This design comes from an exercise in tuning for small area on the open sky130 flow, not from production work.
Where RTL was checked, it was by simulation tests only, not by an equivalence proof against the original.
The series may have gaps, and a smaller design here may also do less where the tests do not look.
The RTL of run 7 was laid out without a check of its function.
The flow treats the clock pin as an ideal source, which a real chip does not have.

**Run 1: M1 wires**

Drawn at 4 px/um. Supply wires on this layer in grey. Cells faint in the background.
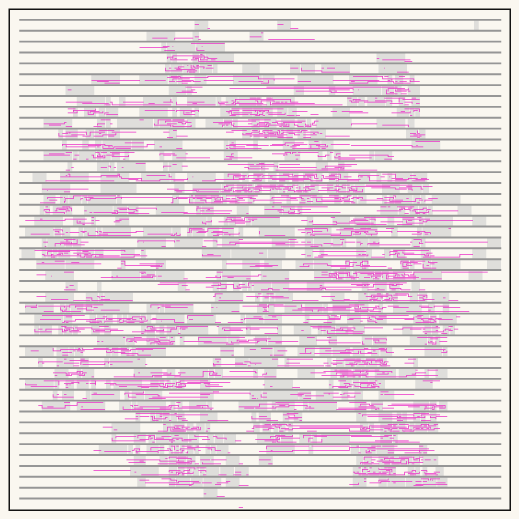
**Run 1: register map, names as in the netlist**

Drawn at 3 px/um.
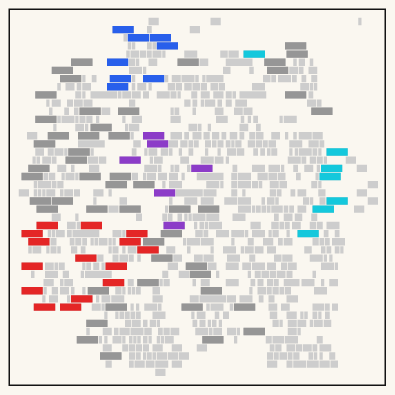
**Run 1: hierarchy map of the flops**

Drawn at 3 px/um.
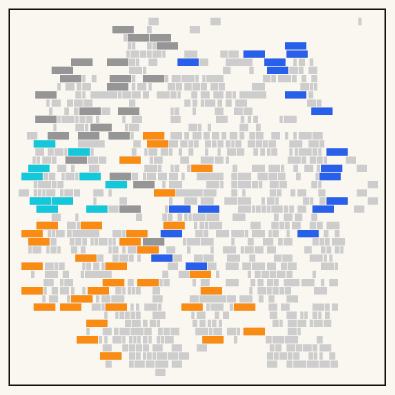
===== flow/run.sh =====
#!/bin/bash
# synth_recipe.tcl (not shown) runs the flow's synth.tcl, then flattens the netlist and writes it again
# the make line also repeats each setting of config.mk as NAME=value (left out here)
make -C /OpenROAD-flow-scripts/flow DESIGN_CONFIG=/design/flow/config.mk WORK_HOME=/design/flow/orfs CLKGATE_MAP_FILE= SYNTH_SCRIPT=/design/flow/synth_recipe.tcl finish

===== flow/config.mk =====
export PLATFORM = sky130hd
export DESIGN_NAME = Top_Module
export DESIGN_NICKNAME = Top_Module
export VERILOG_FILES = /design/flow/design.v
export SDC_FILE = /design/flow/constraint.sdc
export NUM_CORES = 4
export LEC_CHECK = 0
export CAP_MARGIN = 20
export CORE_MARGIN = 2
export CORE_UTILIZATION = 40
export PLACE_DENSITY = 0.6
export SLEW_MARGIN = 20

===== flow/constraint.sdc =====
create_clock -name core_clock -period 20.0 [get_ports {clk}]
set_input_delay 4.0000 -clock core_clock [delete_from_list [all_inputs] [get_ports {clk}]]
set_output_delay 4.0000 -clock core_clock [all_outputs]
set_load 0.01 [all_outputs]

===== flow/design.v =====
`timescale 1ns / 1ps
module D_FF(
    input clk,  
    input rst,  
    input en,  
    input D,  
    output reg Q
    );
    always @(posedge clk)
    begin
    if (rst) Q <= 1'b0;
    else if (en) Q <= D;
    end
endmodule
`timescale 1ns / 1ps
module Slow_Clock(
    input clk_in,
    input reset,
    output slow_clk_en
    );
    reg [7:0] counter;
    always @(posedge clk_in)
    begin
    if (reset)
    counter <= 0;
    else
    counter <= (counter >= 255) ? 8'd0 : counter + 8'd1;
    end
    assign slow_clk_en = (counter == 255) ? 1'b1 : 1'b0;
endmodule
`timescale 1ns / 1ps
module debounce(
    input clk_in,
    input reset,
    input pb,
    output led
    );
    wire clk_out;
    wire Q1, Q2, Q2_bar;
  Slow_Clock u1(clk_in, reset, clk_out);
  D_FF d1(clk_in, reset, clk_out, pb, Q1); 
  D_FF D2(clk_in, reset, clk_out, Q1, Q2); 
  assign Q2_bar = ~Q2;
  assign led = Q2_bar & Q1;
endmodule
`timescale 1ns / 1ps
module Decoder_7_segment(
    input [3:0] in,  
    output reg [6:0] seg  
    );
    always @(*)
    begin
    case (in)
    0: seg=7'b0000001;  
    1: seg=7'b1001111;  
    2: seg=7'b0010010;  
    3: seg=7'b0000110;  
    4: seg=7'b1001100;  
    5: seg=7'b0100100;  
    6: seg=7'b0100000;  
    7: seg=7'b0001111;  
    8: seg=7'b0000000;  
    9: seg=7'b0000100;  
    default: seg=7'b1111111;  
    endcase
    end
endmodule
`timescale 1ns / 1ps
module Sevenseg_driver(
    input clk,
    input rst,
    input clr,
    input [3:0] in1,
    input [3:0] in2,
    input [3:0] in3,
    input [3:0] in4,
    output reg [6:0] seg,
    output reg [3:0] an
    );
    wire [6:0] seg1, seg2, seg3, seg4;
    reg [5:0] segclk;
    localparam LEFT = 2'b00, MIDLEFT = 2'b01, MIDRIGHT = 2'b10, RIGHT = 2'b11;
    reg [1:0] state;
    Decoder_7_segment disp1(in1, seg1);
    Decoder_7_segment disp2(in2, seg2);
    Decoder_7_segment disp3(in3, seg3);
    Decoder_7_segment disp4(in4, seg4);
    always @(posedge clk)
    begin
    if (rst)
    segclk <= 0;
    else if (segclk == 63)
    segclk <= 0;
    else
    segclk <= segclk + 1'b1;
    end
    always @(posedge clk)
    begin
    if (rst || clr)
    begin
    seg <= 7'b1111111;
    an <= 4'b1111;
    state <= LEFT;
    end
    else if (segclk == 63)
    begin
    case (state)
    LEFT:
    begin
    seg <= seg1;
    an <= 4'b0111;
    state <= MIDLEFT;
    end
    MIDLEFT:
    begin
    seg <= seg2;
    an <= 4'b1011;
    state <= MIDRIGHT;
    end
    MIDRIGHT:
    begin
    seg <= seg3;
    an <= 4'b1101;
    state <= RIGHT;
    end
    RIGHT:
    begin
    seg <= seg4;
    an <= 4'b1110;
    state <= LEFT;
    end
    endcase
    end
    end
endmodule
`timescale 1ns / 1ps
module binarytoBCD(
    input [11:0] binary,
    output reg [3:0] thos,
    output reg [3:0] huns,
    output reg [3:0] tens,
    output reg [3:0] ones
    );
    reg [11:0] bcd_data, bcd_data2, bcd_data3;
    always @(*)  
    begin
    bcd_data = binary;  
    thos = bcd_data/1000;  
    bcd_data2 = bcd_data%1000;  
    huns = bcd_data2/100;  
    bcd_data3 = bcd_data2%100;  
    tens = bcd_data3/10;  
    ones = bcd_data3%10;  
    end
endmodule
`timescale 1ns / 1ps
module digital_clock(  
    input clk,
    input en,
    input rst,
    input hrup,
    input minup,
    output [3:0] s1,
    output [3:0] s2,
    output [3:0] m1,
    output [3:0] m2,
    output [3:0] h1,
    output [3:0] h2
    );
   reg [5:0] hour, min, sec;  
   reg [14:0] clkc;
   always @(posedge clk)
   begin 
   if (rst == 1'b1)
   begin
   {hour,min,sec} <= 0;
   clkc <= 0;
   end
   else if (minup == 1'b1)  
   if (min == 6'd59)
   min <=0;
   else 
   min <=min+1'd1;
   else if (hrup == 1'b1)
   if (hour ==23)
   hour <= 0;
   else
   hour <= hour +1;
   else if (en == 1'b1)
   if (clkc == 32_767)
   begin
   clkc <=0;
   if (sec == 6'd59)
   begin
   sec<=0;
   if(min== 6'd59)
   begin 
   min<=0;
   if (hour == 6'd23)
   hour<=0;
   else
   hour<= hour +1'd1;
   end
   else
   min <= min + 1'd1;
   end
   else
   sec<= sec+1'd1;
   end
   else
   clkc<=clkc + 1;
   end
   binarytoBCD secs(.binary(sec), .thos(), .huns(), .tens(s2), .ones(s1));
   binarytoBCD mins(.binary(min), .thos(), .huns(), .tens(m2), .ones(m1));
   binarytoBCD hours(.binary(hour), .thos(), .huns(), .tens(h2), .ones(h1));
endmodule
`timescale 1ns / 1ps
module Top_Module(
    input clk,  
    input rst,  
    input sw,  
    input btnC,  
    input btnU,   
    input btnR,   
    output  [3:0] an, 
    output  [6:0] seg,
    output [7:0] led  
    );
    wire [3:0] s1,s2,m1,m2,h1,h2;
    reg hrup, minup, reset;
    wire btnCclr, btnUclr, btnRclr;
    reg btnCclr_prev, btnUclr_prev, btnRclr_prev;
   debounce dbC(clk, rst, btnC, btnCclr);
   debounce dbU(clk, rst, btnU, btnUclr);
   debounce dbR(clk, rst, btnR, btnRclr);
   Sevenseg_driver seg7(clk, rst, 1'b0, h2, h1, m2, m1, seg, an);  
   digital_clock clock(clk, sw, rst | btnCclr, hrup, minup, s1, s2, m1, m2, h1, h2);
   always @(posedge clk)
   begin
   if (rst == 1'b1)
   begin
   btnUclr_prev <= 1'b0;
   btnRclr_prev <= 1'b0;
   hrup <= 1'b0;
   minup <= 1'b0;
   end
   else
   begin
   btnUclr_prev <= btnUclr; 
   btnRclr_prev <= btnRclr;
   if (btnUclr_prev == 1'b0 &&  btnUclr == 1'b1) hrup <= 1'b1; else hrup <=1'b0;
   if (btnRclr_prev == 1'b0 &&  btnRclr == 1'b1) minup <= 1'b1; else minup <=1'b0;
   end
  end
  assign led[7:0] ={s2,s1};
endmodule

==> qor.yml, run 1 <==
avgViaCountPerCell: 5.38
clock_sinks: 86
tritoncts: "yes"
syn_area_um2: 5840
worstSetupStartpointType: "flip-flop"
worstHoldPathType: "reg -> reg"
grt_use_total: 0.156
cap_viol_max_count: 0
ys_ff_latch: 86
outcome: "no timing/DRC/antenna violations"
setup_ws_ns: 12.62
finalSetupViolations: 0
post-route-util: 0.440
whs_ns: 0.379
period_needed_ns: 7.38
finClkSkew_ns: 0.0103
ys.flop_type: "dfxtp_1"
async_reset_ff_frac: 0
cts_made_buffers: 9
synth_seq_area_share: 0.295
synth_edf_count: 0
nNetsFinal: 768
final_cell_mix: "nor2_1 (92), dfxtp_1 (86), ha_1 (55)"
drt.antenna.violating_nets: 0
final_cells: 896
ys_types: 82
clock_path_buffers: 2
insertion_delay_ns: 0.34
wl_per_cell_um: 13.5
place_hpwl_um: 8880
synthCells: 712
gp_congestion: 0.863
ff2ff_setup_slack_ns: 15.46
path_cells: "or2_2, ha_1, nor2b_1, a21oi_1, a21oi_1, xor2_1, nand2_1, nand2_1, o21ai_1, nand2b_1, xnor2_1, clkdlybuf4s50_1"
drt_iter0_drc: 265
coreArea_um2: 14400
fillCellCount: 1419
crit_path_end_kind: "output port"
slew_headroom: 0.386
crit_path_top_delay_cell: "clkdlybuf4s50_1"
clkTransAtPathRegs_ns: 0.07
yosys_warnings: 10
place_area_um2: 6080
fin_area_um2: 6350
synth.top_cell.area_share: 0.295
slowest_delay_ns: 0.56
antenna_found_initial: 0
critPathBufInv: 1
io_buffers: 23
dieArea_um2: 15600
hold_path_startpoint: "btnUclr_prev$_SDFF_PP0_"
seq_area_um2: 1720
multiInputGateArea_um2: 3760
n_antenna_cell: 0
cts_hold_buf: 0
cp_top_family: "simple AND/OR/NAND/NOR gates"
fp.dieH_um: 125
crit_fanout: 12
post-place-ws_ns: 12.97
htreeDepth: 3
postCtsSetupRepairBufs: 0
die_x_um: 125
maxSlewViolCount: 0
synthTopCellsByArea: "dfxtp_1 (29%), ha_1 (12%), nor2_1 (5.9%)"
grt_pass1_vias: 4468
area_delta_synth_final_pct: 8.67
drc: 0
grt_pass1_wl_um: 20800
firstDrtPassIters: 5
overflow: 0
worstSetupPathType: "reg -> out"
layout_commonest_cell: "nor2_1"
drive_gt1_frac: 0.0618
timing.rr.end: "seg7.seg[2]$_SDFFE_PP1P_"
initial_core_util: 0.405
num_rows: 44
placed_cells: 880
syn_nets: 773
min_to: "hrup$_SDFF_PP0_"
cts.repair.resized: 0
grt_max_degree: 41
ios: 25
period_share: 0.369
tightest_slew_ns: 0.919
cts_root_buf: "clkbuf_16"
reg2regPathDepth: 18
syn_avg_cell_area_um2: 8.21
fin_setup_tns_ns: 0
timing.fmax_mhz: 135
arrival_ns: 3.38
holdPathStages: 1
hold_violations: 0
required_ns: 16.00
synth_largest_area_cell: "dfxtp_1"
rsz0062_at_grt: "no"
rr_startpoint: "clock.min[4]$_SDFFE_PP0P_"
-- 'M1 wires' (at the start) --
688 nets have wire on it. The longest straight run is 39.6 um.
met1 global-route usage: 0.210
Via Count: 4,818
final wirelength: 12,100 um

-- 'register map, names as in the netlist' (at the start) --
Key: seg7.seg = cyan [sequential cells 7, where middle right]; clock.hour = purple [sequential cells 6, where centre]; clock.clkc = red [sequential cells 15]; dbC.u1.counter = blue [sequential cells 8]

-- 'hierarchy map of the flops' (at the start) --
Key: clock = orange [sequential cells 33]; seg7 = blue [sequential cells 19]; dbU = cyan [sequential cells 10, where middle left]

run 1: layout make-up:
type	count	area share
inverters	35	0.0215
clock buffers	11	0.0367
well taps	184	0.0363
clock inverters	5	0.00552
repair buffers	24	0.0374
multi-input cells	551	0.592
flip-flops and latches	86	0.271
run 1: cells in the mapped netlist, types with 17 or more instances:
master   count
nand3_1     26
nor2b_1     17
a21oi_1     28
nand2_1     51
xor2_1      29
nor2_1      92
inv_1       31
a31oi_1     18
ha_1        55
dfxtp_1     86
xnor2_1     26
o21ai_0     22
run 1: routing by layer:
| layer | share of wire | wire [um] | vias to the layer above | track usage |
|---|---|---|---|---|
| li1 | - | - | 2488 | - |
| met1 | 0.49 | 5860 | 2243 | 0.210 |
| met2 | 0.47 | 5620 | 70 | 0.254 |
| met3 | 0.031 | 380 | 17 | 0.0228 |
| met4 | 0.018 | 216 | 0 | 0.0608 |
| met5 | 0 | 0 | - | 0 |
run 1: logic make-up (layout without fill, tap and decap cells):
| logic type | Yosys count | after routing | synth area share |
|---|---|---|---|
| multiplexers | 17 | 17 | 0.0295 |
| buffers and inverters | 75 | 75 | 0.0625 |
| AO/OA/AOI/OAI | 152 | 152 | 0.184 |
| adder cells (fa/ha/maj) | 56 | 56 | 0.119 |
| AND/OR/NAND/NOR | 270 | 270 | 0.227 |
| other | 1 | 1 | 0.000642 |
| XOR/XNOR | 55 | 55 | 0.0824 |
| flip-flops | 86 | 86 | 0.295 |
run 1: sequential cells by signal (all words and copies together), names as in the netlist, 2 cells and up:
name and cells:
clock.min 6, dbU.u1.counter 8, seg7.state 2, clock.hour 6, seg7.seg 7, clock.sec 6
clock.clkc 15, dbR.u1.counter 8, seg7.an 4, seg7.segclk 6, dbC.u1.counter 8
run 1: how the worst max path moves through the flow:
stage | start | endpoint | slack [ns] | depth (start not counted)
floorplan | clock.sec[4]$_SDFFE_PP0P_ | led[3] | 13.61 | 12
global placement | clock.sec[3]$_SDFFE_PP0P_ | led[3] | 13.13 | 12
detailed placement | clock.sec[3]$_SDFFE_PP0P_ | led[3] | 12.97 | 12
CTS | clock.sec[3]$_SDFFE_PP0P_ | led[3] | 12.60 | 12
global route | clock.sec[3]$_SDFFE_PP0P_ | led[3] | 12.32 | 12
finish | clock.sec[3]$_SDFFE_PP0P_ | led[3] | 12.62 | 12
**Run 1: supply voltage drop heat map**

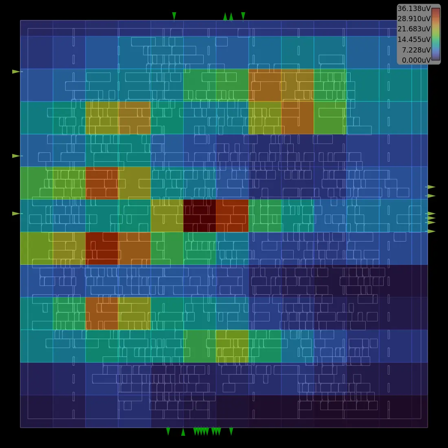

==> run 1 -> run 2 <==
--- a/flow/design.v
+++ b/flow/design.v
@@ -222,35 +222,125 @@
     input btnC,  
     input btnU,   
     input btnR,   
-    output  [3:0] an, 
-    output  [6:0] seg,
+    output [3:0] an,
+    output [6:0] seg,
     output [7:0] led  
     );
-    wire [3:0] s1,s2,m1,m2,h1,h2;
-    reg hrup, minup, reset;
-    wire btnCclr, btnUclr, btnRclr;
-    reg btnCclr_prev, btnUclr_prev, btnRclr_prev;
-   debounce dbC(clk, rst, btnC, btnCclr);
-   debounce dbU(clk, rst, btnU, btnUclr);
-   debounce dbR(clk, rst, btnR, btnRclr);
-   Sevenseg_driver seg7(clk, rst, 1'b0, h2, h1, m2, m1, seg, an);  
-   digital_clock clock(clk, sw, rst | btnCclr, hrup, minup, s1, s2, m1, m2, h1, h2);
-   always @(posedge clk)
-   begin
-   if (rst == 1'b1)
-   begin
-   btnUclr_prev <= 1'b0;
-   btnRclr_prev <= 1'b0;
-   hrup <= 1'b0;
-   minup <= 1'b0;
-   end
-   else
-   begin
-   btnUclr_prev <= btnUclr; 
-   btnRclr_prev <= btnRclr;
-   if (btnUclr_prev == 1'b0 &&  btnUclr == 1'b1) hrup <= 1'b1; else hrup <=1'b0;
-   if (btnRclr_prev == 1'b0 &&  btnRclr == 1'b1) minup <= 1'b1; else minup <=1'b0;
-   end
-  end
-  assign led[7:0] ={s2,s1};
+    reg [7:0] cnt;
+    always @(posedge clk)
+        if (rst) cnt <= 8'd0;
+        else cnt <= cnt + 8'd1;
+    wire strobe = &cnt;               
+    wire first  = (cnt == 8'd1);      
+    reg qc1, qc2, qu1, qu2, qr1, qr2;
+    always @(posedge clk)
+        if (rst) {qc1, qc2, qu1, qu2, qr1, qr2} <= 6'd0;
+        else if (strobe) {qc1, qc2, qu1, qu2, qr1, qr2} <= {btnC, qc1, btnU, qu1, btnR, qr1};
+    wire clr   = rst | (qc1 & ~qc2);
+    wire hrup  = first & qu1 & ~qu2;
+    wire minup = first & qr1 & ~qr2;
+    reg [14:0] clkc;
+    reg [3:0] s1, m1, h1;
+    reg [2:0] s2, m2;
+    reg [1:0] h2;
+    wire s1_9 = s1[3] & s1[0];
+    wire s2_5 = s2[2] & s2[0];
+    wire m1_9 = m1[3] & m1[0];
+    wire m2_5 = m2[2] & m2[0];
+    wire h1_9 = h1[3] & h1[0];
+    wire h_23 = h2[1] & h1[1] & h1[0];
+    wire tick = &clkc;
+    always @(posedge clk)
+    begin
+        if (clr)
+        begin
+            clkc <= 15'd0;
+            {s2, s1, m2, m1, h2, h1} <= 0;
+        end
+        else if (minup)
+        begin
+            if (m1_9)
+            begin
+                m1 <= 4'd0;
+                m2 <= m2_5 ? 3'd0 : m2 + 3'd1;
+            end
+            else
+                m1 <= m1 + 4'd1;
+        end
+        else if (hrup || (sw && tick && s1_9 && s2_5 && m1_9 && m2_5))
+        begin
+            if (!hrup)
+            begin
+                clkc <= 15'd0;
+                {s2, s1, m2, m1} <= 0;
+            end
+            if (h_23)
+                {h2, h1} <= 0;
+            else if (h1_9)
+            begin
+                h1 <= 4'd0;
+                h2 <= h2 + 2'd1;
+            end
+            else
+                h1 <= h1 + 4'd1;
+        end
+        else if (sw)
+        begin
+            clkc <= clkc + 15'd1;
+            if (tick)
+            begin
+                if (s1_9)
+                begin
+                    s1 <= 4'd0;
+                    if (s2_5)
+                    begin
+                        s2 <= 3'd0;
+                        if (m1_9)
+                        begin
+                            m1 <= 4'd0;
+                            m2 <= m2 + 3'd1;
+                        end
+                        else
+                            m1 <= m1 + 4'd1;
+                    end
+                    else
+                        s2 <= s2 + 3'd1;
+                end
+                else
+                    s1 <= s1 + 4'd1;
+            end
+        end
+    end
+    reg [3:0] dig;
+    always @(posedge clk)
+        if (rst) dig <= 4'hF;
+        else if (cnt[5:0] == 6'd63)
+            case (cnt[7:6])
+                2'd0: dig <= {2'b00, h2};
+                2'd1: dig <= h1;
+                2'd2: dig <= {1'b0, m2};
+                default: dig <= m1;
+            endcase
+    wire blank = dig[3] & dig[1];     
+    assign an = blank ? 4'b1111 :
+                (cnt[7:6] == 2'd1) ? 4'b0111 :
+                (cnt[7:6] == 2'd2) ? 4'b1011 :
+                (cnt[7:6] == 2'd3) ? 4'b1101 : 4'b1110;
+    reg [6:0] sg;
+    always @(*)
+        if (dig[3])
+            sg = dig[1] ? 7'b1111111 : (dig[0] ? 7'b0000100 : 7'b0000000);
+        else
+            case (dig[2:0])
+                3'd0: sg = 7'b0000001;
+                3'd1: sg = 7'b1001111;
+                3'd2: sg = 7'b0010010;
+                3'd3: sg = 7'b0000110;
+                3'd4: sg = 7'b1001100;
+                3'd5: sg = 7'b0100100;
+                3'd6: sg = 7'b0100000;
+                default: sg = 7'b0001111;
+            endcase
+    assign seg = sg;
+    assign led = {1'b0, s2, s1};
 endmodule
--- a/flow/config.mk
+++ b/flow/config.mk
@@ -7,6 +7,7 @@
 export LEC_CHECK = 0
 export CAP_MARGIN = 20
 export CORE_MARGIN = 2
-export CORE_UTILIZATION = 40
-export PLACE_DENSITY = 0.6
+export CORE_UTILIZATION = 70
+export CTS_BUF_LIST = sky130_fd_sc_hd__clkbuf_4 sky130_fd_sc_hd__clkbuf_8
+export PLACE_DENSITY = 0.8
 export SLEW_MARGIN = 20
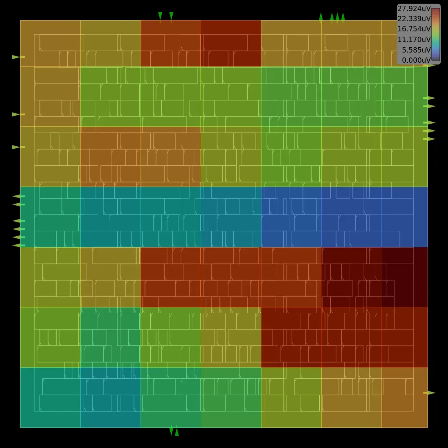
**Above:** run 2 (supply voltage drop heat map).

==> qor.yml, run 2 <==
outcome: "no timing/DRC/antenna violations"
syn_nets: 347  # -55%
holdPathStages: 2  # +1
grt_pass1_wl_um: 9230  # -56%
worstHoldPathType: "reg -> reg"
ys_ff_latch: 53  # -38%
htreeDepth: 2  # -1
crit_fanout: 15  # +3
synth_seq_area_share: 0.374  # +0.0796
drive_gt1_frac: 0.0581  # -0.00366
fp.dieH_um: 67.6  # -46%
period_share: 0.308  # -0.0613
maxSlewViolCount: 0  # unchanged
drt_iter0_drc: 125  # -53%
synthCells: 333  # -53%
route.vias.total: 2361  # -51%
gp_congestion: 0.800  # -7.3%
syn_avg_cell_area_um2: 8.51  # +3.7%
ys_types: 55  # -33%
syn_area_um2: 2840  # -51%
grt_pass1_vias: 2072  # -54%
period_needed_ns: 6.16  # -1.23 ns
ios: 25  # unchanged
wl_per_cell_um: 14.3  # +6.4%
required_ns: 20.22  # +4.22 ns
finClkSkew_ns: 0.0104  # +0.0000944 ns
synthTopCellsByArea: "dfxtp_1 (37%), nor2_1 (5.0%), xor2_1 (4.3%)"
fillCellCount: 268  # -81%
grt_max_degree: 21  # -49%
synth_edf_count: 0  # unchanged
nNetsFinal: 357  # -54%
n_antenna_cell: 0  # unchanged
cts_made_buffers: 5  # -4
coreArea_um2: 3940  # -73%
tritoncts: "yes"
initial_core_util: 0.719  # +0.314
clkTransAtPathRegs_ns: 0.10  # +0.03 ns
cts_root_buf: "clkbuf_8"
synth.top_cell.area_share: 0.374  # +0.0796
slowest_delay_ns: 0.76  # +0.20 ns
worst-path-stages: 6  # -6
finalSetupViolations: 0  # unchanged
crit_path_end_kind: "flip-flop"
crit_path_top_delay_cell: "clkdlybuf4s50_1"
clock_path_buffers: 2  # unchanged
wl_um: 5650  # -53%
avgViaCountPerCell: 5.99  # +11%
fin_setup_tns_ns: 0  # unchanged
yosys_warnings: 1  # -9
rsz0062_at_grt: "no"
final_cell_mix: "dfxtp_1 (53), nor2_1 (38), nand2_1 (30)"
dieArea_um2: 4580  # -71%
timing.fmax_mhz: 162  # +20%
antenna_found_initial: 0  # unchanged
overflow: 0  # unchanged
reg.largest.list: "clkc x15, cnt x8"
cap_viol_max_count: 0  # unchanged
synth_commonest_cells: "dfxtp_1 (53), nor2_1 (38), nand2_1 (30)"
top_register: "clkc"
postCtsSetupRepairBufs: 0  # unchanged
clock_sinks: 53  # -38%
tightest_slew_ns: 0.951  # +0.0312 ns
synth_largest_area_cell: "dfxtp_1"
insertion_delay_ns: 0.31  # -0.03 ns
path_cells: "clkdlybuf4s50_1, nand3_1, nor4_4, a21oi_2, or4b_1, a32o_1"
worstSetupStartpointType: "primary input"
layout_commonest_cell: "dfxtp_1"
arrival_ns: 6.37  # +2.99 ns
ys.flop_type: "dfxtp_1"
drc: 0  # unchanged
grt_use_total: 0.265  # +0.108
critPathBufInv: 1  # unchanged
num_rows: 23  # -48%
io_buffers: 23  # unchanged
place_hpwl_um: 4000  # -55%
reg2regPathDepth: 7  # -11
cp_top_family: "simple AND/OR/NAND/NOR gates"
synth.most_common_cell: "dfxtp_1"
async_reset_ff_frac: 0  # unchanged
worstSetupPathType: "in -> reg"
cts_hold_buf: 0  # unchanged
slew_headroom: 0.362  # -0.0237
post-route-util: 0.794  # +0.354
drt.antenna.violating_nets: 0  # unchanged
cts.repair.resized: 0  # unchanged
area_delta_synth_final_pct: 10.4
firstDrtPassIters: 4  # -1
largest_reg_flops: 15  # unchanged
die_x_um: 67.6  # -46%
hold_violations: 0  # unchanged
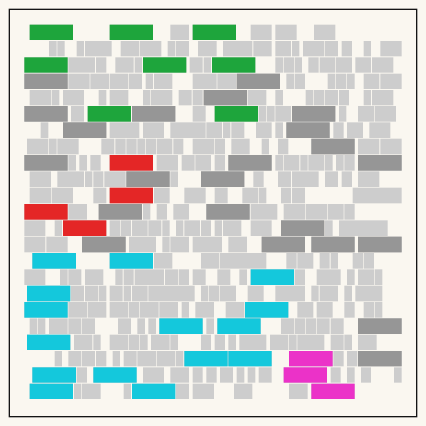
**Above:** run 2 (register map, names as in the netlist).
Drawn at 6 px/um.
Key: m2 = magenta [sequential cells 3]; cnt = green [sequential cells 8]; s1 = red [sequential cells 4, where middle left]; clkc = cyan [sequential cells 15]

run 2: stage by stage:
step                hold WS [ns]  worst slack [ns]  std cells  cell area [um2]
finish                     0.486             13.84        394             3130
global route               0.521             13.67        394             3130
detailed placement         0.470             13.55        386             3040
CTS                        0.484             13.90        394             3130
global placement           0.463             13.61        386             3040
floorplan                  0.441             14.60        333             2840
run 2: worst paths after layout:
kind	startpoint	to	slack [ns]
min reg2reg	clkc[1]$_SDFFE_PP0P_	clkc[1]$_SDFFE_PP0P_	0.49
max reg2reg	cnt[1]$_SDFF_PP0_	clkc[6]$_SDFFE_PP0P_	17.38
max	sw	h2[1]$_SDFFE_PP0P_	13.84
min	clkc[1]$_SDFFE_PP0P_	clkc[1]$_SDFFE_PP0P_	0.49
run 2: cells by family after synthesis:
logic type	count (synthesis)	share of synthesized area
xor+xnor	20	0.0618
compound gates	62	0.143
mux	11	0.0481
buf+inv	29	0.0432
simple gates	149	0.293
other cells	1	0.00132
flops	53	0.374
fa+ha+maj	8	0.0353
run 2: routing by layer:
layer	up-vias	wire [um]	part of all wire	track usage
met2	45	2600	0.46	0.423
li1	1204	-	-	-
met5	-	0	0	0
met3	11	176	0.031	0.0533
met4	0	105	0.019	0.105
met1	1101	2770	0.49	0.350
run 2: cell type report:
type	instances	area [um2]	area share
multi-input cells	251	1650	0.528
flip-flops and latches	53	1060	0.339
repair buffers	23	230	0.0735
clock buffers	6	76.3	0.0244
well taps	50	62.6	0.0200
inverters	9	33.8	0.0108
clock inverters	2	15.0	0.00480
run 2: worst reg2reg max path, delay by kind of cell, from the launching register on:
kind	cells	cell delay, ns
buffers and inverters	1	0.06
adder cells (fa/ha/maj)	1	0.17
AO/OA/AOI/OAI	2	1.26
flip-flops	1	0.38
AND/OR/NAND/NOR	3	0.60
**Run 2: placement by cell class**

Drawn at 8 px/um. Fill, decap, tap and diode cells in grey.
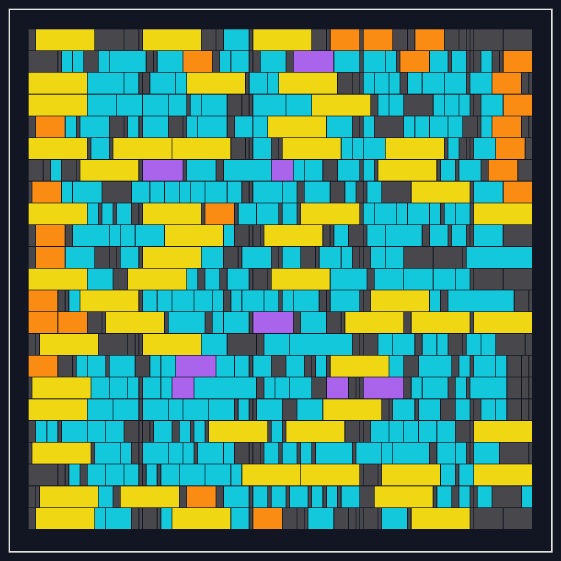

==> run 2 -> run 3 <==
==> flow/flow/run.sh (new file) <==
#!/bin/bash
# Own layout flow: the standard synthesis, its combinational logic re-mapped
# for area (flip-flops untouched, proven equal), then the standard layout with
# the smallest buffer on each port. Each tool's output goes to its own log here.
set -euo pipefail
W=$(pwd)
R=$W/orfs/results/$FLOW_PLATFORM/Top_Module/base
LIB=$FLOW_HOME/platforms/sky130hd/lib/sky130_fd_sc_hd__tt_025C_1v80.lib

bash standard.sh synth > $W/log_1_synth_standard.log 2>&1
cp $R/1_2_yosys.v $W/netlist_standard.v

sed -e "s#@LIB@#$LIB#g" -e "s#@IN@#$W/netlist_standard.v#" -e "s#@OUT@#$W/netlist_area.v#" \
    -e "s#@ABC@#$W/flow/area.abc#" -e "s#@STAT@#$W/netlist_area_stat.txt#" flow/resynth.ys > $W/resynth_run.ys
sed -e "s#@LIB@#$LIB#g" -e "s#@GOLD@#$W/netlist_standard.v#" -e "s#@GATE@#$W/netlist_area.v#" \
    flow/equiv.ys > $W/equiv_run.ys
if yosys -s $W/resynth_run.ys > $W/log_2_resynth.log 2>&1 && \
   yosys -s $W/equiv_run.ys > $W/log_3_equiv.log 2>&1; then
  echo "using the re-mapped netlist"
  cp $W/netlist_area.v $R/1_2_yosys.v
  rm -f $R/1_synth.odb
  bash standard.sh synth > $W/log_4_synth_odb.log 2>&1
else
  echo "re-mapping failed or not proven; keeping the standard netlist"
fi

CTS_ARGS=$(cat flow/cts_args.txt)
bash standard.sh "BUFFER_PORTS_ARGS=-buffer_cell sky130_fd_sc_hd__buf_1" "CTS_ARGS=$CTS_ARGS" finish > $W/log_5_layout.log 2>&1
==> flow/flow/area.abc (new file) <==
strash
balance -l
resub -K 6 -l
rewrite -l
resub -K 6 -N 2 -l
refactor -l
resub -K 8 -l
balance -l
resub -K 8 -N 2 -l
rewrite -l
resub -K 10 -l
rewrite -z -l
resub -K 10 -N 2 -l
balance -l
resub -K 12 -l
refactor -z -l
resub -K 12 -N 2 -l
rewrite -z -l
balance -l
&get -n
&deepsyn -T 30
&put
&get -n
&dch -f
&nf -a -R 1000
&put
==> flow/flow/cts_args.txt (new file) <==
-sink_clustering_enable -repair_clock_nets -dont_use_dummy_load -buf_list sky130_fd_sc_hd__clkbuf_16 -sink_clustering_size 60 -sink_clustering_max_diameter 500
==> flow/flow/equiv.ys (new file) <==
# Prove the re-mapped netlist equal to the standard one, flip-flop for flip-flop.
read_liberty -ignore_miss_func @LIB@
read_verilog @GOLD@
rename Top_Module gold
read_verilog @GATE@
rename Top_Module gate
flatten gold gate
rename -hide gold/w:* gate/w:* %u gold/w:*.IQ gate/w:*.IQ %u %d
opt_clean gold gate
equiv_make gold gate equiv
hierarchy -top equiv
equiv_simple -seq 1
equiv_status -assert
==> flow/flow/resynth.ys (new file) <==
# Re-map the combinational logic of the standard synthesis netlist for area.
# The flip-flop instances are kept as they are (names, cell types, nets).
read_liberty -ignore_miss_func @LIB@
read_verilog @IN@
hierarchy -top Top_Module
setattr -mod -set keep_hierarchy 1 sky130_fd_sc_hd__df* sky130_fd_sc_hd__edf* sky130_fd_sc_hd__sdf* sky130_fd_sc_hd__sedf* sky130_fd_sc_hd__dl*
flatten
rename -hide w:*.*
opt_clean -purge
abc -liberty @LIB@ -dont_use sky130_fd_sc_hd__probe_p_8 -dont_use sky130_fd_sc_hd__probec_p_8 -dont_use sky130_fd_sc_hd__lpflow_bleeder_1 -dont_use sky130_fd_sc_hd__lpflow_clkbufkapwr_1 -dont_use sky130_fd_sc_hd__lpflow_clkbufkapwr_16 -dont_use sky130_fd_sc_hd__lpflow_clkbufkapwr_2 -dont_use sky130_fd_sc_hd__lpflow_clkbufkapwr_4 -dont_use sky130_fd_sc_hd__lpflow_clkbufkapwr_8 -dont_use sky130_fd_sc_hd__lpflow_clkinvkapwr_1 -dont_use sky130_fd_sc_hd__lpflow_clkinvkapwr_16 -dont_use sky130_fd_sc_hd__lpflow_clkinvkapwr_2 -dont_use sky130_fd_sc_hd__lpflow_clkinvkapwr_4 -dont_use sky130_fd_sc_hd__lpflow_clkinvkapwr_8 -dont_use sky130_fd_sc_hd__lpflow_decapkapwr_12 -dont_use sky130_fd_sc_hd__lpflow_decapkapwr_3 -dont_use sky130_fd_sc_hd__lpflow_decapkapwr_4 -dont_use sky130_fd_sc_hd__lpflow_decapkapwr_6 -dont_use sky130_fd_sc_hd__lpflow_decapkapwr_8 -dont_use sky130_fd_sc_hd__lpflow_inputiso0n_1 -dont_use sky130_fd_sc_hd__lpflow_inputiso0p_1 -dont_use sky130_fd_sc_hd__lpflow_inputiso1n_1 -dont_use sky130_fd_sc_hd__lpflow_inputiso1p_1 -dont_use sky130_fd_sc_hd__lpflow_inputisolatch_1 -dont_use sky130_fd_sc_hd__lpflow_isobufsrc_1 -dont_use sky130_fd_sc_hd__lpflow_isobufsrc_16 -dont_use sky130_fd_sc_hd__lpflow_isobufsrc_2 -dont_use sky130_fd_sc_hd__lpflow_isobufsrc_4 -dont_use sky130_fd_sc_hd__lpflow_isobufsrc_8 -dont_use sky130_fd_sc_hd__lpflow_isobufsrckapwr_16 -dont_use sky130_fd_sc_hd__lpflow_lsbuf_lh_hl_isowell_tap_1 -dont_use sky130_fd_sc_hd__lpflow_lsbuf_lh_hl_isowell_tap_2 -dont_use sky130_fd_sc_hd__lpflow_lsbuf_lh_hl_isowell_tap_4 -dont_use sky130_fd_sc_hd__lpflow_lsbuf_lh_isowell_4 -dont_use sky130_fd_sc_hd__lpflow_lsbuf_lh_isowell_tap_1 -dont_use sky130_fd_sc_hd__lpflow_lsbuf_lh_isowell_tap_2 -dont_use sky130_fd_sc_hd__lpflow_lsbuf_lh_isowell_tap_4  -script @ABC@
opt_clean -purge
hilomap -singleton -hicell sky130_fd_sc_hd__conb_1 HI -locell sky130_fd_sc_hd__conb_1 LO
splitnets
opt_clean -purge
select Top_Module
tee -o @STAT@ stat -liberty @LIB@
write_verilog -noattr -nohex -nodec -selected @OUT@
==> flow/standard.sh (new file) <==
#!/bin/bash
# synth_recipe.tcl (not shown) runs the flow's synth.tcl, then flattens the netlist and writes it again
# the make line also repeats each setting of config.mk as NAME=value (left out here)
make -C /OpenROAD-flow-scripts/flow DESIGN_CONFIG=/design/flow/config.mk WORK_HOME=/design/flow/orfs CLKGATE_MAP_FILE= SYNTH_SCRIPT=/design/flow/synth_recipe.tcl "${@:-finish}"
--- a/flow/config.mk
+++ b/flow/config.mk
@@ -8,6 +8,5 @@
 export CAP_MARGIN = 20
 export CORE_MARGIN = 2
 export CORE_UTILIZATION = 70
-export CTS_BUF_LIST = sky130_fd_sc_hd__clkbuf_4 sky130_fd_sc_hd__clkbuf_8
 export PLACE_DENSITY = 0.8
 export SLEW_MARGIN = 20
removed: flow/run.sh
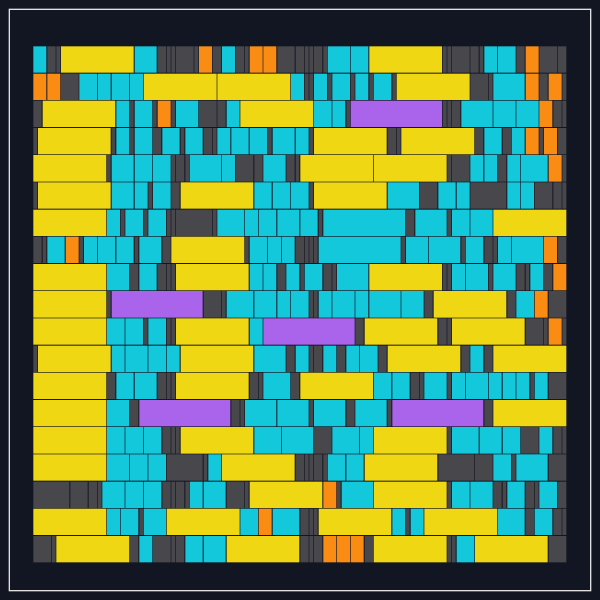
**Above:** run 3 (placement by cell class).
Drawn at 10 px/um. Fill, decap, tap and diode cells in grey.
Key: all other logic = cyan [cells 178, share of their area 44%]; cells driving clock nets = purple [cells 5, share of their area 5.6%]; flip-flops = yellow [cells 53, share of their area 47%]; other buffers and delay cells = orange [cells 23, share of their area 3.8%]

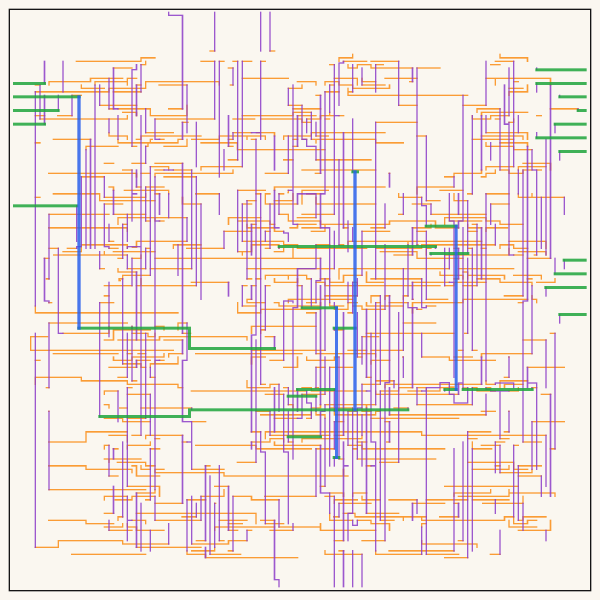
**Above:** run 3 (routed metal, one colour a layer).
Drawn at 10 px/um.
Key: met4 = blue [wire length 78.2 um]; met1 = orange [wire length 1,780 um]; met3 = green [wire length 157 um]; met2 = purple [wire length 1,820 um]
final wirelength: 3840 um
Via Count: 1,696
Overall Global Routing Usage: 0.259
Routed WL per cell: 13.2 um

==> qor.yml, run 3 <==
n_antenna_cell: 0  # unchanged
cap_viol_max_count: 0  # unchanged
slew_headroom: 0.356  # -0.00554
finalSetupViolations: 0  # unchanged
crit_fanout: 6  # -9
area_delta_synth_final_pct: 12.3
worstSetupStartpointType: "primary input"
required_ns: 20.22  # about the same
reg.largest.list: "clkc x15, cnt x8"
period_needed_ns: 8.34  # +2.19 ns
syn_nets: 237  # -32%
postCtsSetupRepairBufs: 0  # unchanged
cts_made_buffers: 5  # unchanged
avgViaCountPerCell: 5.85  # -2.4%
clock_sinks: 53  # unchanged
rsz0062_at_grt: "no"
setup_ws_ns: 11.66  # -2.19 ns
num_rows: 19  # -17%
firstDrtPassIters: 4  # unchanged
worstSetupPathType: "in -> reg"
drt.antenna.violating_nets: 0  # unchanged
grt_pass1_wl_um: 6510  # -29%
cts.repair.resized: 0  # unchanged
syn_area_um2: 2040  # -28%
htreeDepth: 2  # unchanged
drc: 0  # unchanged
io_buffers: 23  # unchanged
layout_commonest_cell: "dfxtp_1"
hold_violations: 0  # unchanged
clock_path_buffers: 2  # unchanged
drive_gt1_frac: 0.0270  # -0.0311
ios: 25  # unchanged
post-place-ws_ns: 11.49  # -2.06 ns
maxSlewViolCount: 0  # unchanged
insertion_delay_ns: 0.28  # -0.03 ns
coreArea_um2: 2760  # -30%
synthCells: 231  # -31%
syn_avg_cell_area_um2: 8.83  # +3.8%
outcome: "no timing/DRC/antenna violations"
largest_reg_flops: 15  # unchanged
worstHoldPathType: "reg -> reg"
nNetsFinal: 267  # -25%
fp.dieH_um: 58.0  # -14%
final_cell_mix: "dfxtp_1 (53), nor2_1 (36), a21oi_1 (31)"
clkTransAtPathRegs_ns: 0.06  # -0.04 ns
initial_core_util: 0.740  # +0.0209
top_register: "clkc"
gp_congestion: 0.802  # +0.15%
crit_path_end_kind: "flip-flop"
dieArea_um2: 3360  # -26%
cts_root_buf: "clkbuf_16"
arrival_ns: 8.56  # +2.19 ns
grt_max_degree: 16  # -24%
tightest_slew_ns: 0.965  # +0.0147 ns
place_hpwl_um: 2600  # -35%
finClkSkew_ns: 0.00845  # -0.00191 ns
cts_hold_buf: 0  # unchanged
yosys_warnings: 1  # unchanged
grt_pass1_vias: 1504  # -27%
antenna_found_initial: 0  # unchanged
period_share: 0.417  # +0.109
overflow: 0  # unchanged
drt_iter0_drc: 138  # +10%
timing.fmax_mhz: 120  # -26%
die_x_um: 58.0  # -14%
fin_setup_tns_ns: 0  # unchanged
tritoncts: "yes"
==> run 3: per-layer routing <==
metal	GRT usage	routed length [um]	vias up
met1	0.329	1780	760
met5	0	0	-
met2	0.424	1820	38
met4	0.126	78	0
met3	0.0491	156	9
li1	-	-	889
==> run 3: critical path: stages <==
cell and delay (ns):
buf_1 0.06, nor3b_1 0.27, and3_1 0.25, and3_1 0.23
and3_1 0.25, and3_1 0.22, and3_1 0.25, and3_1 0.21
and2_0 0.25, and3_1 0.22, and2_0 0.26, and3_1 0.28
a21oi_1 0.10, nor2b_1 0.32, and3_1 0.31, a21oi_1 0.10
nor2_1 0.13, and2_0 0.25, nand2_1 0.13, nor4_1 0.26
nor2_1 0.07, a21oi_1 0.11
==> run 3: area by class of cell <==
cell class                      instances  area, um2
Sequential cell                        53       1060
Multi-Input combinational cell        176        972
Fill cell                             191        467
Clock buffer                            5        125
Timing Repair Buffer                   23       86.3
Tap cell                               31       38.8
Inverter                                2       7.51
==> run 3: final timing paths <==
check,startpoint,endpoint,slack (ns),depth (start not counted)
min reg2reg,clkc[4]$_SDFFE_PP0P_,clkc[4]$_SDFFE_PP0P_,0.47,1
max reg2reg,cnt[6]$_SDFF_PP0_,h1[2]$_SDFFE_PP0P_,14.48,24
min,clkc[4]$_SDFFE_PP0P_,clkc[4]$_SDFFE_PP0P_,0.47,1
max,sw,h1[2]$_SDFFE_PP0P_,11.66,22
==> run 3: metrics by stage <==
step	utilization	std cells	cell area [um2]	hold WS, ns
after CTS	0.831	290	2290	0.470
after detailed placement	0.785	285	2170	0.460
after global placement	0.785	285	2170	0.447
final	0.831	290	2290	0.469
after global routing	0.831	290	2290	0.498
after floorplan	-	231	2040	0.426
**Run 3: supply voltage drop heat map**

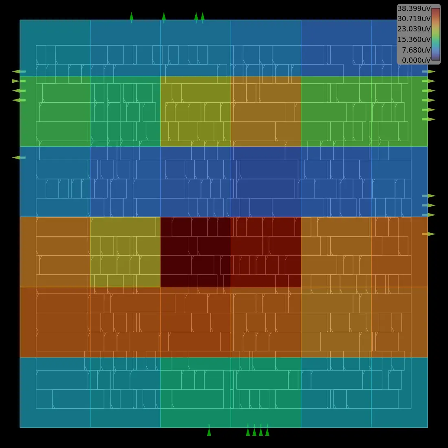

==> run 3 -> run 4 <==
==> flow/flow/cts_args.txt (replaced) <==
-sink_clustering_enable -repair_clock_nets -dont_use_dummy_load -buf_list sky130_fd_sc_hd__clkbuf_8
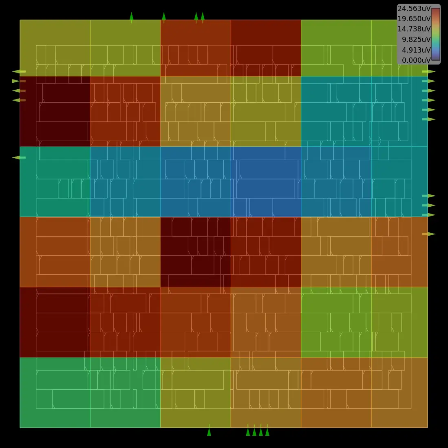
**Above:** run 4 (supply voltage drop heat map).

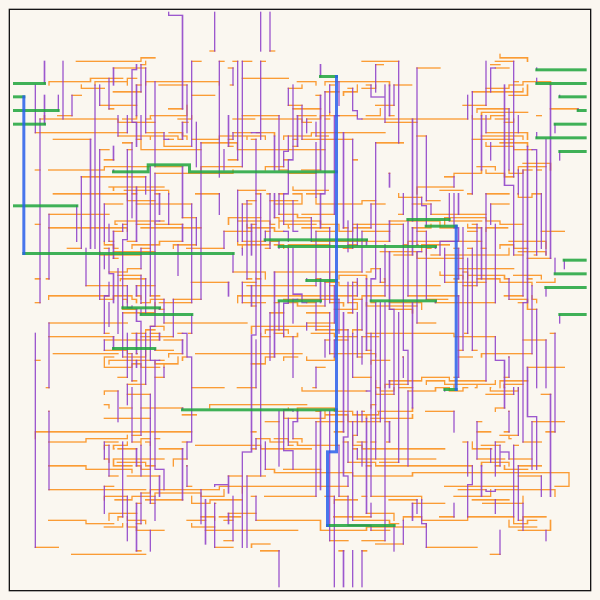
**Above:** run 4 (routed metal, one colour a layer).
Drawn at 10 px/um.
Key: met4 = blue [wire length 77.8 um]; met3 = green [wire length 181 um]; met1 = orange [wire length 1,600 um]; met2 = purple [wire length 1,740 um]

==> qor.yml, run 4 <==
critPathBufInv: 1  # unchanged
cts_made_buffers: 5  # unchanged
post-route-util: 0.810  # -0.0204
final_cells: 290  # unchanged
initial_core_util: 0.740  # unchanged
syn_avg_cell_area_um2: 8.83  # unchanged
firstDrtPassIters: 4  # unchanged
dieArea_um2: 3360  # unchanged
finClkSkew_ns: 0.0143  # +0.00587 ns
drive_gt1_frac: 0.0270  # unchanged
maxSlewViolCount: 0  # unchanged
grt_pass1_vias: 1467  # -2.5%
cap_viol_max_count: 0  # unchanged
wl_um: 3600  # -6.2%
largest_reg_flops: 15  # unchanged
num_rows: 19  # unchanged
nNetsFinal: 267  # unchanged
fillCellCount: 199  # +4.2%
period_needed_ns: 8.29  # -0.0519 ns
cts.repair.resized: 0  # unchanged
hold_violations: 0  # unchanged
slowest_delay_ns: 0.32  # about the same
yosys_warnings: 1  # unchanged
outcome: "no timing/DRC/antenna violations"
postCtsSetupRepairBufs: 0  # unchanged
clock_sinks: 53  # unchanged
tightest_slew_ns: 0.920  # -0.0457 ns
crit_top_cell: "and3_1"
cp_top_family: "simple AND/OR/NAND/NOR gates"
reg.largest.list: "clkc x15, cnt x8"
tritoncts: "yes"
drt.antenna.violating_nets: 0  # unchanged
drt_iter0_drc: 115  # -17%
path_cells: "buf_1, nor3b_1, and3_1, and3_1, and3_1, and3_1, and3_1, and3_1, and2_0, and3_1, and2_0, and3_1, a21oi_1, nor2b_1, and3_1, a21oi_1, nor2_1, and2_0, nand2_1, nor4_1, nor2_1, a21oi_1"
timing.fmax_mhz: 121  # +0.63%
insertion_delay_ns: 0.31  # +0.03 ns
required_ns: 20.24  # +0.02 ns
die_x_um: 58.0  # unchanged
wl_per_cell_um: 12.4  # -6.2%
antenna_found_initial: 0  # unchanged
hold_path_startpoint: "clkc[4]$_SDFFE_PP0P_"
fin_setup_tns_ns: 0  # unchanged
grt_use_total: 0.252  # -0.00711
final_cell_mix: "dfxtp_1 (53), nor2_1 (36), a21oi_1 (31)"
cts_hold_buf: 0  # unchanged
placed_cells: 285  # unchanged
clkTransAtPathRegs_ns: 0.09  # +0.03 ns
n_antenna_cell: 0  # unchanged
worstSetupPathType: "in -> reg"
top_register: "clkc"
rr_startpoint: "cnt[6]$_SDFF_PP0_"
crit_path_top_delay_cell: "nor2b_1"
crit_path_end_kind: "flip-flop"
area_delta_synth_final_pct: 9.50
place_hpwl_um: 2600  # unchanged
io_buffers: 23  # unchanged
worstSetupStartpointType: "primary input"
crit_fanout: 6  # unchanged
syn_area_um2: 2040  # unchanged
htreeDepth: 2  # unchanged
synthCells: 231  # unchanged
rsz0062_at_grt: "no"
slew_headroom: 0.387  # +0.0305
worstHoldPathType: "reg -> reg"
layout_commonest_cell: "dfxtp_1"
grt_max_degree: 16  # unchanged
overflow: 0  # unchanged
syn_nets: 237  # unchanged
ios: 25  # unchanged
cp-startpoint: "sw"
gp_congestion: 0.802  # unchanged
arrival_ns: 8.54  # -0.02 ns
drc: 0  # unchanged
cts_root_buf: "clkbuf_8"
finalSetupViolations: 0  # unchanged
period_share: 0.415  # -0.00260
fp.dieH_um: 58.0  # unchanged
coreArea_um2: 2760  # unchanged
grt_pass1_wl_um: 6300  # -3.2%
avgViaCountPerCell: 5.85  # unchanged
route.vias.total: 1696  # unchanged
clock_path_buffers: 2  # unchanged
run 4: worst paths after layout:
path	end	slack (ns)	cells after the start
worst min-delay path	clkc[4]$_SDFFE_PP0P_	0.48	1
worst max register to register	h1[2]$_SDFFE_PP0P_	14.51	24
worst max-delay path	h1[2]$_SDFFE_PP0P_	11.71	22
worst min register to register	clkc[4]$_SDFFE_PP0P_	0.48	1
run 4: layout make-up:
| cell class | instances | area [um2] | share of cell area |
|---|---|---|---|
| clock buffer | 5 | 68.8 | 0.0308 |
| multi-input combinational | 176 | 972 | 0.435 |
| inverter | 2 | 7.51 | 0.00336 |
| sequential | 53 | 1060 | 0.475 |
| timing repair buffer | 23 | 86.3 | 0.0386 |
| tap | 31 | 38.8 | 0.0174 |
run 4: worst register-to-register path, stage by stage, from the launching register on:
cell and delay (ns):
dfxtp_1 0.55, nor2_1 0.12, nand3_1 0.15, nor3b_1 0.10
nor3b_1 0.27, and3_1 0.24, and3_1 0.23, and3_1 0.24
and3_1 0.22, and3_1 0.24, and3_1 0.21, and2_0 0.24
and3_1 0.22, and2_0 0.29, and3_1 0.29, a21oi_1 0.10
nor2b_1 0.32, and3_1 0.31, a21oi_1 0.10, nor2_1 0.13
and2_0 0.25, nand2_1 0.12, nor4_1 0.26, nor2_1 0.07
a21oi_1 0.11
run 4: per-stage QoR:
step	setup WS, ns	hold WS [ns]	instance area [um2]
after floorplan	12.02	0.426	2040
after global placement	11.69	0.447	2170
after detailed placement	11.49	0.460	2170
after CTS	11.75	0.473	2230
after global routing	11.12	0.501	2230
final	11.71	0.477	2230
run 4: routing by layer:
metal | track usage | vias to the layer above | share of wire
li1 | - | 882 | -
met3 | 0.0670 | 9 | 0.050
met5 | 0 | - | 0
met1 | 0.321 | 766 | 0.45
met4 | 0.110 | 0 | 0.021
met2 | 0.404 | 39 | 0.48
**Run 4: register map, names as in the netlist**

Drawn at 6 px/um.
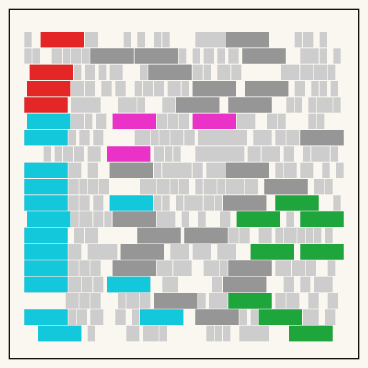

==> run 4 -> run 5 <==
--- a/flow/flow/run.sh
+++ b/flow/flow/run.sh
@@ -24,5 +24,7 @@
   echo "re-mapping failed or not proven; keeping the standard netlist"
 fi
 
-CTS_ARGS=$(cat flow/cts_args.txt)
-bash standard.sh "BUFFER_PORTS_ARGS=-buffer_cell sky130_fd_sc_hd__buf_1" "CTS_ARGS=$CTS_ARGS" finish > $W/log_5_layout.log 2>&1
+bash standard.sh "BUFFER_PORTS_ARGS=-buffer_cell sky130_fd_sc_hd__buf_1" place > $W/log_5_place.log 2>&1
+RESULTS=$R CLK_GROUPS=3 CLK_BUF=sky130_fd_sc_hd__clkbuf_8 \
+  openroad -no_init -exit flow/cts_manual.tcl > $W/log_6_cts_manual.log 2>&1
+bash standard.sh finish > $W/log_7_route_finish.log 2>&1
==> flow/flow/cts_manual.tcl (new file) <==
# Clock buffering in place of TritonCTS: the clock port drives CLK_GROUPS
# buffers directly, each driving the clock pins of one cluster of flip-flops
# (k-means on their placed locations), all at the same depth.
set platform $::env(FLOW_HOME)/platforms/sky130hd
read_lef $platform/lef/sky130_fd_sc_hd.tlef
read_lef $platform/lef/sky130_fd_sc_hd_merged.lef
read_liberty $platform/lib/sky130_fd_sc_hd__tt_025C_1v80.lib
set R $::env(RESULTS)
read_db $R/3_place.odb
read_sdc $R/3_place.sdc
source $platform/setRC.tcl

set k $::env(CLK_GROUPS)
set buf $::env(CLK_BUF)
set block [ord::get_db_block]
set net [$block findNet clk]
set sinks {}
foreach it [$net getITerms] {
  set inst [$it getInst]
  set loc [$inst getLocation]
  lappend sinks [list [lindex $loc 0] [lindex $loc 1] "[$inst getName]/[[$it getMTerm] getName]"]
}
set sinks [lsort -integer -index 0 $sinks]
set n [llength $sinks]
# initial centres: split the x-sorted sinks into k runs
set centres {}
for {set g 0} {$g < $k} {incr g} {
  set grp [lrange $sinks [expr {$g * $n / $k}] [expr {($g + 1) * $n / $k - 1}]]
  set sx 0.0; set sy 0.0
  foreach s $grp { set sx [expr {$sx + [lindex $s 0]}]; set sy [expr {$sy + [lindex $s 1]}] }
  lappend centres [list [expr {$sx / [llength $grp]}] [expr {$sy / [llength $grp]}]]
}
for {set iter 0} {$iter < 20} {incr iter} {
  for {set g 0} {$g < $k} {incr g} { set mem($g) {} }
  foreach s $sinks {
    set best 0; set bd 1e30
    for {set g 0} {$g < $k} {incr g} {
      set c [lindex $centres $g]
      set d [expr {abs([lindex $s 0] - [lindex $c 0]) + abs([lindex $s 1] - [lindex $c 1])}]
      if {$d < $bd} { set bd $d; set best $g }
    }
    lappend mem($best) $s
  }
  set centres {}
  for {set g 0} {$g < $k} {incr g} {
    set sx 0.0; set sy 0.0
    foreach s $mem($g) { set sx [expr {$sx + [lindex $s 0]}]; set sy [expr {$sy + [lindex $s 1]}] }
    set m [expr {max(1, [llength $mem($g)])}]
    lappend centres [list [expr {$sx / $m}] [expr {$sy / $m}]]
  }
}
for {set g 0} {$g < $k} {incr g} {
  if {[llength $mem($g)] == 0} continue
  set pins {}
  foreach s $mem($g) { lappend pins [get_pins [lindex $s 2]] }
  set c [lindex $centres $g]
  set dbu [$block getDbUnitsPerMicron]
  puts "clock group $g: [llength $mem($g)] sinks"
  insert_buffer -buffer_cell $buf -net clk -load_pins $pins \
    -location [list [expr {[lindex $c 0] / $dbu}] [expr {[lindex $c 1] / $dbu}]] \
    -buffer_name clkbuf_leaf_$g -net_name clknet_leaf_$g
}
foreach g [$block getNets] {
  if {[string match clknet_leaf_* [$g getName]] || [$g getName] == "clk"} { $g setSigType CLOCK }
}
set_propagated_clock [all_clocks]
detailed_placement
check_placement -verbose
estimate_parasitics -placement
report_clock_skew
set mx 0
foreach p [get_pins -hierarchical */CLK] { set s [get_property $p slew_max]; if {$s > $mx} {set mx $s} }
puts "largest clock pin slew (placement estimate): $mx"
puts "clock net pins: [llength [$net getITerms]]"
write_db $R/4_1_cts.odb
write_sdc -no_timestamp $R/4_cts.sdc
--- a/flow/config.mk
+++ b/flow/config.mk
@@ -7,6 +7,6 @@
 export LEC_CHECK = 0
 export CAP_MARGIN = 20
 export CORE_MARGIN = 2
-export CORE_UTILIZATION = 70
-export PLACE_DENSITY = 0.8
+export CORE_UTILIZATION = 45
+export PLACE_DENSITY = 0.7
 export SLEW_MARGIN = 20
removed: flow/flow/cts_args.txt
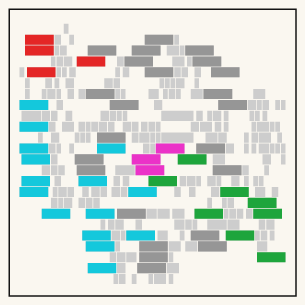
**Above:** run 5 (register map, names as in the netlist).
Drawn at 4 px/um.
Key: s1 = red [sequential cells 4, where upper left]; m2 = magenta [sequential cells 3]; cnt = green [sequential cells 8]; clkc = cyan [sequential cells 15]
Another 23 sequential cells are not coloured.

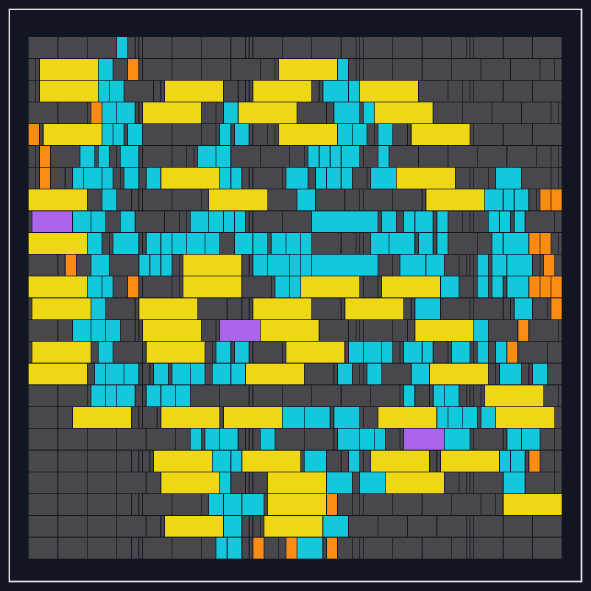
**Above:** run 5 (placement by cell class).
Drawn at 8 px/um. Fill, decap, tap and diode cells in grey.
Key: other buffers and delay cells = orange [cells 23, share of their area 4.0%]; all other logic = cyan [cells 178, share of their area 45%]; flip-flops = yellow [cells 53, share of their area 49%]; cells driving clock nets = purple [cells 3, share of their area 1.9%]
fraction of area in registers: 0.475
Layout Utilization: 0.513
Core Rows: 24

==> qor.yml, run 5 <==
outcome: "no timing/DRC/antenna violations"
period_share: 0.417  # +0.00226
final_cells: 309  # +6.6%
crit_path_end_kind: "flip-flop"
insertion_delay_ns: 0.17  # -0.14 ns
finClkSkew_ns: 0.0386  # +0.0243 ns
whs_ns: 0.473  # -0.00423 ns
area_delta_synth_final_pct: 9.44  # about the same
critPathBufInv: 1  # unchanged
nNetsFinal: 265  # -0.75%
hold_violations: 0  # unchanged
wl_per_cell_um: 11.4  # -8.4%
coreArea_um2: 4350  # +58%
n_antenna_cell: 0  # unchanged
top_register: "clkc"
drt_iter0_drc: 87  # -24%
fin_area_um2: 2230  # about the same
period_needed_ns: 8.34  # +0.0451 ns
wl_um: 3510  # -2.4%
largest_reg_flops: 15  # unchanged
required_ns: 20.09  # -0.15 ns
initial_core_util: 0.469  # -0.271
placed_cells: 306  # +7.4%
gp_congestion: 0.728  # -9.2%
overflow: 0  # unchanged
seq_area_um2: 1060  # unchanged
grt_pass1_wl_um: 6340  # +0.67%
multiInputGateArea_um2: 972  # unchanged
avgViaCountPerCell: 5.38  # -8.0%
io_buffers: 23  # unchanged
worstHoldPathType: "reg -> reg"
fp.dieH_um: 71.3  # +23%
timing.fmax_mhz: 120  # -0.54%
fillCellCount: 408  # +110%
slew_headroom: 0.311  # -0.0760
rsz0062_at_grt: "no"
grt_max_degree: 25  # +9
grt_pass1_vias: 1498  # +2.1%
reg.largest.list: "clkc x15, cnt x8"
layout_commonest_cell: "dfxtp_1"
clkTransAtPathRegs_ns: 0.09  # about the same
slowest_delay_ns: 0.31  # about the same
maxSlewViolCount: 0  # unchanged
syn_nets: 237  # unchanged
worstSetupStartpointType: "primary input"
worstSetupPathType: "in -> reg"
finalSetupViolations: 0  # unchanged
fin_setup_tns_ns: 0  # unchanged
tightest_slew_ns: 1.03  # +0.114 ns
die_x_um: 71.3  # +23%
firstDrtPassIters: 4  # unchanged
setup_ws_ns: 11.66  # -0.0451 ns
crit_top_cell: "and3_1"
post-place-ws_ns: 11.49  # +0.00170 ns
ff2ff_setup_slack_ns: 14.61  # +0.10 ns
cap_viol_max_count: 0  # unchanged
drc: 0  # unchanged
grt_use_total: 0.143  # -0.109
route.vias.total: 1663  # -1.9%
yosys_warnings: 1  # unchanged
crit_path_top_delay_cell: "and3_1"
place_area_um2: 2190  # +1.2%
-- run 5: changes by cell type in the layout (fill, tap and decap cells not counted), sizes merged --
| cell | delta |
|---|---|
| clkbuf | -2 |
-- run 5: worst paths after layout --
path / start / depth (start not counted) / to
max: sw / 22 / h1[2]$_SDFFE_PP0P_
min: clkc[10]$_SDFFE_PP0P_ / 1 / clkc[10]$_SDFFE_PP0P_
max reg2reg: cnt[7]$_SDFF_PP0_ / 24 / h1[2]$_SDFFE_PP0P_
min reg2reg: clkc[10]$_SDFFE_PP0P_ / 1 / clkc[10]$_SDFFE_PP0P_
-- run 5: cell type report --
cell class | count | share of cell area
inverter | 2 | 0.00336
tap | 52 | 0.0291
timing repair buffer | 23 | 0.0387
sequential | 53 | 0.475
multi-input combinational | 176 | 0.435
clock buffer | 3 | 0.0185
-- run 5: metal layers --
metal  part of all wire  vias up  global-route usage
li1                   -      882                   -
met1               0.47      729               0.190
met2               0.44       42               0.253
met3              0.061       10              0.0155
met4              0.020        0              0.0273
met5                  0        -                   0
**Run 5: supply voltage drop heat map**

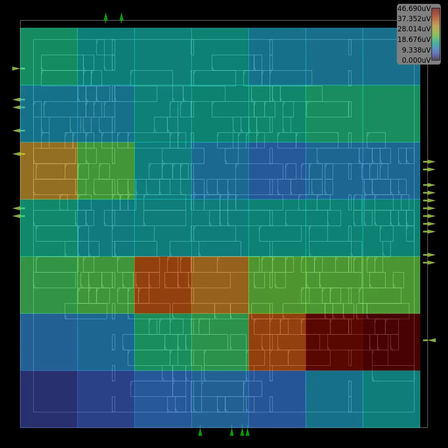

==> run 5 -> run 6 <==
--- a/flow/design.v
+++ b/flow/design.v
@@ -237,8 +237,8 @@
         if (rst) {qc1, qc2, qu1, qu2, qr1, qr2} <= 6'd0;
         else if (strobe) {qc1, qc2, qu1, qu2, qr1, qr2} <= {btnC, qc1, btnU, qu1, btnR, qr1};
     wire clr   = rst | (qc1 & ~qc2);
-    wire hrup  = first & qu1 & ~qu2;
     wire minup = first & qr1 & ~qr2;
+    wire hrup  = first & qu1 & ~qu2 & ~minup;
     reg [14:0] clkc;
     reg [3:0] s1, m1, h1;
     reg [2:0] s2, m2;
@@ -249,67 +249,36 @@
     wire m2_5 = m2[2] & m2[0];
     wire h1_9 = h1[3] & h1[0];
     wire h_23 = h2[1] & h1[1] & h1[0];
-    wire tick = &clkc;
+    wire run    = sw & ~minup & ~hrup;           
+    wire sec_up = run & (&clkc);                 
+    wire s2_up  = sec_up & s1_9;
+    wire min_c  = s2_up & s2_5;                  
+    wire min_up = minup | min_c;
+    wire m2_up  = min_up & m1_9;
+    wire hr_up  = hrup | (min_c & m1_9 & m2_5);
+    wire h2_up  = hr_up & (h1_9 | h_23);
+    function [3:0] inc9(input [3:0] q);
+        inc9 = {(q[3] & ~q[0]) | (q[2] & q[1] & q[0]), q[2] ^ (q[1] & q[0]), (q[1] ^ q[0]) & ~q[3], ~q[0]};
+    endfunction
+    function [2:0] inc5(input [2:0] q);
+        inc5 = {(q[2] & ~q[0]) | (q[1] & q[0]), (q[1] ^ q[0]) & ~q[2], ~q[0]};
+    endfunction
     always @(posedge clk)
     begin
-        if (clr)
-        begin
-            clkc <= 15'd0;
-            {s2, s1, m2, m1, h2, h1} <= 0;
-        end
-        else if (minup)
-        begin
-            if (m1_9)
-            begin
-                m1 <= 4'd0;
-                m2 <= m2_5 ? 3'd0 : m2 + 3'd1;
-            end
-            else
-                m1 <= m1 + 4'd1;
-        end
-        else if (hrup || (sw && tick && s1_9 && s2_5 && m1_9 && m2_5))
-        begin
-            if (!hrup)
-            begin
-                clkc <= 15'd0;
-                {s2, s1, m2, m1} <= 0;
-            end
-            if (h_23)
-                {h2, h1} <= 0;
-            else if (h1_9)
-            begin
-                h1 <= 4'd0;
-                h2 <= h2 + 2'd1;
-            end
-            else
-                h1 <= h1 + 4'd1;
-        end
-        else if (sw)
-        begin
-            clkc <= clkc + 15'd1;
-            if (tick)
-            begin
-                if (s1_9)
-                begin
-                    s1 <= 4'd0;
-                    if (s2_5)
-                    begin
-                        s2 <= 3'd0;
-                        if (m1_9)
-                        begin
-                            m1 <= 4'd0;
-                            m2 <= m2 + 3'd1;
-                        end
-                        else
-                            m1 <= m1 + 4'd1;
-                    end
-                    else
-                        s2 <= s2 + 3'd1;
-                end
-                else
-                    s1 <= s1 + 4'd1;
-            end
-        end
+        if (clr) clkc <= 15'd0;
+        else if (run) clkc <= clkc + 15'd1;
+        if (clr) s1 <= 4'd0;
+        else if (sec_up) s1 <= inc9(s1);
+        if (clr) s2 <= 3'd0;
+        else if (s2_up) s2 <= inc5(s2);
+        if (clr) m1 <= 4'd0;
+        else if (min_up) m1 <= inc9(m1);
+        if (clr) m2 <= 3'd0;
+        else if (m2_up) m2 <= inc5(m2);
+        if (clr) h1 <= 4'd0;
+        else if (hr_up) h1 <= h_23 ? 4'd0 : inc9(h1);
+        if (clr) h2 <= 2'd0;
+        else if (h2_up) h2 <= h_23 ? 2'd0 : {h2[0], ~h2[0]};
     end
     reg [3:0] dig;
     always @(posedge clk)
@@ -321,26 +290,18 @@
                 2'd2: dig <= {1'b0, m2};
                 default: dig <= m1;
             endcase
-    wire blank = dig[3] & dig[1];     
+    wire blank = dig[3] & dig[2];     
     assign an = blank ? 4'b1111 :
                 (cnt[7:6] == 2'd1) ? 4'b0111 :
                 (cnt[7:6] == 2'd2) ? 4'b1011 :
                 (cnt[7:6] == 2'd3) ? 4'b1101 : 4'b1110;
-    reg [6:0] sg;
-    always @(*)
-        if (dig[3])
-            sg = dig[1] ? 7'b1111111 : (dig[0] ? 7'b0000100 : 7'b0000000);
-        else
-            case (dig[2:0])
-                3'd0: sg = 7'b0000001;
-                3'd1: sg = 7'b1001111;
-                3'd2: sg = 7'b0010010;
-                3'd3: sg = 7'b0000110;
-                3'd4: sg = 7'b1001100;
-                3'd5: sg = 7'b0100100;
-                3'd6: sg = 7'b0100000;
-                default: sg = 7'b0001111;
-            endcase
-    assign seg = sg;
+    wire [3:0] d = dig;
+    assign seg[6] = (~d[3] & ~d[2] & ~d[1] & d[0]) | (d[3] & d[2]) | (d[2] & ~d[1] & ~d[0]);
+    assign seg[5] = ~((~d[3] & d[1] & d[0]) | ~d[2] | (~d[1] & ~d[0]));
+    assign seg[4] = (d[3] & d[2]) | (~d[2] & d[1] & ~d[0]);
+    assign seg[3] = (~d[3] & ~d[2] & ~d[1] & d[0]) | (d[2] & ~d[1] & ~d[0]) | (d[2] & d[1] & d[0]);
+    assign seg[2] = (d[2] & ~d[1]) | d[0];
+    assign seg[1] = (~d[3] & ~d[2] & d[0]) | (~d[2] & d[1]) | (d[1] & d[0]);
+    assign seg[0] = (~d[3] & ~d[2] & ~d[1]) | (d[2] & d[1] & d[0]);
     assign led = {1'b0, s2, s1};
 endmodule
==> flow/flow/run.sh (replaced) <==
#!/bin/bash
# Own layout flow: the standard synthesis, its combinational logic re-mapped
# for area (flip-flops untouched; several ABC runs with different seeds, each
# proven equal to the standard netlist, the smallest kept), then the standard
# floorplan and placement with the smallest buffer on each port, a flat
# clock buffering (cts_manual.tcl) and the standard routing and finish.
# Each tool's output goes to its own log in this folder.
set -euo pipefail
W=$(pwd)
R=$W/orfs/results/$FLOW_PLATFORM/Top_Module/base
LIB=$FLOW_HOME/platforms/sky130hd/lib/sky130_fd_sc_hd__tt_025C_1v80.lib

bash standard.sh synth > $W/log_1_synth_standard.log 2>&1
cp $R/1_2_yosys.v $W/netlist_standard.v

remap() {
  local s=$1
  sed -e "s#@SEED@#$s#" flow/area.abc > $W/area_$s.abc
  sed -e "s#@LIB@#$LIB#g" -e "s#@IN@#$W/netlist_standard.v#" -e "s#@OUT@#$W/netlist_area_$s.v#" \
      -e "s#@ABC@#$W/area_$s.abc#" -e "s#@STAT@#$W/netlist_area_stat_$s.txt#" flow/resynth.ys > $W/resynth_$s.ys
  sed -e "s#@LIB@#$LIB#g" -e "s#@GOLD@#$W/netlist_standard.v#" -e "s#@GATE@#$W/netlist_area_$s.v#" \
      flow/equiv.ys > $W/equiv_$s.ys
  if yosys -s $W/resynth_$s.ys > $W/log_2_resynth_$s.log 2>&1 && \
     yosys -s $W/equiv_$s.ys > $W/log_3_equiv_$s.log 2>&1; then
    grep "Chip area" $W/netlist_area_stat_$s.txt | awk '{print $NF}' > $W/area_ok_$s.txt
  fi
}
for s in 1 2 3 4; do remap $s & done
wait

best=""; best_area=""
for s in 1 2 3 4; do
  if [[ -s $W/area_ok_$s.txt ]]; then
    a=$(cat $W/area_ok_$s.txt)
    echo "seed $s: area $a (proven equal)"
    if [[ -z $best ]] || awk -v a=$a -v b=$best_area 'BEGIN{exit !(a < b)}'; then best=$s; best_area=$a; fi
  else
    echo "seed $s: failed or not proven"
  fi
done
if [[ -n $best ]]; then
  echo "using the re-mapped netlist of seed $best ($best_area um2)"
  cp $W/netlist_area_$best.v $R/1_2_yosys.v
  rm -f $R/1_synth.odb
  bash standard.sh synth > $W/log_4_synth_odb.log 2>&1
else
  echo "keeping the standard netlist"
fi

bash standard.sh "BUFFER_PORTS_ARGS=-buffer_cell sky130_fd_sc_hd__buf_1" place > $W/log_5_place.log 2>&1
RESULTS=$R CLK_GROUPS=3 CLK_BUF=sky130_fd_sc_hd__clkbuf_8 \
  openroad -no_init -exit flow/cts_manual.tcl > $W/log_6_cts_manual.log 2>&1
bash standard.sh finish > $W/log_7_route_finish.log 2>&1
--- a/flow/flow/area.abc
+++ b/flow/flow/area.abc
@@ -18,9 +18,14 @@
 rewrite -z -l
 balance -l
 &get -n
-&deepsyn -T 30
+&deepsyn -T 60 -S @SEED@
 &put
 &get -n
 &dch -f
 &nf -a -R 1000
 &put
+strash
+&get -n
+&dch -f
+&nf -a -R 1000
+&put
--- a/flow/config.mk
+++ b/flow/config.mk
@@ -6,7 +6,7 @@
 export NUM_CORES = 4
 export LEC_CHECK = 0
 export CAP_MARGIN = 20
-export CORE_MARGIN = 2
-export CORE_UTILIZATION = 45
-export PLACE_DENSITY = 0.7
+export CORE_AREA = 2.3 2.72 59.8 59.84
+export DIE_AREA = 0 0 62 62
+export PLACE_DENSITY = 0.8
 export SLEW_MARGIN = 20
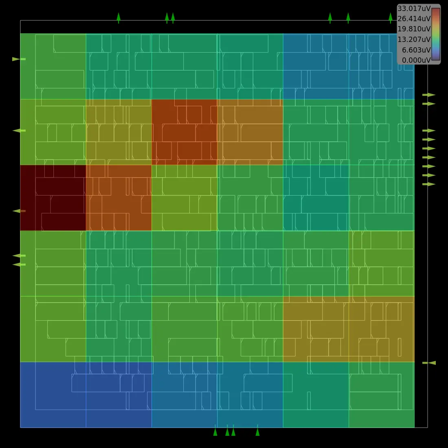
**Above:** run 6 (supply voltage drop heat map).

==> qor.yml, run 6 <==
yosys_warnings: 1  # unchanged
route.vias.total: 1672  # +0.54%
post-place-ws_ns: 11.05  # -0.443 ns
top_layer_used: "met4"
dieArea_um2: 3840
path_cells: "buf_1, and3_1, and3_1, and3_1, and3_1, and2_0, and3_1, and2_0, and3_1, and2_0, and3_1, and2_0, and3_1, a32o_1, and2_0, and3_1, nand2_1, a21boi_0, and2_0, nand2_1, nor3_1, nor2_1, a21oi_1"
largest_reg_flops: 15  # unchanged
worstHoldPathType: "reg -> reg"
crit_path_top_delay_cell: "and2_0"
crit_path_end_kind: "flip-flop"
syn_nets: 237  # unchanged
multiInputGateArea_um2: 953  # -1.9%
crit_top_cell: "and3_1"
syn_area_um2: 2030
fp.dieH_um: 62  # -13%
timing.fmax_mhz: 113  # -5.4%
syn_avg_cell_area_um2: 8.77
wl_um: 3620  # +2.9%
synthCells: 231
gp_congestion: 0.739  # +1.6%
place_hpwl_um: 2650
finClkSkew_ns: 0.0164  # -0.0222 ns
clkTransAtPathRegs_ns: 0.10  # about the same
area_delta_synth_final_pct: 9.14
tightest_slew_ns: 0.712  # -0.321 ns
top_register: "clkc"
maxSlewViolCount: 0  # unchanged
wl_met3_um: 142  # -34%
required_ns: 20.10  # about the same
overflow: 0  # unchanged
worstSetupStartpointType: "primary input"
outcome: "no timing/DRC/antenna violations"
io_buffers: 23  # unchanged
coreArea_um2: 3280  # -25%
wl_per_cell_um: 11.9  # +5.0%
whs_ns: 0.469  # -0.00369 ns
drc: 0  # unchanged
worstSetupPathType: "in -> reg"
met2_wirelength_um: 1710  # +9.9%
avgViaCountPerCell: 5.52  # +2.5%
grt_pass1_wl_um: 5530  # -13%
period_needed_ns: 8.81  # +0.475 ns
setup_ws_ns: 11.19  # -0.475 ns
slowest_delay_ns: 0.36  # +0.05 ns
nNetsFinal: 265  # unchanged
ios: 25
antenna_found_initial: 0
period_share: 0.441  # +0.0237
firstDrtPassIters: 4  # unchanged
hold_violations: 0  # unchanged
grt_pass1_vias: 1287  # -14%
crit_fanout: 9
final_cell_mix: "dfxtp_1 (53), a21oi_1 (33), nor2_1 (28)"
layout_commonest_cell: "dfxtp_1"
reg.largest.list: "clkc x15, cnt x8"
drive_gt1_frac: 0.0117
drt.antenna.violating_nets: 0
drt_iter0_drc: 74  # -15%
die_x_um: 62  # -13%
cap_viol_max_count: 0  # unchanged
insertion_delay_ns: 0.16  # about the same
num_rows: 21  # -13%
initial_core_util: 0.617  # +0.148
grt_use_total: 0.184  # +0.0408
slew_headroom: 0.525  # +0.214
n_antenna_cell: 0  # unchanged
arrival_ns: 8.91
fin_setup_tns_ns: 0  # unchanged
rsz0062_at_grt: "no"
grt_max_degree: 23  # -8.0%
fillCellCount: 295  # -28%
finalSetupViolations: 0  # unchanged
met1_length_um: 1710  # +2.9%
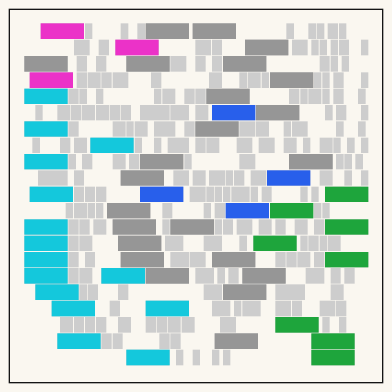
**Above:** run 6 (register map, names as in the netlist).
Drawn at 6 px/um.
Key: h1 = blue [sequential cells 4]; cnt = green [sequential cells 8]; s1 = magenta [sequential cells 3]; clkc = cyan [sequential cells 15]
Another 23 sequential cells are not coloured.
fraction of area in registers: 0.480
Layout Utilization: 0.673
Seq. cell area: 1060 um2

## run 6: path summary, 6_finish.rpt
check,startpoint,end,slack [ns],depth (start not counted)
max,sw,h1[2]$_SDFFE_PP0P_,11.19,23
max reg2reg,cnt[6]$_SDFF_PP0_,h2[1]$_SDFFE_PP0P_,14.06,26
min reg2reg,clkc[13]$_SDFFE_PP0P_,clkc[13]$_SDFFE_PP0P_,0.47,1
min,clkc[13]$_SDFFE_PP0P_,clkc[13]$_SDFFE_PP0P_,0.47,1
## run 6: cell type report
type,instances,share of cell area
timing repair buffer,23,0.0390
multi-input combinational,175,0.431
inverter,3,0.00509
sequential,53,0.480
clock buffer,3,0.0187
tap,46,0.0260
## run 6: worst max-delay path: cells and delay by family
family                 cells  cell delay [ns]
AOI/OAI and AO/OA          3             0.57
and+or+nand+nor           19             4.29
buffers and inverters      1             0.06
## run 6: stage by stage
step / area [um2] / instances
after floorplan: 2030 / 231
after global routing: 2210 / 303
after detailed placement: 2170 / 300
final: 2210 / 303
after global placement: 2170 / 300
## run 6: layer usage
layer / vias to the layer above / GRT usage
li1: 894 / -
met4: 0 / 0.0213
met3: 6 / 0.0186
met5: - / 0
met2: 27 / 0.341
met1: 745 / 0.236
**Run 6: placement by cell class**

Drawn at 10 px/um. Fill, decap, tap and diode cells in grey.
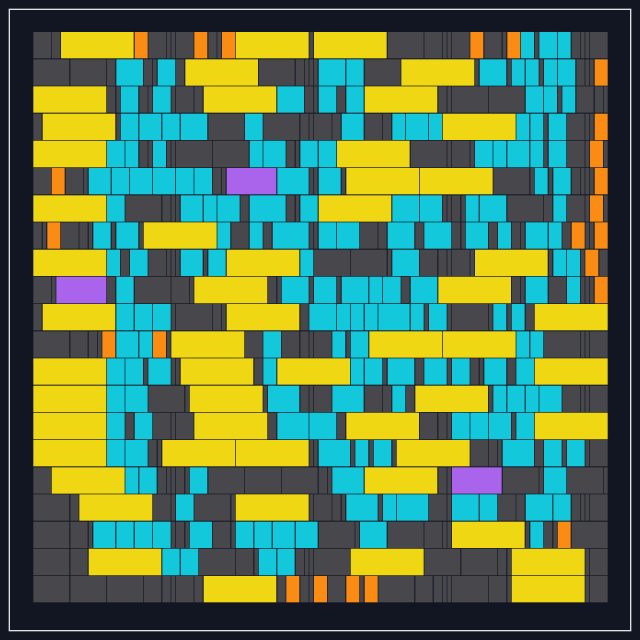

==> run 6 -> run 7 <==
--- a/flow/design.v
+++ b/flow/design.v
@@ -226,12 +226,17 @@
     output [6:0] seg,
     output [7:0] led  
     );
-    reg [7:0] cnt;
+    reg [5:0] lo;
+    reg [1:0] hi;
+    wire lo_end = (lo == 6'd0);       
     always @(posedge clk)
-        if (rst) cnt <= 8'd0;
-        else cnt <= cnt + 8'd1;
-    wire strobe = &cnt;               
-    wire first  = (cnt == 8'd1);      
+        if (rst) lo <= 6'd1;
+        else lo <= {lo[4:0], lo[5] ^ lo[4] ^ (lo[4:0] == 5'd0)};
+    always @(posedge clk)
+        if (rst) hi <= 2'd0;
+        else if (lo_end) hi <= hi + 2'd1;
+    wire strobe = lo_end & (&hi);                     
+    wire first  = (lo == 6'b000010) & (hi == 2'd0);   
     reg qc1, qc2, qu1, qu2, qr1, qr2;
     always @(posedge clk)
         if (rst) {qc1, qc2, qu1, qu2, qr1, qr2} <= 6'd0;
@@ -239,7 +244,7 @@
     wire clr   = rst | (qc1 & ~qc2);
     wire minup = first & qr1 & ~qr2;
     wire hrup  = first & qu1 & ~qu2 & ~minup;
-    reg [14:0] clkc;
+    reg [14:0] clkc;                  
     reg [3:0] s1, m1, h1;
     reg [2:0] s2, m2;
     reg [1:0] h2;
@@ -250,7 +255,8 @@
     wire h1_9 = h1[3] & h1[0];
     wire h_23 = h2[1] & h1[1] & h1[0];
     wire run    = sw & ~minup & ~hrup;           
-    wire sec_up = run & (&clkc);                 
+    wire clkc_z = (clkc[13:0] == 14'd0);
+    wire sec_up = run & clkc_z & ~clkc[14];      
     wire s2_up  = sec_up & s1_9;
     wire min_c  = s2_up & s2_5;                  
     wire min_up = minup | min_c;
@@ -265,8 +271,8 @@
     endfunction
     always @(posedge clk)
     begin
-        if (clr) clkc <= 15'd0;
-        else if (run) clkc <= clkc + 15'd1;
+        if (clr) clkc <= 15'd1;
+        else if (run) clkc <= {clkc[13:0], clkc[14] ^ clkc[13] ^ clkc_z};
         if (clr) s1 <= 4'd0;
         else if (sec_up) s1 <= inc9(s1);
         if (clr) s2 <= 3'd0;
@@ -283,8 +289,8 @@
     reg [3:0] dig;
     always @(posedge clk)
         if (rst) dig <= 4'hF;
-        else if (cnt[5:0] == 6'd63)
-            case (cnt[7:6])
+        else if (lo_end)
+            case (hi)
                 2'd0: dig <= {2'b00, h2};
                 2'd1: dig <= h1;
                 2'd2: dig <= {1'b0, m2};
@@ -292,9 +298,9 @@
             endcase
     wire blank = dig[3] & dig[2];     
     assign an = blank ? 4'b1111 :
-                (cnt[7:6] == 2'd1) ? 4'b0111 :
-                (cnt[7:6] == 2'd2) ? 4'b1011 :
-                (cnt[7:6] == 2'd3) ? 4'b1101 : 4'b1110;
+                (hi == 2'd1) ? 4'b0111 :
+                (hi == 2'd2) ? 4'b1011 :
+                (hi == 2'd3) ? 4'b1101 : 4'b1110;
     wire [3:0] d = dig;
     assign seg[6] = (~d[3] & ~d[2] & ~d[1] & d[0]) | (d[3] & d[2]) | (d[2] & ~d[1] & ~d[0]);
     assign seg[5] = ~((~d[3] & d[1] & d[0]) | ~d[2] | (~d[1] & ~d[0]));
--- a/flow/flow/run.sh
+++ b/flow/flow/run.sh
@@ -1,6 +1,6 @@
 #!/bin/bash
 # Own layout flow: the standard synthesis, its combinational logic re-mapped
-# for area (flip-flops untouched; several ABC runs with different seeds, each
+# for area (flip-flops untouched; eight ABC runs with different seeds and mapping settings, each
 # proven equal to the standard netlist, the smallest kept), then the standard
 # floorplan and placement with the smallest buffer on each port, a flat
 # clock buffering (cts_manual.tcl) and the standard routing and finish.
@@ -15,7 +15,10 @@
 
 remap() {
   local s=$1
-  sed -e "s#@SEED@#$s#" flow/area.abc > $W/area_$s.abc
+  local seed=$(( (s - 1) % 4 + 1 ))
+  local nf="-a -R 1000"
+  if (( s > 4 )); then nf="-a -R 1000 -C 32 -F 8 -A 8 -p"; fi
+  sed -e "s#@SEED@#$seed#" -e "s#@NF@#$nf#g" flow/area.abc > $W/area_$s.abc
   sed -e "s#@LIB@#$LIB#g" -e "s#@IN@#$W/netlist_standard.v#" -e "s#@OUT@#$W/netlist_area_$s.v#" \
       -e "s#@ABC@#$W/area_$s.abc#" -e "s#@STAT@#$W/netlist_area_stat_$s.txt#" flow/resynth.ys > $W/resynth_$s.ys
   sed -e "s#@LIB@#$LIB#g" -e "s#@GOLD@#$W/netlist_standard.v#" -e "s#@GATE@#$W/netlist_area_$s.v#" \
@@ -27,9 +30,11 @@
 }
 for s in 1 2 3 4; do remap $s & done
 wait
+for s in 5 6 7 8; do remap $s & done
+wait
 
 best=""; best_area=""
-for s in 1 2 3 4; do
+for s in 1 2 3 4 5 6 7 8; do
   if [[ -s $W/area_ok_$s.txt ]]; then
     a=$(cat $W/area_ok_$s.txt)
     echo "seed $s: area $a (proven equal)"
--- a/flow/flow/area.abc
+++ b/flow/flow/area.abc
@@ -22,10 +22,10 @@
 &put
 &get -n
 &dch -f
-&nf -a -R 1000
+&nf @NF@
 &put
 strash
 &get -n
 &dch -f
-&nf -a -R 1000
+&nf @NF@
 &put
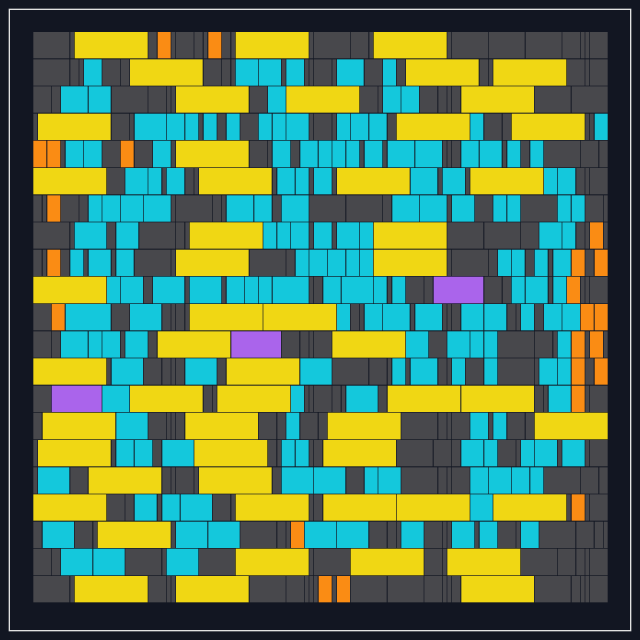
**Above:** run 7 (placement by cell class).
Drawn at 10 px/um. Fill, decap, tap and diode cells in grey.
Key: cells driving clock nets = purple [cells 3, share of their area 1.9%]; other buffers and delay cells = orange [cells 23, share of their area 4.0%]; all other logic = cyan [cells 172, share of their area 45%]; flip-flops = yellow [cells 53, share of their area 49%]

==> qor.yml, run 7 <==
outcome: "no timing/DRC/antenna violations"
overflow: 0  # unchanged
grt_max_degree: 24  # +4.3%
avgViaCountPerCell: 5.70  # +3.3%
hold_violations: 0  # unchanged
cap_viol_max_count: 0  # unchanged
whs_ns: 0.428  # -0.0412 ns
firstDrtPassIters: 4  # unchanged
crit_path_top_delay_cell: "a21oi_1"
antenna_found_initial: 0  # unchanged
drc: 0  # unchanged
syn_nets: 231  # -2.5%
hold_path_startpoint: "s2[1]$_SDFFE_PP0P_"
place_hpwl_um: 2770  # +4.4%
tightest_slew_ns: 0.919  # +0.206 ns
crit_top_cell: "nand2_1"
period_share: 0.329  # -0.112
ff2ff_setup_slack_ns: 16.40  # +2.34 ns
slowest_delay_ns: 0.40  # +0.04 ns
rr_startpoint: "hi[0]$_SDFFE_PP0N_"
route.vias.total: 1693  # +1.3%
drt_iter0_drc: 66  # -11%
cp-startpoint: "sw"
worstSetupPathType: "in -> reg"
drt.antenna.violating_nets: 0  # unchanged
largest_reg_flops: 15  # unchanged
num_rows: 21  # unchanged
clkTransAtPathRegs_ns: 0.12  # +0.02 ns
yosys_warnings: 1  # unchanged
timing.rr.end: "h2[0]$_SDFFE_PP0P_"
top_register: "clkc"
nNetsFinal: 259  # -2.3%
die_x_um: 62  # unchanged
reg2regPathDepth: 17  # -35%
finClkSkew_ns: 0.0369  # +0.0205 ns
maxSlewViolCount: 0  # unchanged
placed_cells: 294  # -2.0%
gp_congestion: 0.767  # +3.7%
path_cells: "buf_1, nand3_1, nor4_1, and3_1, and2_0, nand2_1, nand2_1, and2_0, and3_1, nand2_1, a21oi_1, a21oi_1, nor2_1, nor2_1"
fp.dieH_um: 62  # unchanged
fin_setup_tns_ns: 0  # unchanged
initial_core_util: 0.615  # -0.00190
dieArea_um2: 3840  # unchanged
worstSetupStartpointType: "primary input"
syn_avg_cell_area_um2: 8.98  # +2.3%
area_delta_synth_final_pct: 9.48
period_needed_ns: 6.58  # -2.24 ns
layout_commonest_cell: "dfxtp_1"
insertion_delay_ns: 0.17  # about the same
drive_gt1_frac: 0.0159  # +0.00426
syn_area_um2: 2020  # -0.31%
ios: 25  # unchanged
coreArea_um2: 3280  # unchanged
required_ns: 20.06  # -0.04 ns
reg.largest.list: "clkc x15, lo x6"
grt_use_total: 0.196  # +0.0127
synthCells: 225  # -2.6%
finalSetupViolations: 0  # unchanged
grt_pass1_vias: 1420  # +10%
wl_per_cell_um: 12.9  # +7.7%
grt_pass1_wl_um: 5980  # +8.0%
crit_path_end_kind: "flip-flop"
timing.fmax_mhz: 152  # +34%
wl_um: 3820  # +5.6%
slew_headroom: 0.385  # -0.140
final_cells: 297  # -2.0%
rsz0062_at_grt: "no"
final_cell_mix: "dfxtp_1 (53), nor2_1 (27), nand2_1 (25)"
crit_fanout: 7  # -2
io_buffers: 23  # unchanged
n_antenna_cell: 0  # unchanged
holdPathStages: 2  # +1
arrival_ns: 6.64  # -2.27 ns
worstHoldPathType: "reg -> reg"
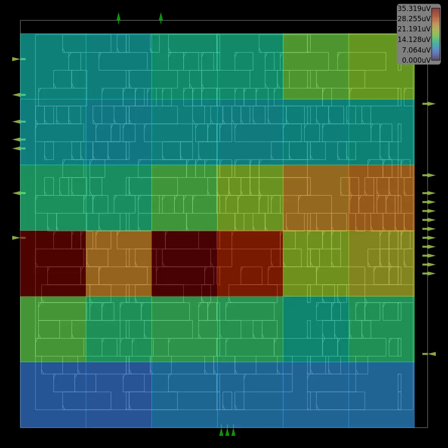
**Above:** run 7 (supply voltage drop heat map).

run 7: critical path: cells and delay by family:
kind	cells	cell delay, ns
and+or+nand+nor	11	1.95
AOI/OAI and AO/OA	2	0.59
buffers and inverters	1	0.11
run 7: metal layers:
layer  global-route usage  vias up  part of all wire
met5                    0        -                 0
met4               0.0334        0            0.0071
met3               0.0166        2             0.031
met2                0.347       34              0.47
met1                0.266      789              0.49
li1                     -      868                 -
run 7: how the worst max path moves through the flow:
stage / to / slack (ns) / cells after the start
2_1_floorplan: h2[0]$_SDFFE_PP0P_ / 13.75 / 13
3_3_place_gp: h2[1]$_SDFFE_PP0P_ / 13.43 / 14
3_5_place_dp: h2[0]$_SDFFE_PP0P_ / 13.35 / 14
5_1_grt: h2[1]$_SDFFE_PP0P_ / 13.08 / 14
6_report: h2[0]$_SDFFE_PP0P_ / 13.42 / 14
run 7: per-stage QoR:
step | utilization | cell area [um2] | setup WS (ns)
after global routing | 0.673 | 2210 | 13.08
after floorplan | - | 2020 | 13.75
final | 0.673 | 2210 | 13.42
after detailed placement | 0.659 | 2160 | 13.35
after global placement | 0.659 | 2160 | 13.43
run 7: area by class of cell:
type	count	area (um2)
tap	46	57.6
fill	283	1070
timing repair buffer	23	86.3
clock buffer	3	41.3
multi-input combinational	166	942
inverter	6	22.5
sequential	53	1060
**Run 7: register map, names as in the netlist**

Drawn at 6 px/um.
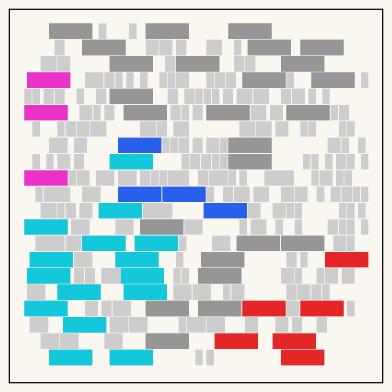

==> run 7 -> run 8 <==
--- a/flow/design.v
+++ b/flow/design.v
@@ -245,15 +245,15 @@
     wire minup = first & qr1 & ~qr2;
     wire hrup  = first & qu1 & ~qu2 & ~minup;
     reg [14:0] clkc;                  
-    reg [3:0] s1, m1, h1;
-    reg [2:0] s2, m2;
-    reg [1:0] h2;
+    reg [3:0] s1, m1, h1;             
+    reg [2:0] s2, m2;                 
+    reg [1:0] h2;                     
     wire s1_9 = s1[3] & s1[0];
     wire s2_5 = s2[2] & s2[0];
-    wire m1_9 = m1[3] & m1[0];
-    wire m2_5 = m2[2] & m2[0];
-    wire h1_9 = h1[3] & h1[0];
-    wire h_23 = h2[1] & h1[1] & h1[0];
+    wire m1_9 = m1[3] & m1[2];
+    wire m2_5 = m2[2] & ~m2[1];
+    wire h1_9 = h1[3] & h1[2];
+    wire h_23 = h2[1] & h1[2] & h1[0];
     wire run    = sw & ~minup & ~hrup;           
     wire clkc_z = (clkc[13:0] == 14'd0);
     wire sec_up = run & clkc_z & ~clkc[14];      
@@ -269,6 +269,16 @@
     function [2:0] inc5(input [2:0] q);
         inc5 = {(q[2] & ~q[0]) | (q[1] & q[0]), (q[1] ^ q[0]) & ~q[2], ~q[0]};
     endfunction
+    function [3:0] cinc9(input [3:0] q);
+        cinc9 = {(~q[3] & q[2] & ~q[1]) | (q[3] & ~q[2]), q[1], q[0],
+                 (~q[3] & ~q[2]) | (~q[2] & ~q[1] & ~q[0])};
+    endfunction
+    function [2:0] cinc5(input [2:0] q);
+        cinc5 = {q[1], q[0], ~q[2]};
+    endfunction
+    function [1:0] cinc2(input [1:0] q);
+        cinc2 = {~q[1] & q[0], ~q[1]};
+    endfunction
     always @(posedge clk)
     begin
         if (clr) clkc <= 15'd1;
@@ -278,17 +288,17 @@
         if (clr) s2 <= 3'd0;
         else if (s2_up) s2 <= inc5(s2);
         if (clr) m1 <= 4'd0;
-        else if (min_up) m1 <= inc9(m1);
+        else if (min_up) m1 <= cinc9(m1);
         if (clr) m2 <= 3'd0;
-        else if (m2_up) m2 <= inc5(m2);
+        else if (m2_up) m2 <= cinc5(m2);
         if (clr) h1 <= 4'd0;
-        else if (hr_up) h1 <= h_23 ? 4'd0 : inc9(h1);
+        else if (hr_up) h1 <= h_23 ? 4'd0 : cinc9(h1);
         if (clr) h2 <= 2'd0;
-        else if (h2_up) h2 <= h_23 ? 2'd0 : {h2[0], ~h2[0]};
+        else if (h2_up) h2 <= h_23 ? 2'd0 : cinc2(h2);
     end
     reg [3:0] dig;
     always @(posedge clk)
-        if (rst) dig <= 4'hF;
+        if (rst) dig <= 4'b0101;
         else if (lo_end)
             case (hi)
                 2'd0: dig <= {2'b00, h2};
@@ -296,18 +306,18 @@
                 2'd2: dig <= {1'b0, m2};
                 default: dig <= m1;
             endcase
-    wire blank = dig[3] & dig[2];     
+    wire blank = dig[2] & ~dig[1] & dig[0];      
     assign an = blank ? 4'b1111 :
                 (hi == 2'd1) ? 4'b0111 :
                 (hi == 2'd2) ? 4'b1011 :
                 (hi == 2'd3) ? 4'b1101 : 4'b1110;
     wire [3:0] d = dig;
-    assign seg[6] = (~d[3] & ~d[2] & ~d[1] & d[0]) | (d[3] & d[2]) | (d[2] & ~d[1] & ~d[0]);
-    assign seg[5] = ~((~d[3] & d[1] & d[0]) | ~d[2] | (~d[1] & ~d[0]));
-    assign seg[4] = (d[3] & d[2]) | (~d[2] & d[1] & ~d[0]);
-    assign seg[3] = (~d[3] & ~d[2] & ~d[1] & d[0]) | (d[2] & ~d[1] & ~d[0]) | (d[2] & d[1] & d[0]);
-    assign seg[2] = (d[2] & ~d[1]) | d[0];
-    assign seg[1] = (~d[3] & ~d[2] & d[0]) | (~d[2] & d[1]) | (d[1] & d[0]);
-    assign seg[0] = (~d[3] & ~d[2] & ~d[1]) | (d[2] & d[1] & d[0]);
+    assign seg[6] = (~d[3] & ~d[1] & d[0]) | (~d[3] & d[1] & ~d[0]);
+    assign seg[5] = (~d[3] & d[2] & ~d[1]) | (d[3] & ~d[2] & ~d[1] & ~d[0]);
+    assign seg[4] = (~d[3] & ~d[2] & d[1]) | (d[2] & ~d[1] & d[0]);
+    assign seg[3] = (~d[3] & d[1] & ~d[0]) | (~d[1] & d[0]);
+    assign seg[2] = d[2] | (~d[1] & d[0]);
+    assign seg[1] = d[0];
+    assign seg[0] = (~d[3] & ~d[2] & ~d[1]) | (~d[1] & d[0]);
     assign led = {1'b0, s2, s1};
 endmodule
--- a/flow/flow/cts_manual.tcl
+++ b/flow/flow/cts_manual.tcl
@@ -1,6 +1,6 @@
 # Clock buffering in place of TritonCTS: the clock port drives CLK_GROUPS
 # buffers directly, each driving the clock pins of one cluster of flip-flops
-# (k-means on their placed locations), all at the same depth.
+# (balanced k-means on their placed locations), all at the same depth.
 set platform $::env(FLOW_HOME)/platforms/sky130hd
 read_lef $platform/lef/sky130_fd_sc_hd.tlef
 read_lef $platform/lef/sky130_fd_sc_hd_merged.lef
@@ -30,16 +30,25 @@
   foreach s $grp { set sx [expr {$sx + [lindex $s 0]}]; set sy [expr {$sy + [lindex $s 1]}] }
   lappend centres [list [expr {$sx / [llength $grp]}] [expr {$sy / [llength $grp]}]]
 }
+# balanced k-means: each cluster takes at most ceil(n/k) sinks, assigned
+# greedily in order of distance to the cluster centres
+set cap [expr {($n + $k - 1) / $k}]
 for {set iter 0} {$iter < 20} {incr iter} {
-  for {set g 0} {$g < $k} {incr g} { set mem($g) {} }
-  foreach s $sinks {
-    set best 0; set bd 1e30
+  set pairs {}
+  for {set i 0} {$i < $n} {incr i} {
+    set s [lindex $sinks $i]
     for {set g 0} {$g < $k} {incr g} {
       set c [lindex $centres $g]
-      set d [expr {abs([lindex $s 0] - [lindex $c 0]) + abs([lindex $s 1] - [lindex $c 1])}]
-      if {$d < $bd} { set bd $d; set best $g }
+      lappend pairs [list [expr {abs([lindex $s 0] - [lindex $c 0]) + abs([lindex $s 1] - [lindex $c 1])}] $i $g]
     }
-    lappend mem($best) $s
+  }
+  set pairs [lsort -real -index 0 $pairs]
+  for {set g 0} {$g < $k} {incr g} { set mem($g) {}; set size($g) 0 }
+  array unset done
+  foreach pr $pairs {
+    lassign $pr d i g
+    if {[info exists done($i)] || $size($g) >= $cap} continue
+    set done($i) 1; incr size($g); lappend mem($g) [lindex $sinks $i]
   }
   set centres {}
   for {set g 0} {$g < $k} {incr g} {
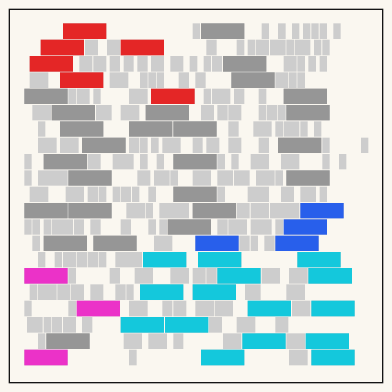
**Above:** run 8 (register map, names as in the netlist).
Drawn at 6 px/um.
Key: lo = red [sequential cells 6, where upper left]; s1 = magenta [sequential cells 3]; clkc = cyan [sequential cells 15]; h1 = blue [sequential cells 4, where middle right]
Another 25 sequential cells are not coloured.

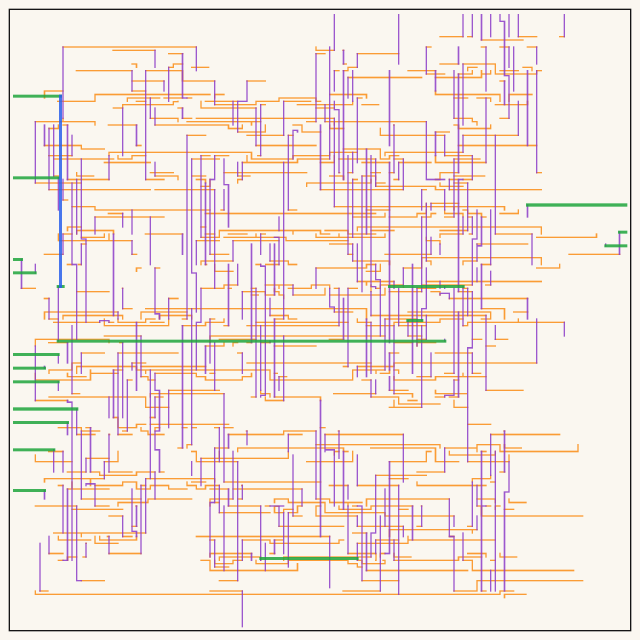
**Above:** run 8 (routed metal, one colour a layer).
Drawn at 10 px/um.
Key: met4 = blue [wire length 19.0 um]; met3 = green [wire length 112 um]; met2 = purple [wire length 1,460 um]; met1 = orange [wire length 1,890 um]

==> qor.yml, run 8 <==
outcome: "no timing/DRC/antenna violations"
timing.fmax_mhz: 173  # +13%
die_x_um: 62  # unchanged
post-route-util: 0.670  # -0.00305
hold_path_startpoint: "m2[0]$_SDFFE_PP0P_"
rr_startpoint: "hi[0]$_SDFFE_PP0N_"
largest_reg_flops: 15  # unchanged
final_cells: 284  # -4.4%
yosys_warnings: 1  # unchanged
crit_fanout: 9  # +2
period_needed_ns: 5.80  # -0.781 ns
cap_viol_max_count: 0  # unchanged
finClkSkew_ns: 0.00314  # -0.0338 ns
area_delta_synth_final_pct: 9.53  # about the same
tightest_slew_ns: 0.911  # -0.00724 ns
io_buffers: 23  # unchanged
cp_top_family: "simple AND/OR/NAND/NOR gates"
wl_um: 3480  # -8.8%
syn_area_um2: 2010  # -0.50%
route.vias.total: 1613  # -4.7%
crit_path_top_delay_cell: "nor4b_1"
worstSetupStartpointType: "primary input"
n_antenna_cell: 0  # unchanged
final_cell_mix: "dfxtp_1 (53), a22o_1 (26), nor2_1 (25)"
maxSlewViolCount: 0  # unchanged
drc: 0  # unchanged
crit_path_end_kind: "flip-flop"
grt_pass1_wl_um: 5640  # -5.7%
clkTransAtPathRegs_ns: 0.10  # -0.02 ns
slowest_delay_ns: 0.39  # about the same
coreArea_um2: 3280  # unchanged
seq_area_um2: 1060  # unchanged
finalSetupViolations: 0  # unchanged
rsz0062_at_grt: "no"
grt_use_total: 0.185  # -0.0111
drive_gt1_frac: 0.0168  # +0.000870
syn_avg_cell_area_um2: 9.48  # +5.6%
worstSetupPathType: "in -> reg"
crit_top_cell: "nand2_1"
layout_commonest_cell: "dfxtp_1"
gp_congestion: 0.767  # about the same
required_ns: 20.11  # +0.05 ns
drt.antenna.violating_nets: 0  # unchanged
fin_area_um2: 2200  # -0.45%
wl_per_cell_um: 12.3  # -4.6%
critPathBufInv: 1  # unchanged
reg.largest.list: "clkc x15, lo x6"
period_share: 0.290  # -0.0390
avgViaCountPerCell: 5.68  # -0.36%
initial_core_util: 0.612  # -0.00305
insertion_delay_ns: 0.16  # about the same
num_rows: 21  # unchanged
place_area_um2: 2150  # -0.46%
worstHoldPathType: "reg -> reg"
grt_pass1_vias: 1290  # -9.2%
slew_headroom: 0.390  # +0.00485
ios: 25  # unchanged
arrival_ns: 5.90  # -0.74 ns
fp.dieH_um: 62  # unchanged
dieArea_um2: 3840  # unchanged
overflow: 0  # unchanged
top_register: "clkc"
synthCells: 212  # -5.8%
syn_nets: 218  # -5.6%
nNetsFinal: 246  # -5.0%
path_cells: "buf_1, nand3_1, nor3_1, and3_1, nand2_1, nand2_1, nand2_1, nor4b_1, a22o_1"
drt_iter0_drc: 71  # +7.6%
antenna_found_initial: 0  # unchanged
fin_setup_tns_ns: 0  # unchanged
cp-startpoint: "sw"
place_hpwl_um: 2580  # -6.8%
fillCellCount: 300  # +6.0%
multiInputGateArea_um2: 940  # -0.27%
firstDrtPassIters: 4  # unchanged
placed_cells: 281  # -4.4%
grt_max_degree: 19  # -21%
hold_violations: 0  # unchanged
run 8: worst paths after layout:
kind / end / cells after the start / slack [ns]
setup / recovery: h2[1]$_SDFFE_PP0P_ / 9 / 14.20
hold / removal: m2[0]$_SDFFE_PP0P_ / 2 / 0.48
setup reg to reg: h2[1]$_SDFFE_PP0P_ / 11 / 17.02
hold reg to reg: m2[0]$_SDFFE_PP0P_ / 2 / 0.48
run 8: cell type report:
type / count / share of cell area
repair buffers: 23 / 0.0392
multi-input cells: 155 / 0.427
well taps: 46 / 0.0262
inverters: 4 / 0.00682
flip-flops and latches: 53 / 0.482
clock buffers: 3 / 0.0188
run 8: tightest hold or removal path, stage by stage (launching register included):
cell,delay [ns]
dfxtp_1,0.34
nand2_1,0.06
o31ai_1,0.05
run 8: per-stage QoR:
step | setup slack (ns) | hold WS [ns]
after floorplan | 14.48 | 0.443
after global placement | 14.08 | 0.457
after detailed placement | 14.08 | 0.463
after global routing | 13.90 | 0.500
final | 14.20 | 0.484
run 8: layer usage:
layer | routed length (um) | track usage
met1 | 1890 | 0.305
met2 | 1460 | 0.275
met3 | 111 | 0.0124
met4 | 19 | 0.0152
met5 | 0 | 0
**Run 8: M1 wires**

Drawn at 10 px/um. Supply wires on this layer in grey. Cells faint in the background.
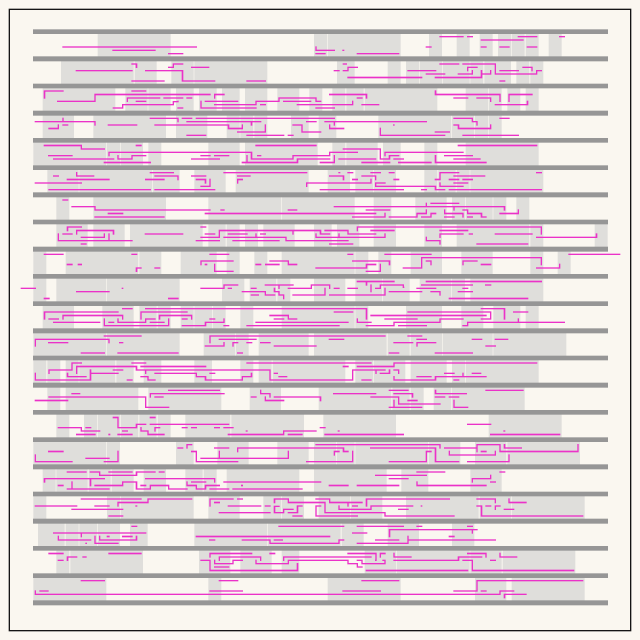

==> run 8 -> run 9 <==
--- a/flow/flow/run.sh
+++ b/flow/flow/run.sh
@@ -1,6 +1,6 @@
 #!/bin/bash
 # Own layout flow: the standard synthesis, its combinational logic re-mapped
-# for area (flip-flops untouched; eight ABC runs with different seeds and mapping settings, each
+# for area (flip-flops untouched; twelve ABC runs with different seeds and mapping settings, each
 # proven equal to the standard netlist, the smallest kept), then the standard
 # floorplan and placement with the smallest buffer on each port, a flat
 # clock buffering (cts_manual.tcl) and the standard routing and finish.
@@ -15,9 +15,9 @@
 
 remap() {
   local s=$1
-  local seed=$(( (s - 1) % 4 + 1 ))
+  local seed=$s
   local nf="-a -R 1000"
-  if (( s > 4 )); then nf="-a -R 1000 -C 32 -F 8 -A 8 -p"; fi
+  if (( s % 2 == 0 )); then nf="-a -R 1000 -C 32 -F 8 -A 8 -p"; fi
   sed -e "s#@SEED@#$seed#" -e "s#@NF@#$nf#g" flow/area.abc > $W/area_$s.abc
   sed -e "s#@LIB@#$LIB#g" -e "s#@IN@#$W/netlist_standard.v#" -e "s#@OUT@#$W/netlist_area_$s.v#" \
       -e "s#@ABC@#$W/area_$s.abc#" -e "s#@STAT@#$W/netlist_area_stat_$s.txt#" flow/resynth.ys > $W/resynth_$s.ys
@@ -28,13 +28,14 @@
     grep "Chip area" $W/netlist_area_stat_$s.txt | awk '{print $NF}' > $W/area_ok_$s.txt
   fi
 }
-for s in 1 2 3 4; do remap $s & done
-wait
-for s in 5 6 7 8; do remap $s & done
-wait
+CANDIDATES="1 2 3 4 5 6 7 8 9 10 11 12"
+for batch in "1 2 3 4" "5 6 7 8" "9 10 11 12"; do
+  for s in $batch; do remap $s & done
+  wait
+done
 
 best=""; best_area=""
-for s in 1 2 3 4 5 6 7 8; do
+for s in $CANDIDATES; do
   if [[ -s $W/area_ok_$s.txt ]]; then
     a=$(cat $W/area_ok_$s.txt)
     echo "seed $s: area $a (proven equal)"
--- a/flow/flow/area.abc
+++ b/flow/flow/area.abc
@@ -18,7 +18,7 @@
 rewrite -z -l
 balance -l
 &get -n
-&deepsyn -T 60 -S @SEED@
+&deepsyn -T 90 -S @SEED@
 &put
 &get -n
 &dch -f
--- a/flow/config.mk
+++ b/flow/config.mk
@@ -5,8 +5,8 @@
 export SDC_FILE = /design/flow/constraint.sdc
 export NUM_CORES = 4
 export LEC_CHECK = 0
-export CAP_MARGIN = 20
+export CAP_MARGIN = 0
 export CORE_AREA = 2.3 2.72 59.8 59.84
 export DIE_AREA = 0 0 62 62
 export PLACE_DENSITY = 0.8
-export SLEW_MARGIN = 20
+export SLEW_MARGIN = 0
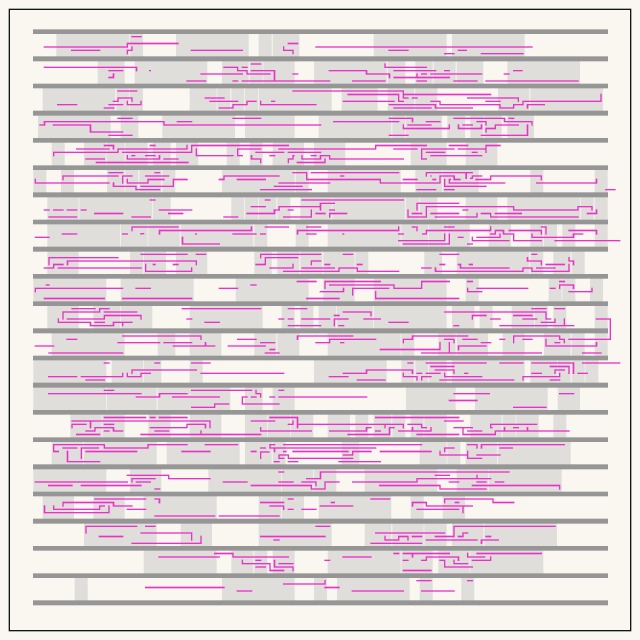
**Above:** run 9 (M1 wires).
Drawn at 10 px/um. Supply wires on this layer in grey. Cells faint in the background.
The layer holds 50% of the routed length. The longest straight run is 21.6 um.
Via Count: 1,601
final wirelength: 3730 um
met1 global-route usage: 0.262

==> qor.yml, run 9 <==
outcome: "no timing/DRC/antenna violations"
drc: 0  # unchanged
dieArea_um2: 3840  # unchanged
hold_path_startpoint: "m1[3]$_SDFFE_PP0P_"
final_cell_mix: "dfxtp_1 (53), a22o_1 (27), buf_1 (23)"
timing.rr.end: "h2[1]$_SDFFE_PP0P_"
place_hpwl_um: 2620  # +1.3%
reg2regPathDepth: 12  # +1
area_delta_synth_final_pct: 9.21
fp.dieH_um: 62  # unchanged
arrival_ns: 6.73  # +0.83 ns
crit_path_end_kind: "flip-flop"
tightest_slew_ns: 1.25  # +0.342 ns
fillCellCount: 293  # -2.3%
n_antenna_cell: 0  # unchanged
top_register: "clkc"
overflow: 0  # unchanged
synthCells: 208  # -1.9%
rsz0062_at_grt: "no"
syn_nets: 214  # -1.8%
period_needed_ns: 6.66  # +0.867 ns
grt_pass1_wl_um: 5790  # +2.7%
gp_congestion: 0.804  # +4.9%
fin_setup_tns_ns: 0  # unchanged
wl_per_cell_um: 13.3  # +8.6%
hold_violations: 0  # unchanged
timing.fmax_mhz: 150  # -13%
period_share: 0.333  # +0.0434
layout_commonest_cell: "dfxtp_1"
die_x_um: 62  # unchanged
firstDrtPassIters: 4  # unchanged
initial_core_util: 0.612  # about the same
drive_gt1_frac: 0.0128  # -0.00399
crit_fanout: 6  # -3
yosys_warnings: 1  # unchanged
largest_reg_flops: 15  # unchanged
avgViaCountPerCell: 5.72  # +0.67%
cap_viol_max_count: 0  # unchanged
maxSlewViolCount: 0  # unchanged
grt_max_degree: 19  # unchanged
finalSetupViolations: 0  # unchanged
syn_avg_cell_area_um2: 9.67  # +2.0%
finClkSkew_ns: 0.00607  # +0.00293 ns
drt_iter0_drc: 69  # -2.8%
grt_use_total: 0.191  # +0.00554
required_ns: 20.06  # -0.05 ns
grt_pass1_vias: 1306  # +1.2%
antenna_found_initial: 0  # unchanged
worstHoldPathType: "reg -> reg"
insertion_delay_ns: 0.16  # about the same
holdPathStages: 2  # unchanged
worstSetupPathType: "in -> reg"
rr_startpoint: "hi[0]$_SDFFE_PP0N_"
drt.antenna.violating_nets: 0  # unchanged
clkTransAtPathRegs_ns: 0.10  # about the same
reg.largest.list: "clkc x15, lo x6"
ios: 25  # unchanged
min_to: "dig[3]$_SDFFE_PP0N_"
syn_area_um2: 2010  # about the same
slew_headroom: 0.161  # -0.229
ff2ff_setup_slack_ns: 16.19  # -0.83 ns
worstSetupStartpointType: "primary input"
io_buffers: 23  # unchanged
nNetsFinal: 242  # -1.6%
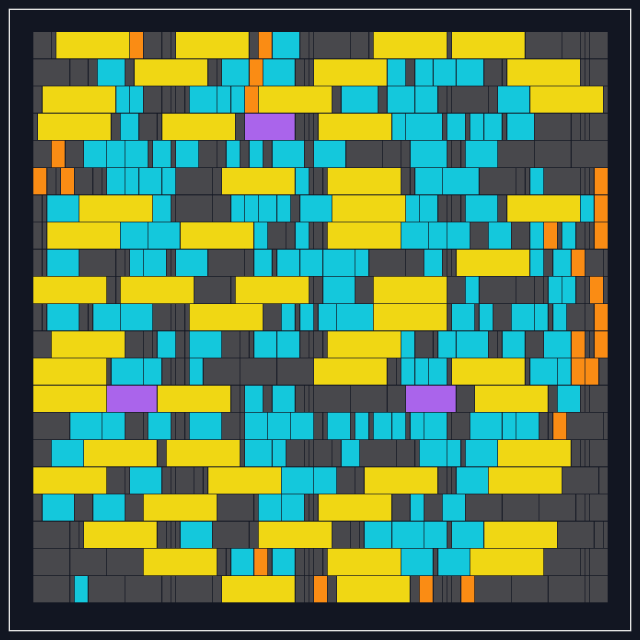
**Above:** run 9 (placement by cell class).
Drawn at 10 px/um. Fill, decap, tap and diode cells in grey.
Key: cells driving clock nets = purple [cells 3, share of their area 1.9%]; all other logic = cyan [cells 155, share of their area 44%]; other buffers and delay cells = orange [cells 23, share of their area 4.0%]; flip-flops = yellow [cells 53, share of their area 50%]
Core Rows: 21
Final Cell Area: 2200 um2
fraction of area in registers: 0.483
Core Area: 3280 um2

-- run 9: metrics by stage --
step                      cells  instance area, um2  hold slack (ns)  setup WS (ns)  utilization
after floorplan             208                2010            0.440          13.69            -
after global placement      277                2150            0.459          13.35        0.656
after detailed placement    277                2150            0.461          13.20        0.656
after global routing        280                2200            0.512          13.06        0.669
final                       280                2200            0.483          13.34        0.669
-- run 9: worst max-delay path, cell delays in order --
cell and delay [ns]:
buf_1 0.10, nand3_1 0.12, nor3_1 0.40, and3_1 0.27, nand2_1 0.09, o41ai_1 0.87
and2_0 0.37, a31o_1 0.21, a21oi_1 0.07, a22o_1 0.24
-- run 9: metal layers --
| layer | track usage | vias up | wire [um] |
|---|---|---|---|
| met1 | 0.262 | 738 | 1850 |
| met2 | 0.335 | 34 | 1710 |
| met3 | 0.0145 | 4 | 121 |
| met4 | 0.0274 | 0 | 46 |
| met5 | 0 | - | 0 |
| li1 | - | 825 | - |
-- run 9: worst max-delay path by stage --
| stage | slack [ns] | from | cells past startpoint | endpoint |
|---|---|---|---|---|
| floorplan | 13.69 | sw | 9 | h2[1]$_SDFFE_PP0P_ |
| global route | 13.06 | sw | 10 | h2[1]$_SDFFE_PP0P_ |
| detailed placement | 13.20 | sw | 10 | h2[1]$_SDFFE_PP0P_ |
| global placement | 13.35 | sw | 10 | h2[1]$_SDFFE_PP0P_ |
| finish | 13.34 | sw | 10 | h2[1]$_SDFFE_PP0P_ |
-- run 9: layout make-up --
type | count | area (um2) | area share
sequential | 53 | 1060 | 0.483
timing repair buffer | 23 | 86.3 | 0.0393
inverter | 6 | 22.5 | 0.0103
tap | 46 | 57.6 | 0.0262
clock buffer | 3 | 41.3 | 0.0188
multi-input combinational | 149 | 927 | 0.422

## Gallery

Placement by cell class.
(a)
Drawn at 4 px/um. Fill, decap, tap and diode cells in grey.
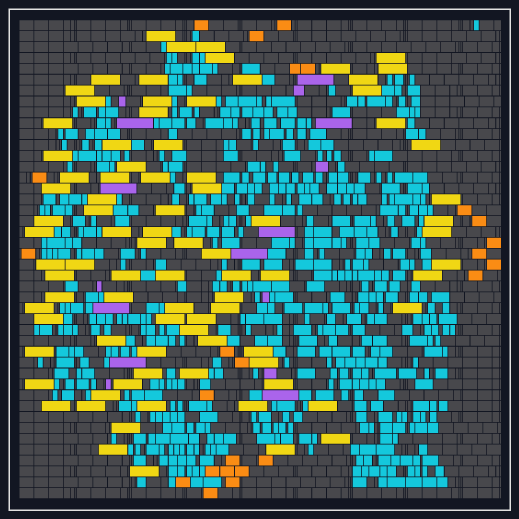
(b)
Drawn at 10 px/um. Fill, decap, tap and diode cells in grey.
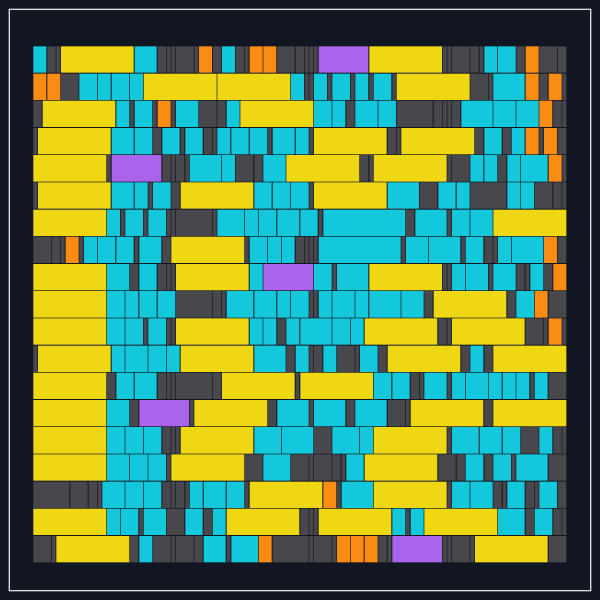
(c)
Drawn at 10 px/um. Fill, decap, tap and diode cells in grey.
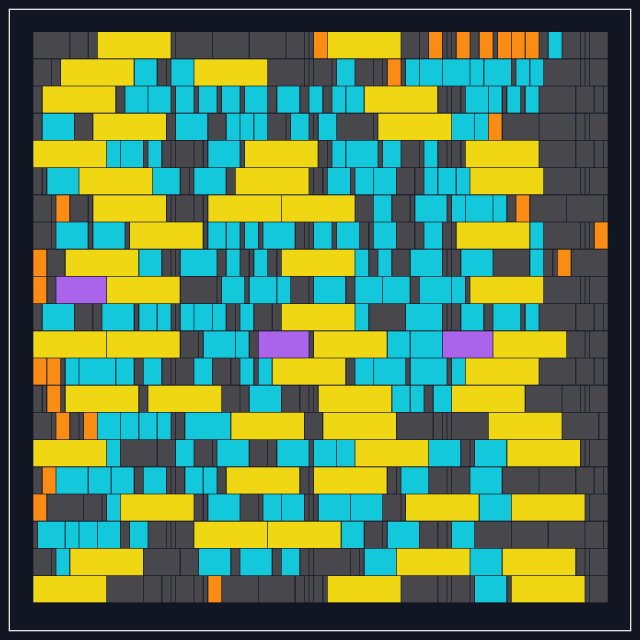
| picture | from |
|---|---|
| (b) | run 4 |
| (c) | run 8 |
| (a) | run 1 |
- most cells: (a)


==> layout pictures side by side <==
M1 wires.
panel A
Drawn at 10 px/um. Supply wires on this layer in grey. Cells faint in the background.
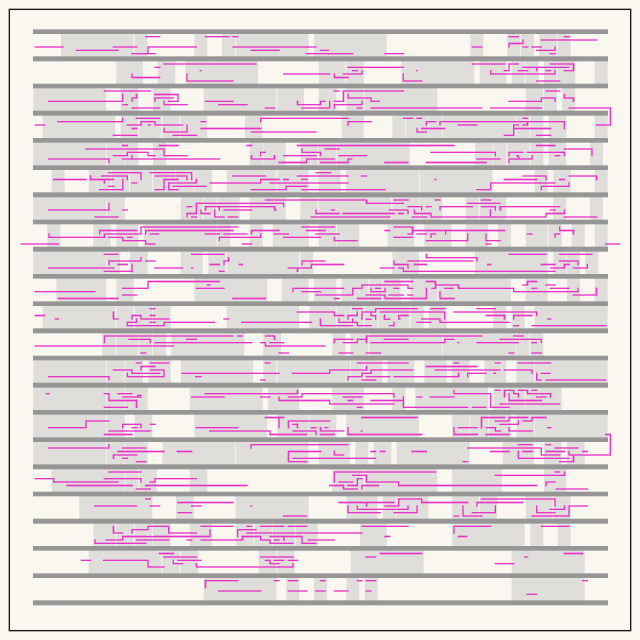
panel B
Drawn at 8 px/um. Supply wires on this layer in grey. Cells faint in the background.
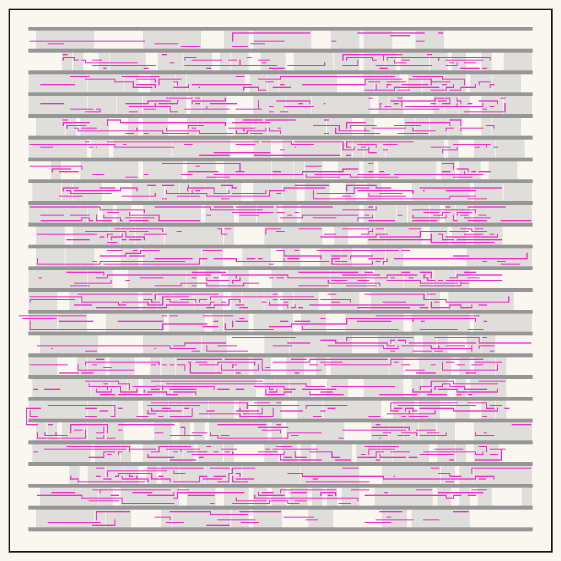
panel C
Drawn at 10 px/um. Supply wires on this layer in grey. Cells faint in the background.
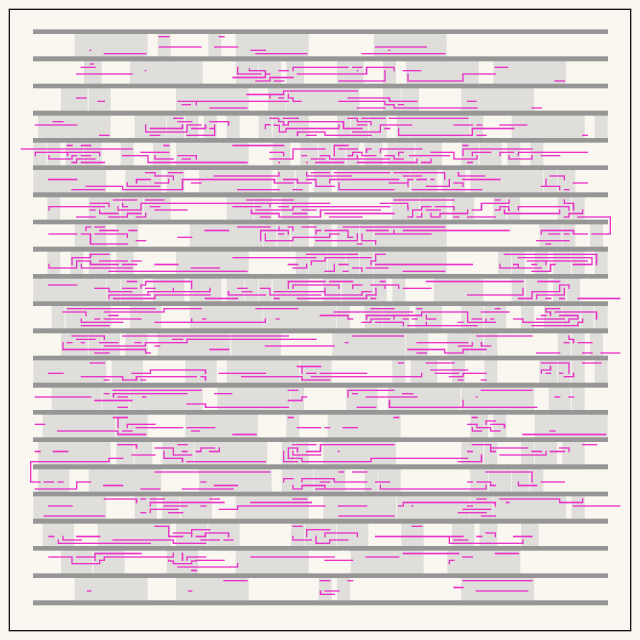
panel D
Drawn at 8 px/um. Supply wires on this layer in grey. Cells faint in the background.
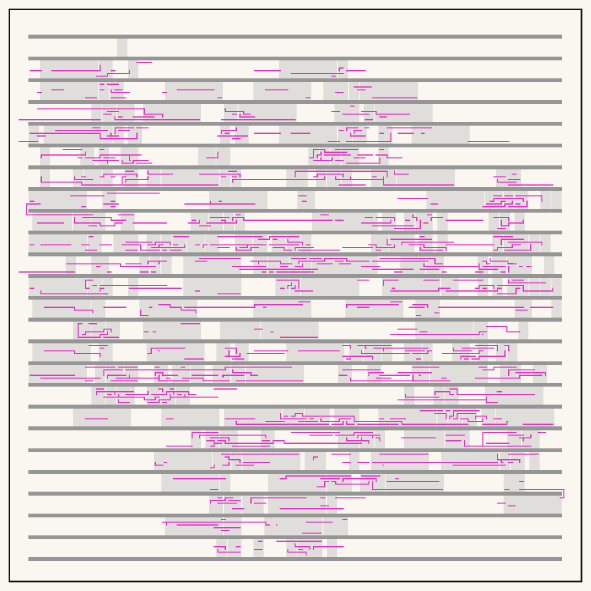
panel E
Drawn at 10 px/um. Supply wires on this layer in grey. Cells faint in the background.
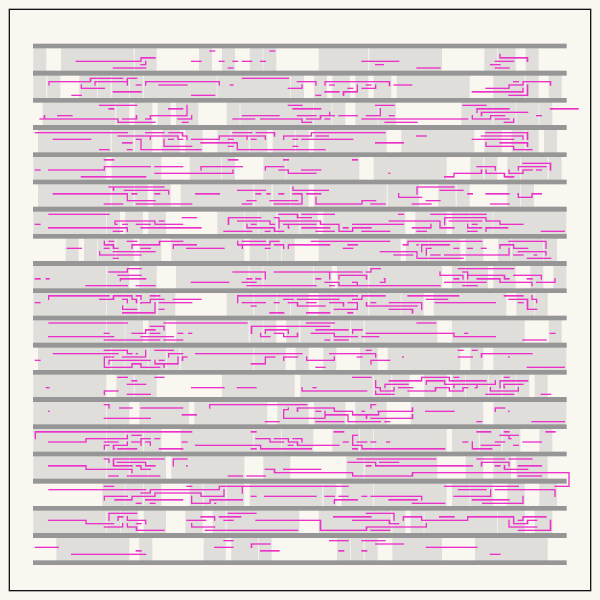
Panel B comes from run 2.
Panel E comes from run 4.
Panel A comes from run 6.
Panel D comes from run 5.
Panel C comes from run 7.

-- re-timing with driven ports --
Ports are ideal in the flow. The routed layouts listed here were re-timed in OpenROAD.
Step 1: set_driving_cell puts a clkbuf_16 on clk and a buf_2 on each other input, an assumption about the parent block.
Step 2 moves the port delays by t, midway between the first and last clock arrival at a register: inputs arrive t later, outputs are due t later. That takes back most of the time a late clock gives input paths.
a / b / c = no drivers / after step 1 / after step 2; a / b = the first two.
| run | shift t [ns] | setup slack, ns | worst setup path after step 2 | worst data-port slew with drivers (ns) | cell pins on the clock port's net |
|---|---|---|---|---|---|
| run 1 | 0.376 | 12.617 / 12.578 / 12.954 | register to output | 0.04 | 1 |
| run 2 | 0.336 | 13.844 / 13.846 / 13.511 | input to register | 0.04 | 1 |
| run 3 | 0.310 | 11.656 / 11.662 / 11.352 | input to register | 0.03 | 1 |
| run 4 | 0.322 | 11.708 / 11.709 / 11.387 | input to register | 0.03 | 1 |
| run 5 | 0.199 | 11.663 / 11.685 / 11.486 | input to register | 0.03 | 3 |
| run 6 | 0.197 | 11.188 / 11.210 / 11.014 | input to register | 0.03 | 3 |
| run 7 | 0.196 | 13.424 / 13.443 / 13.248 | input to register | 0.03 | 3 |
| run 8 | 0.196 | 14.204 / 14.220 / 14.025 | input to register | 0.03 | 3 |
| run 9 | 0.198 | 13.337 / 13.357 / 13.159 | input to register | 0.03 | 3 |
After both steps setup and hold are still met in every run listed. The setup slack of run 2, which loses most, moves by +0.002 ns with the drivers and by -0.333 ns with both steps.
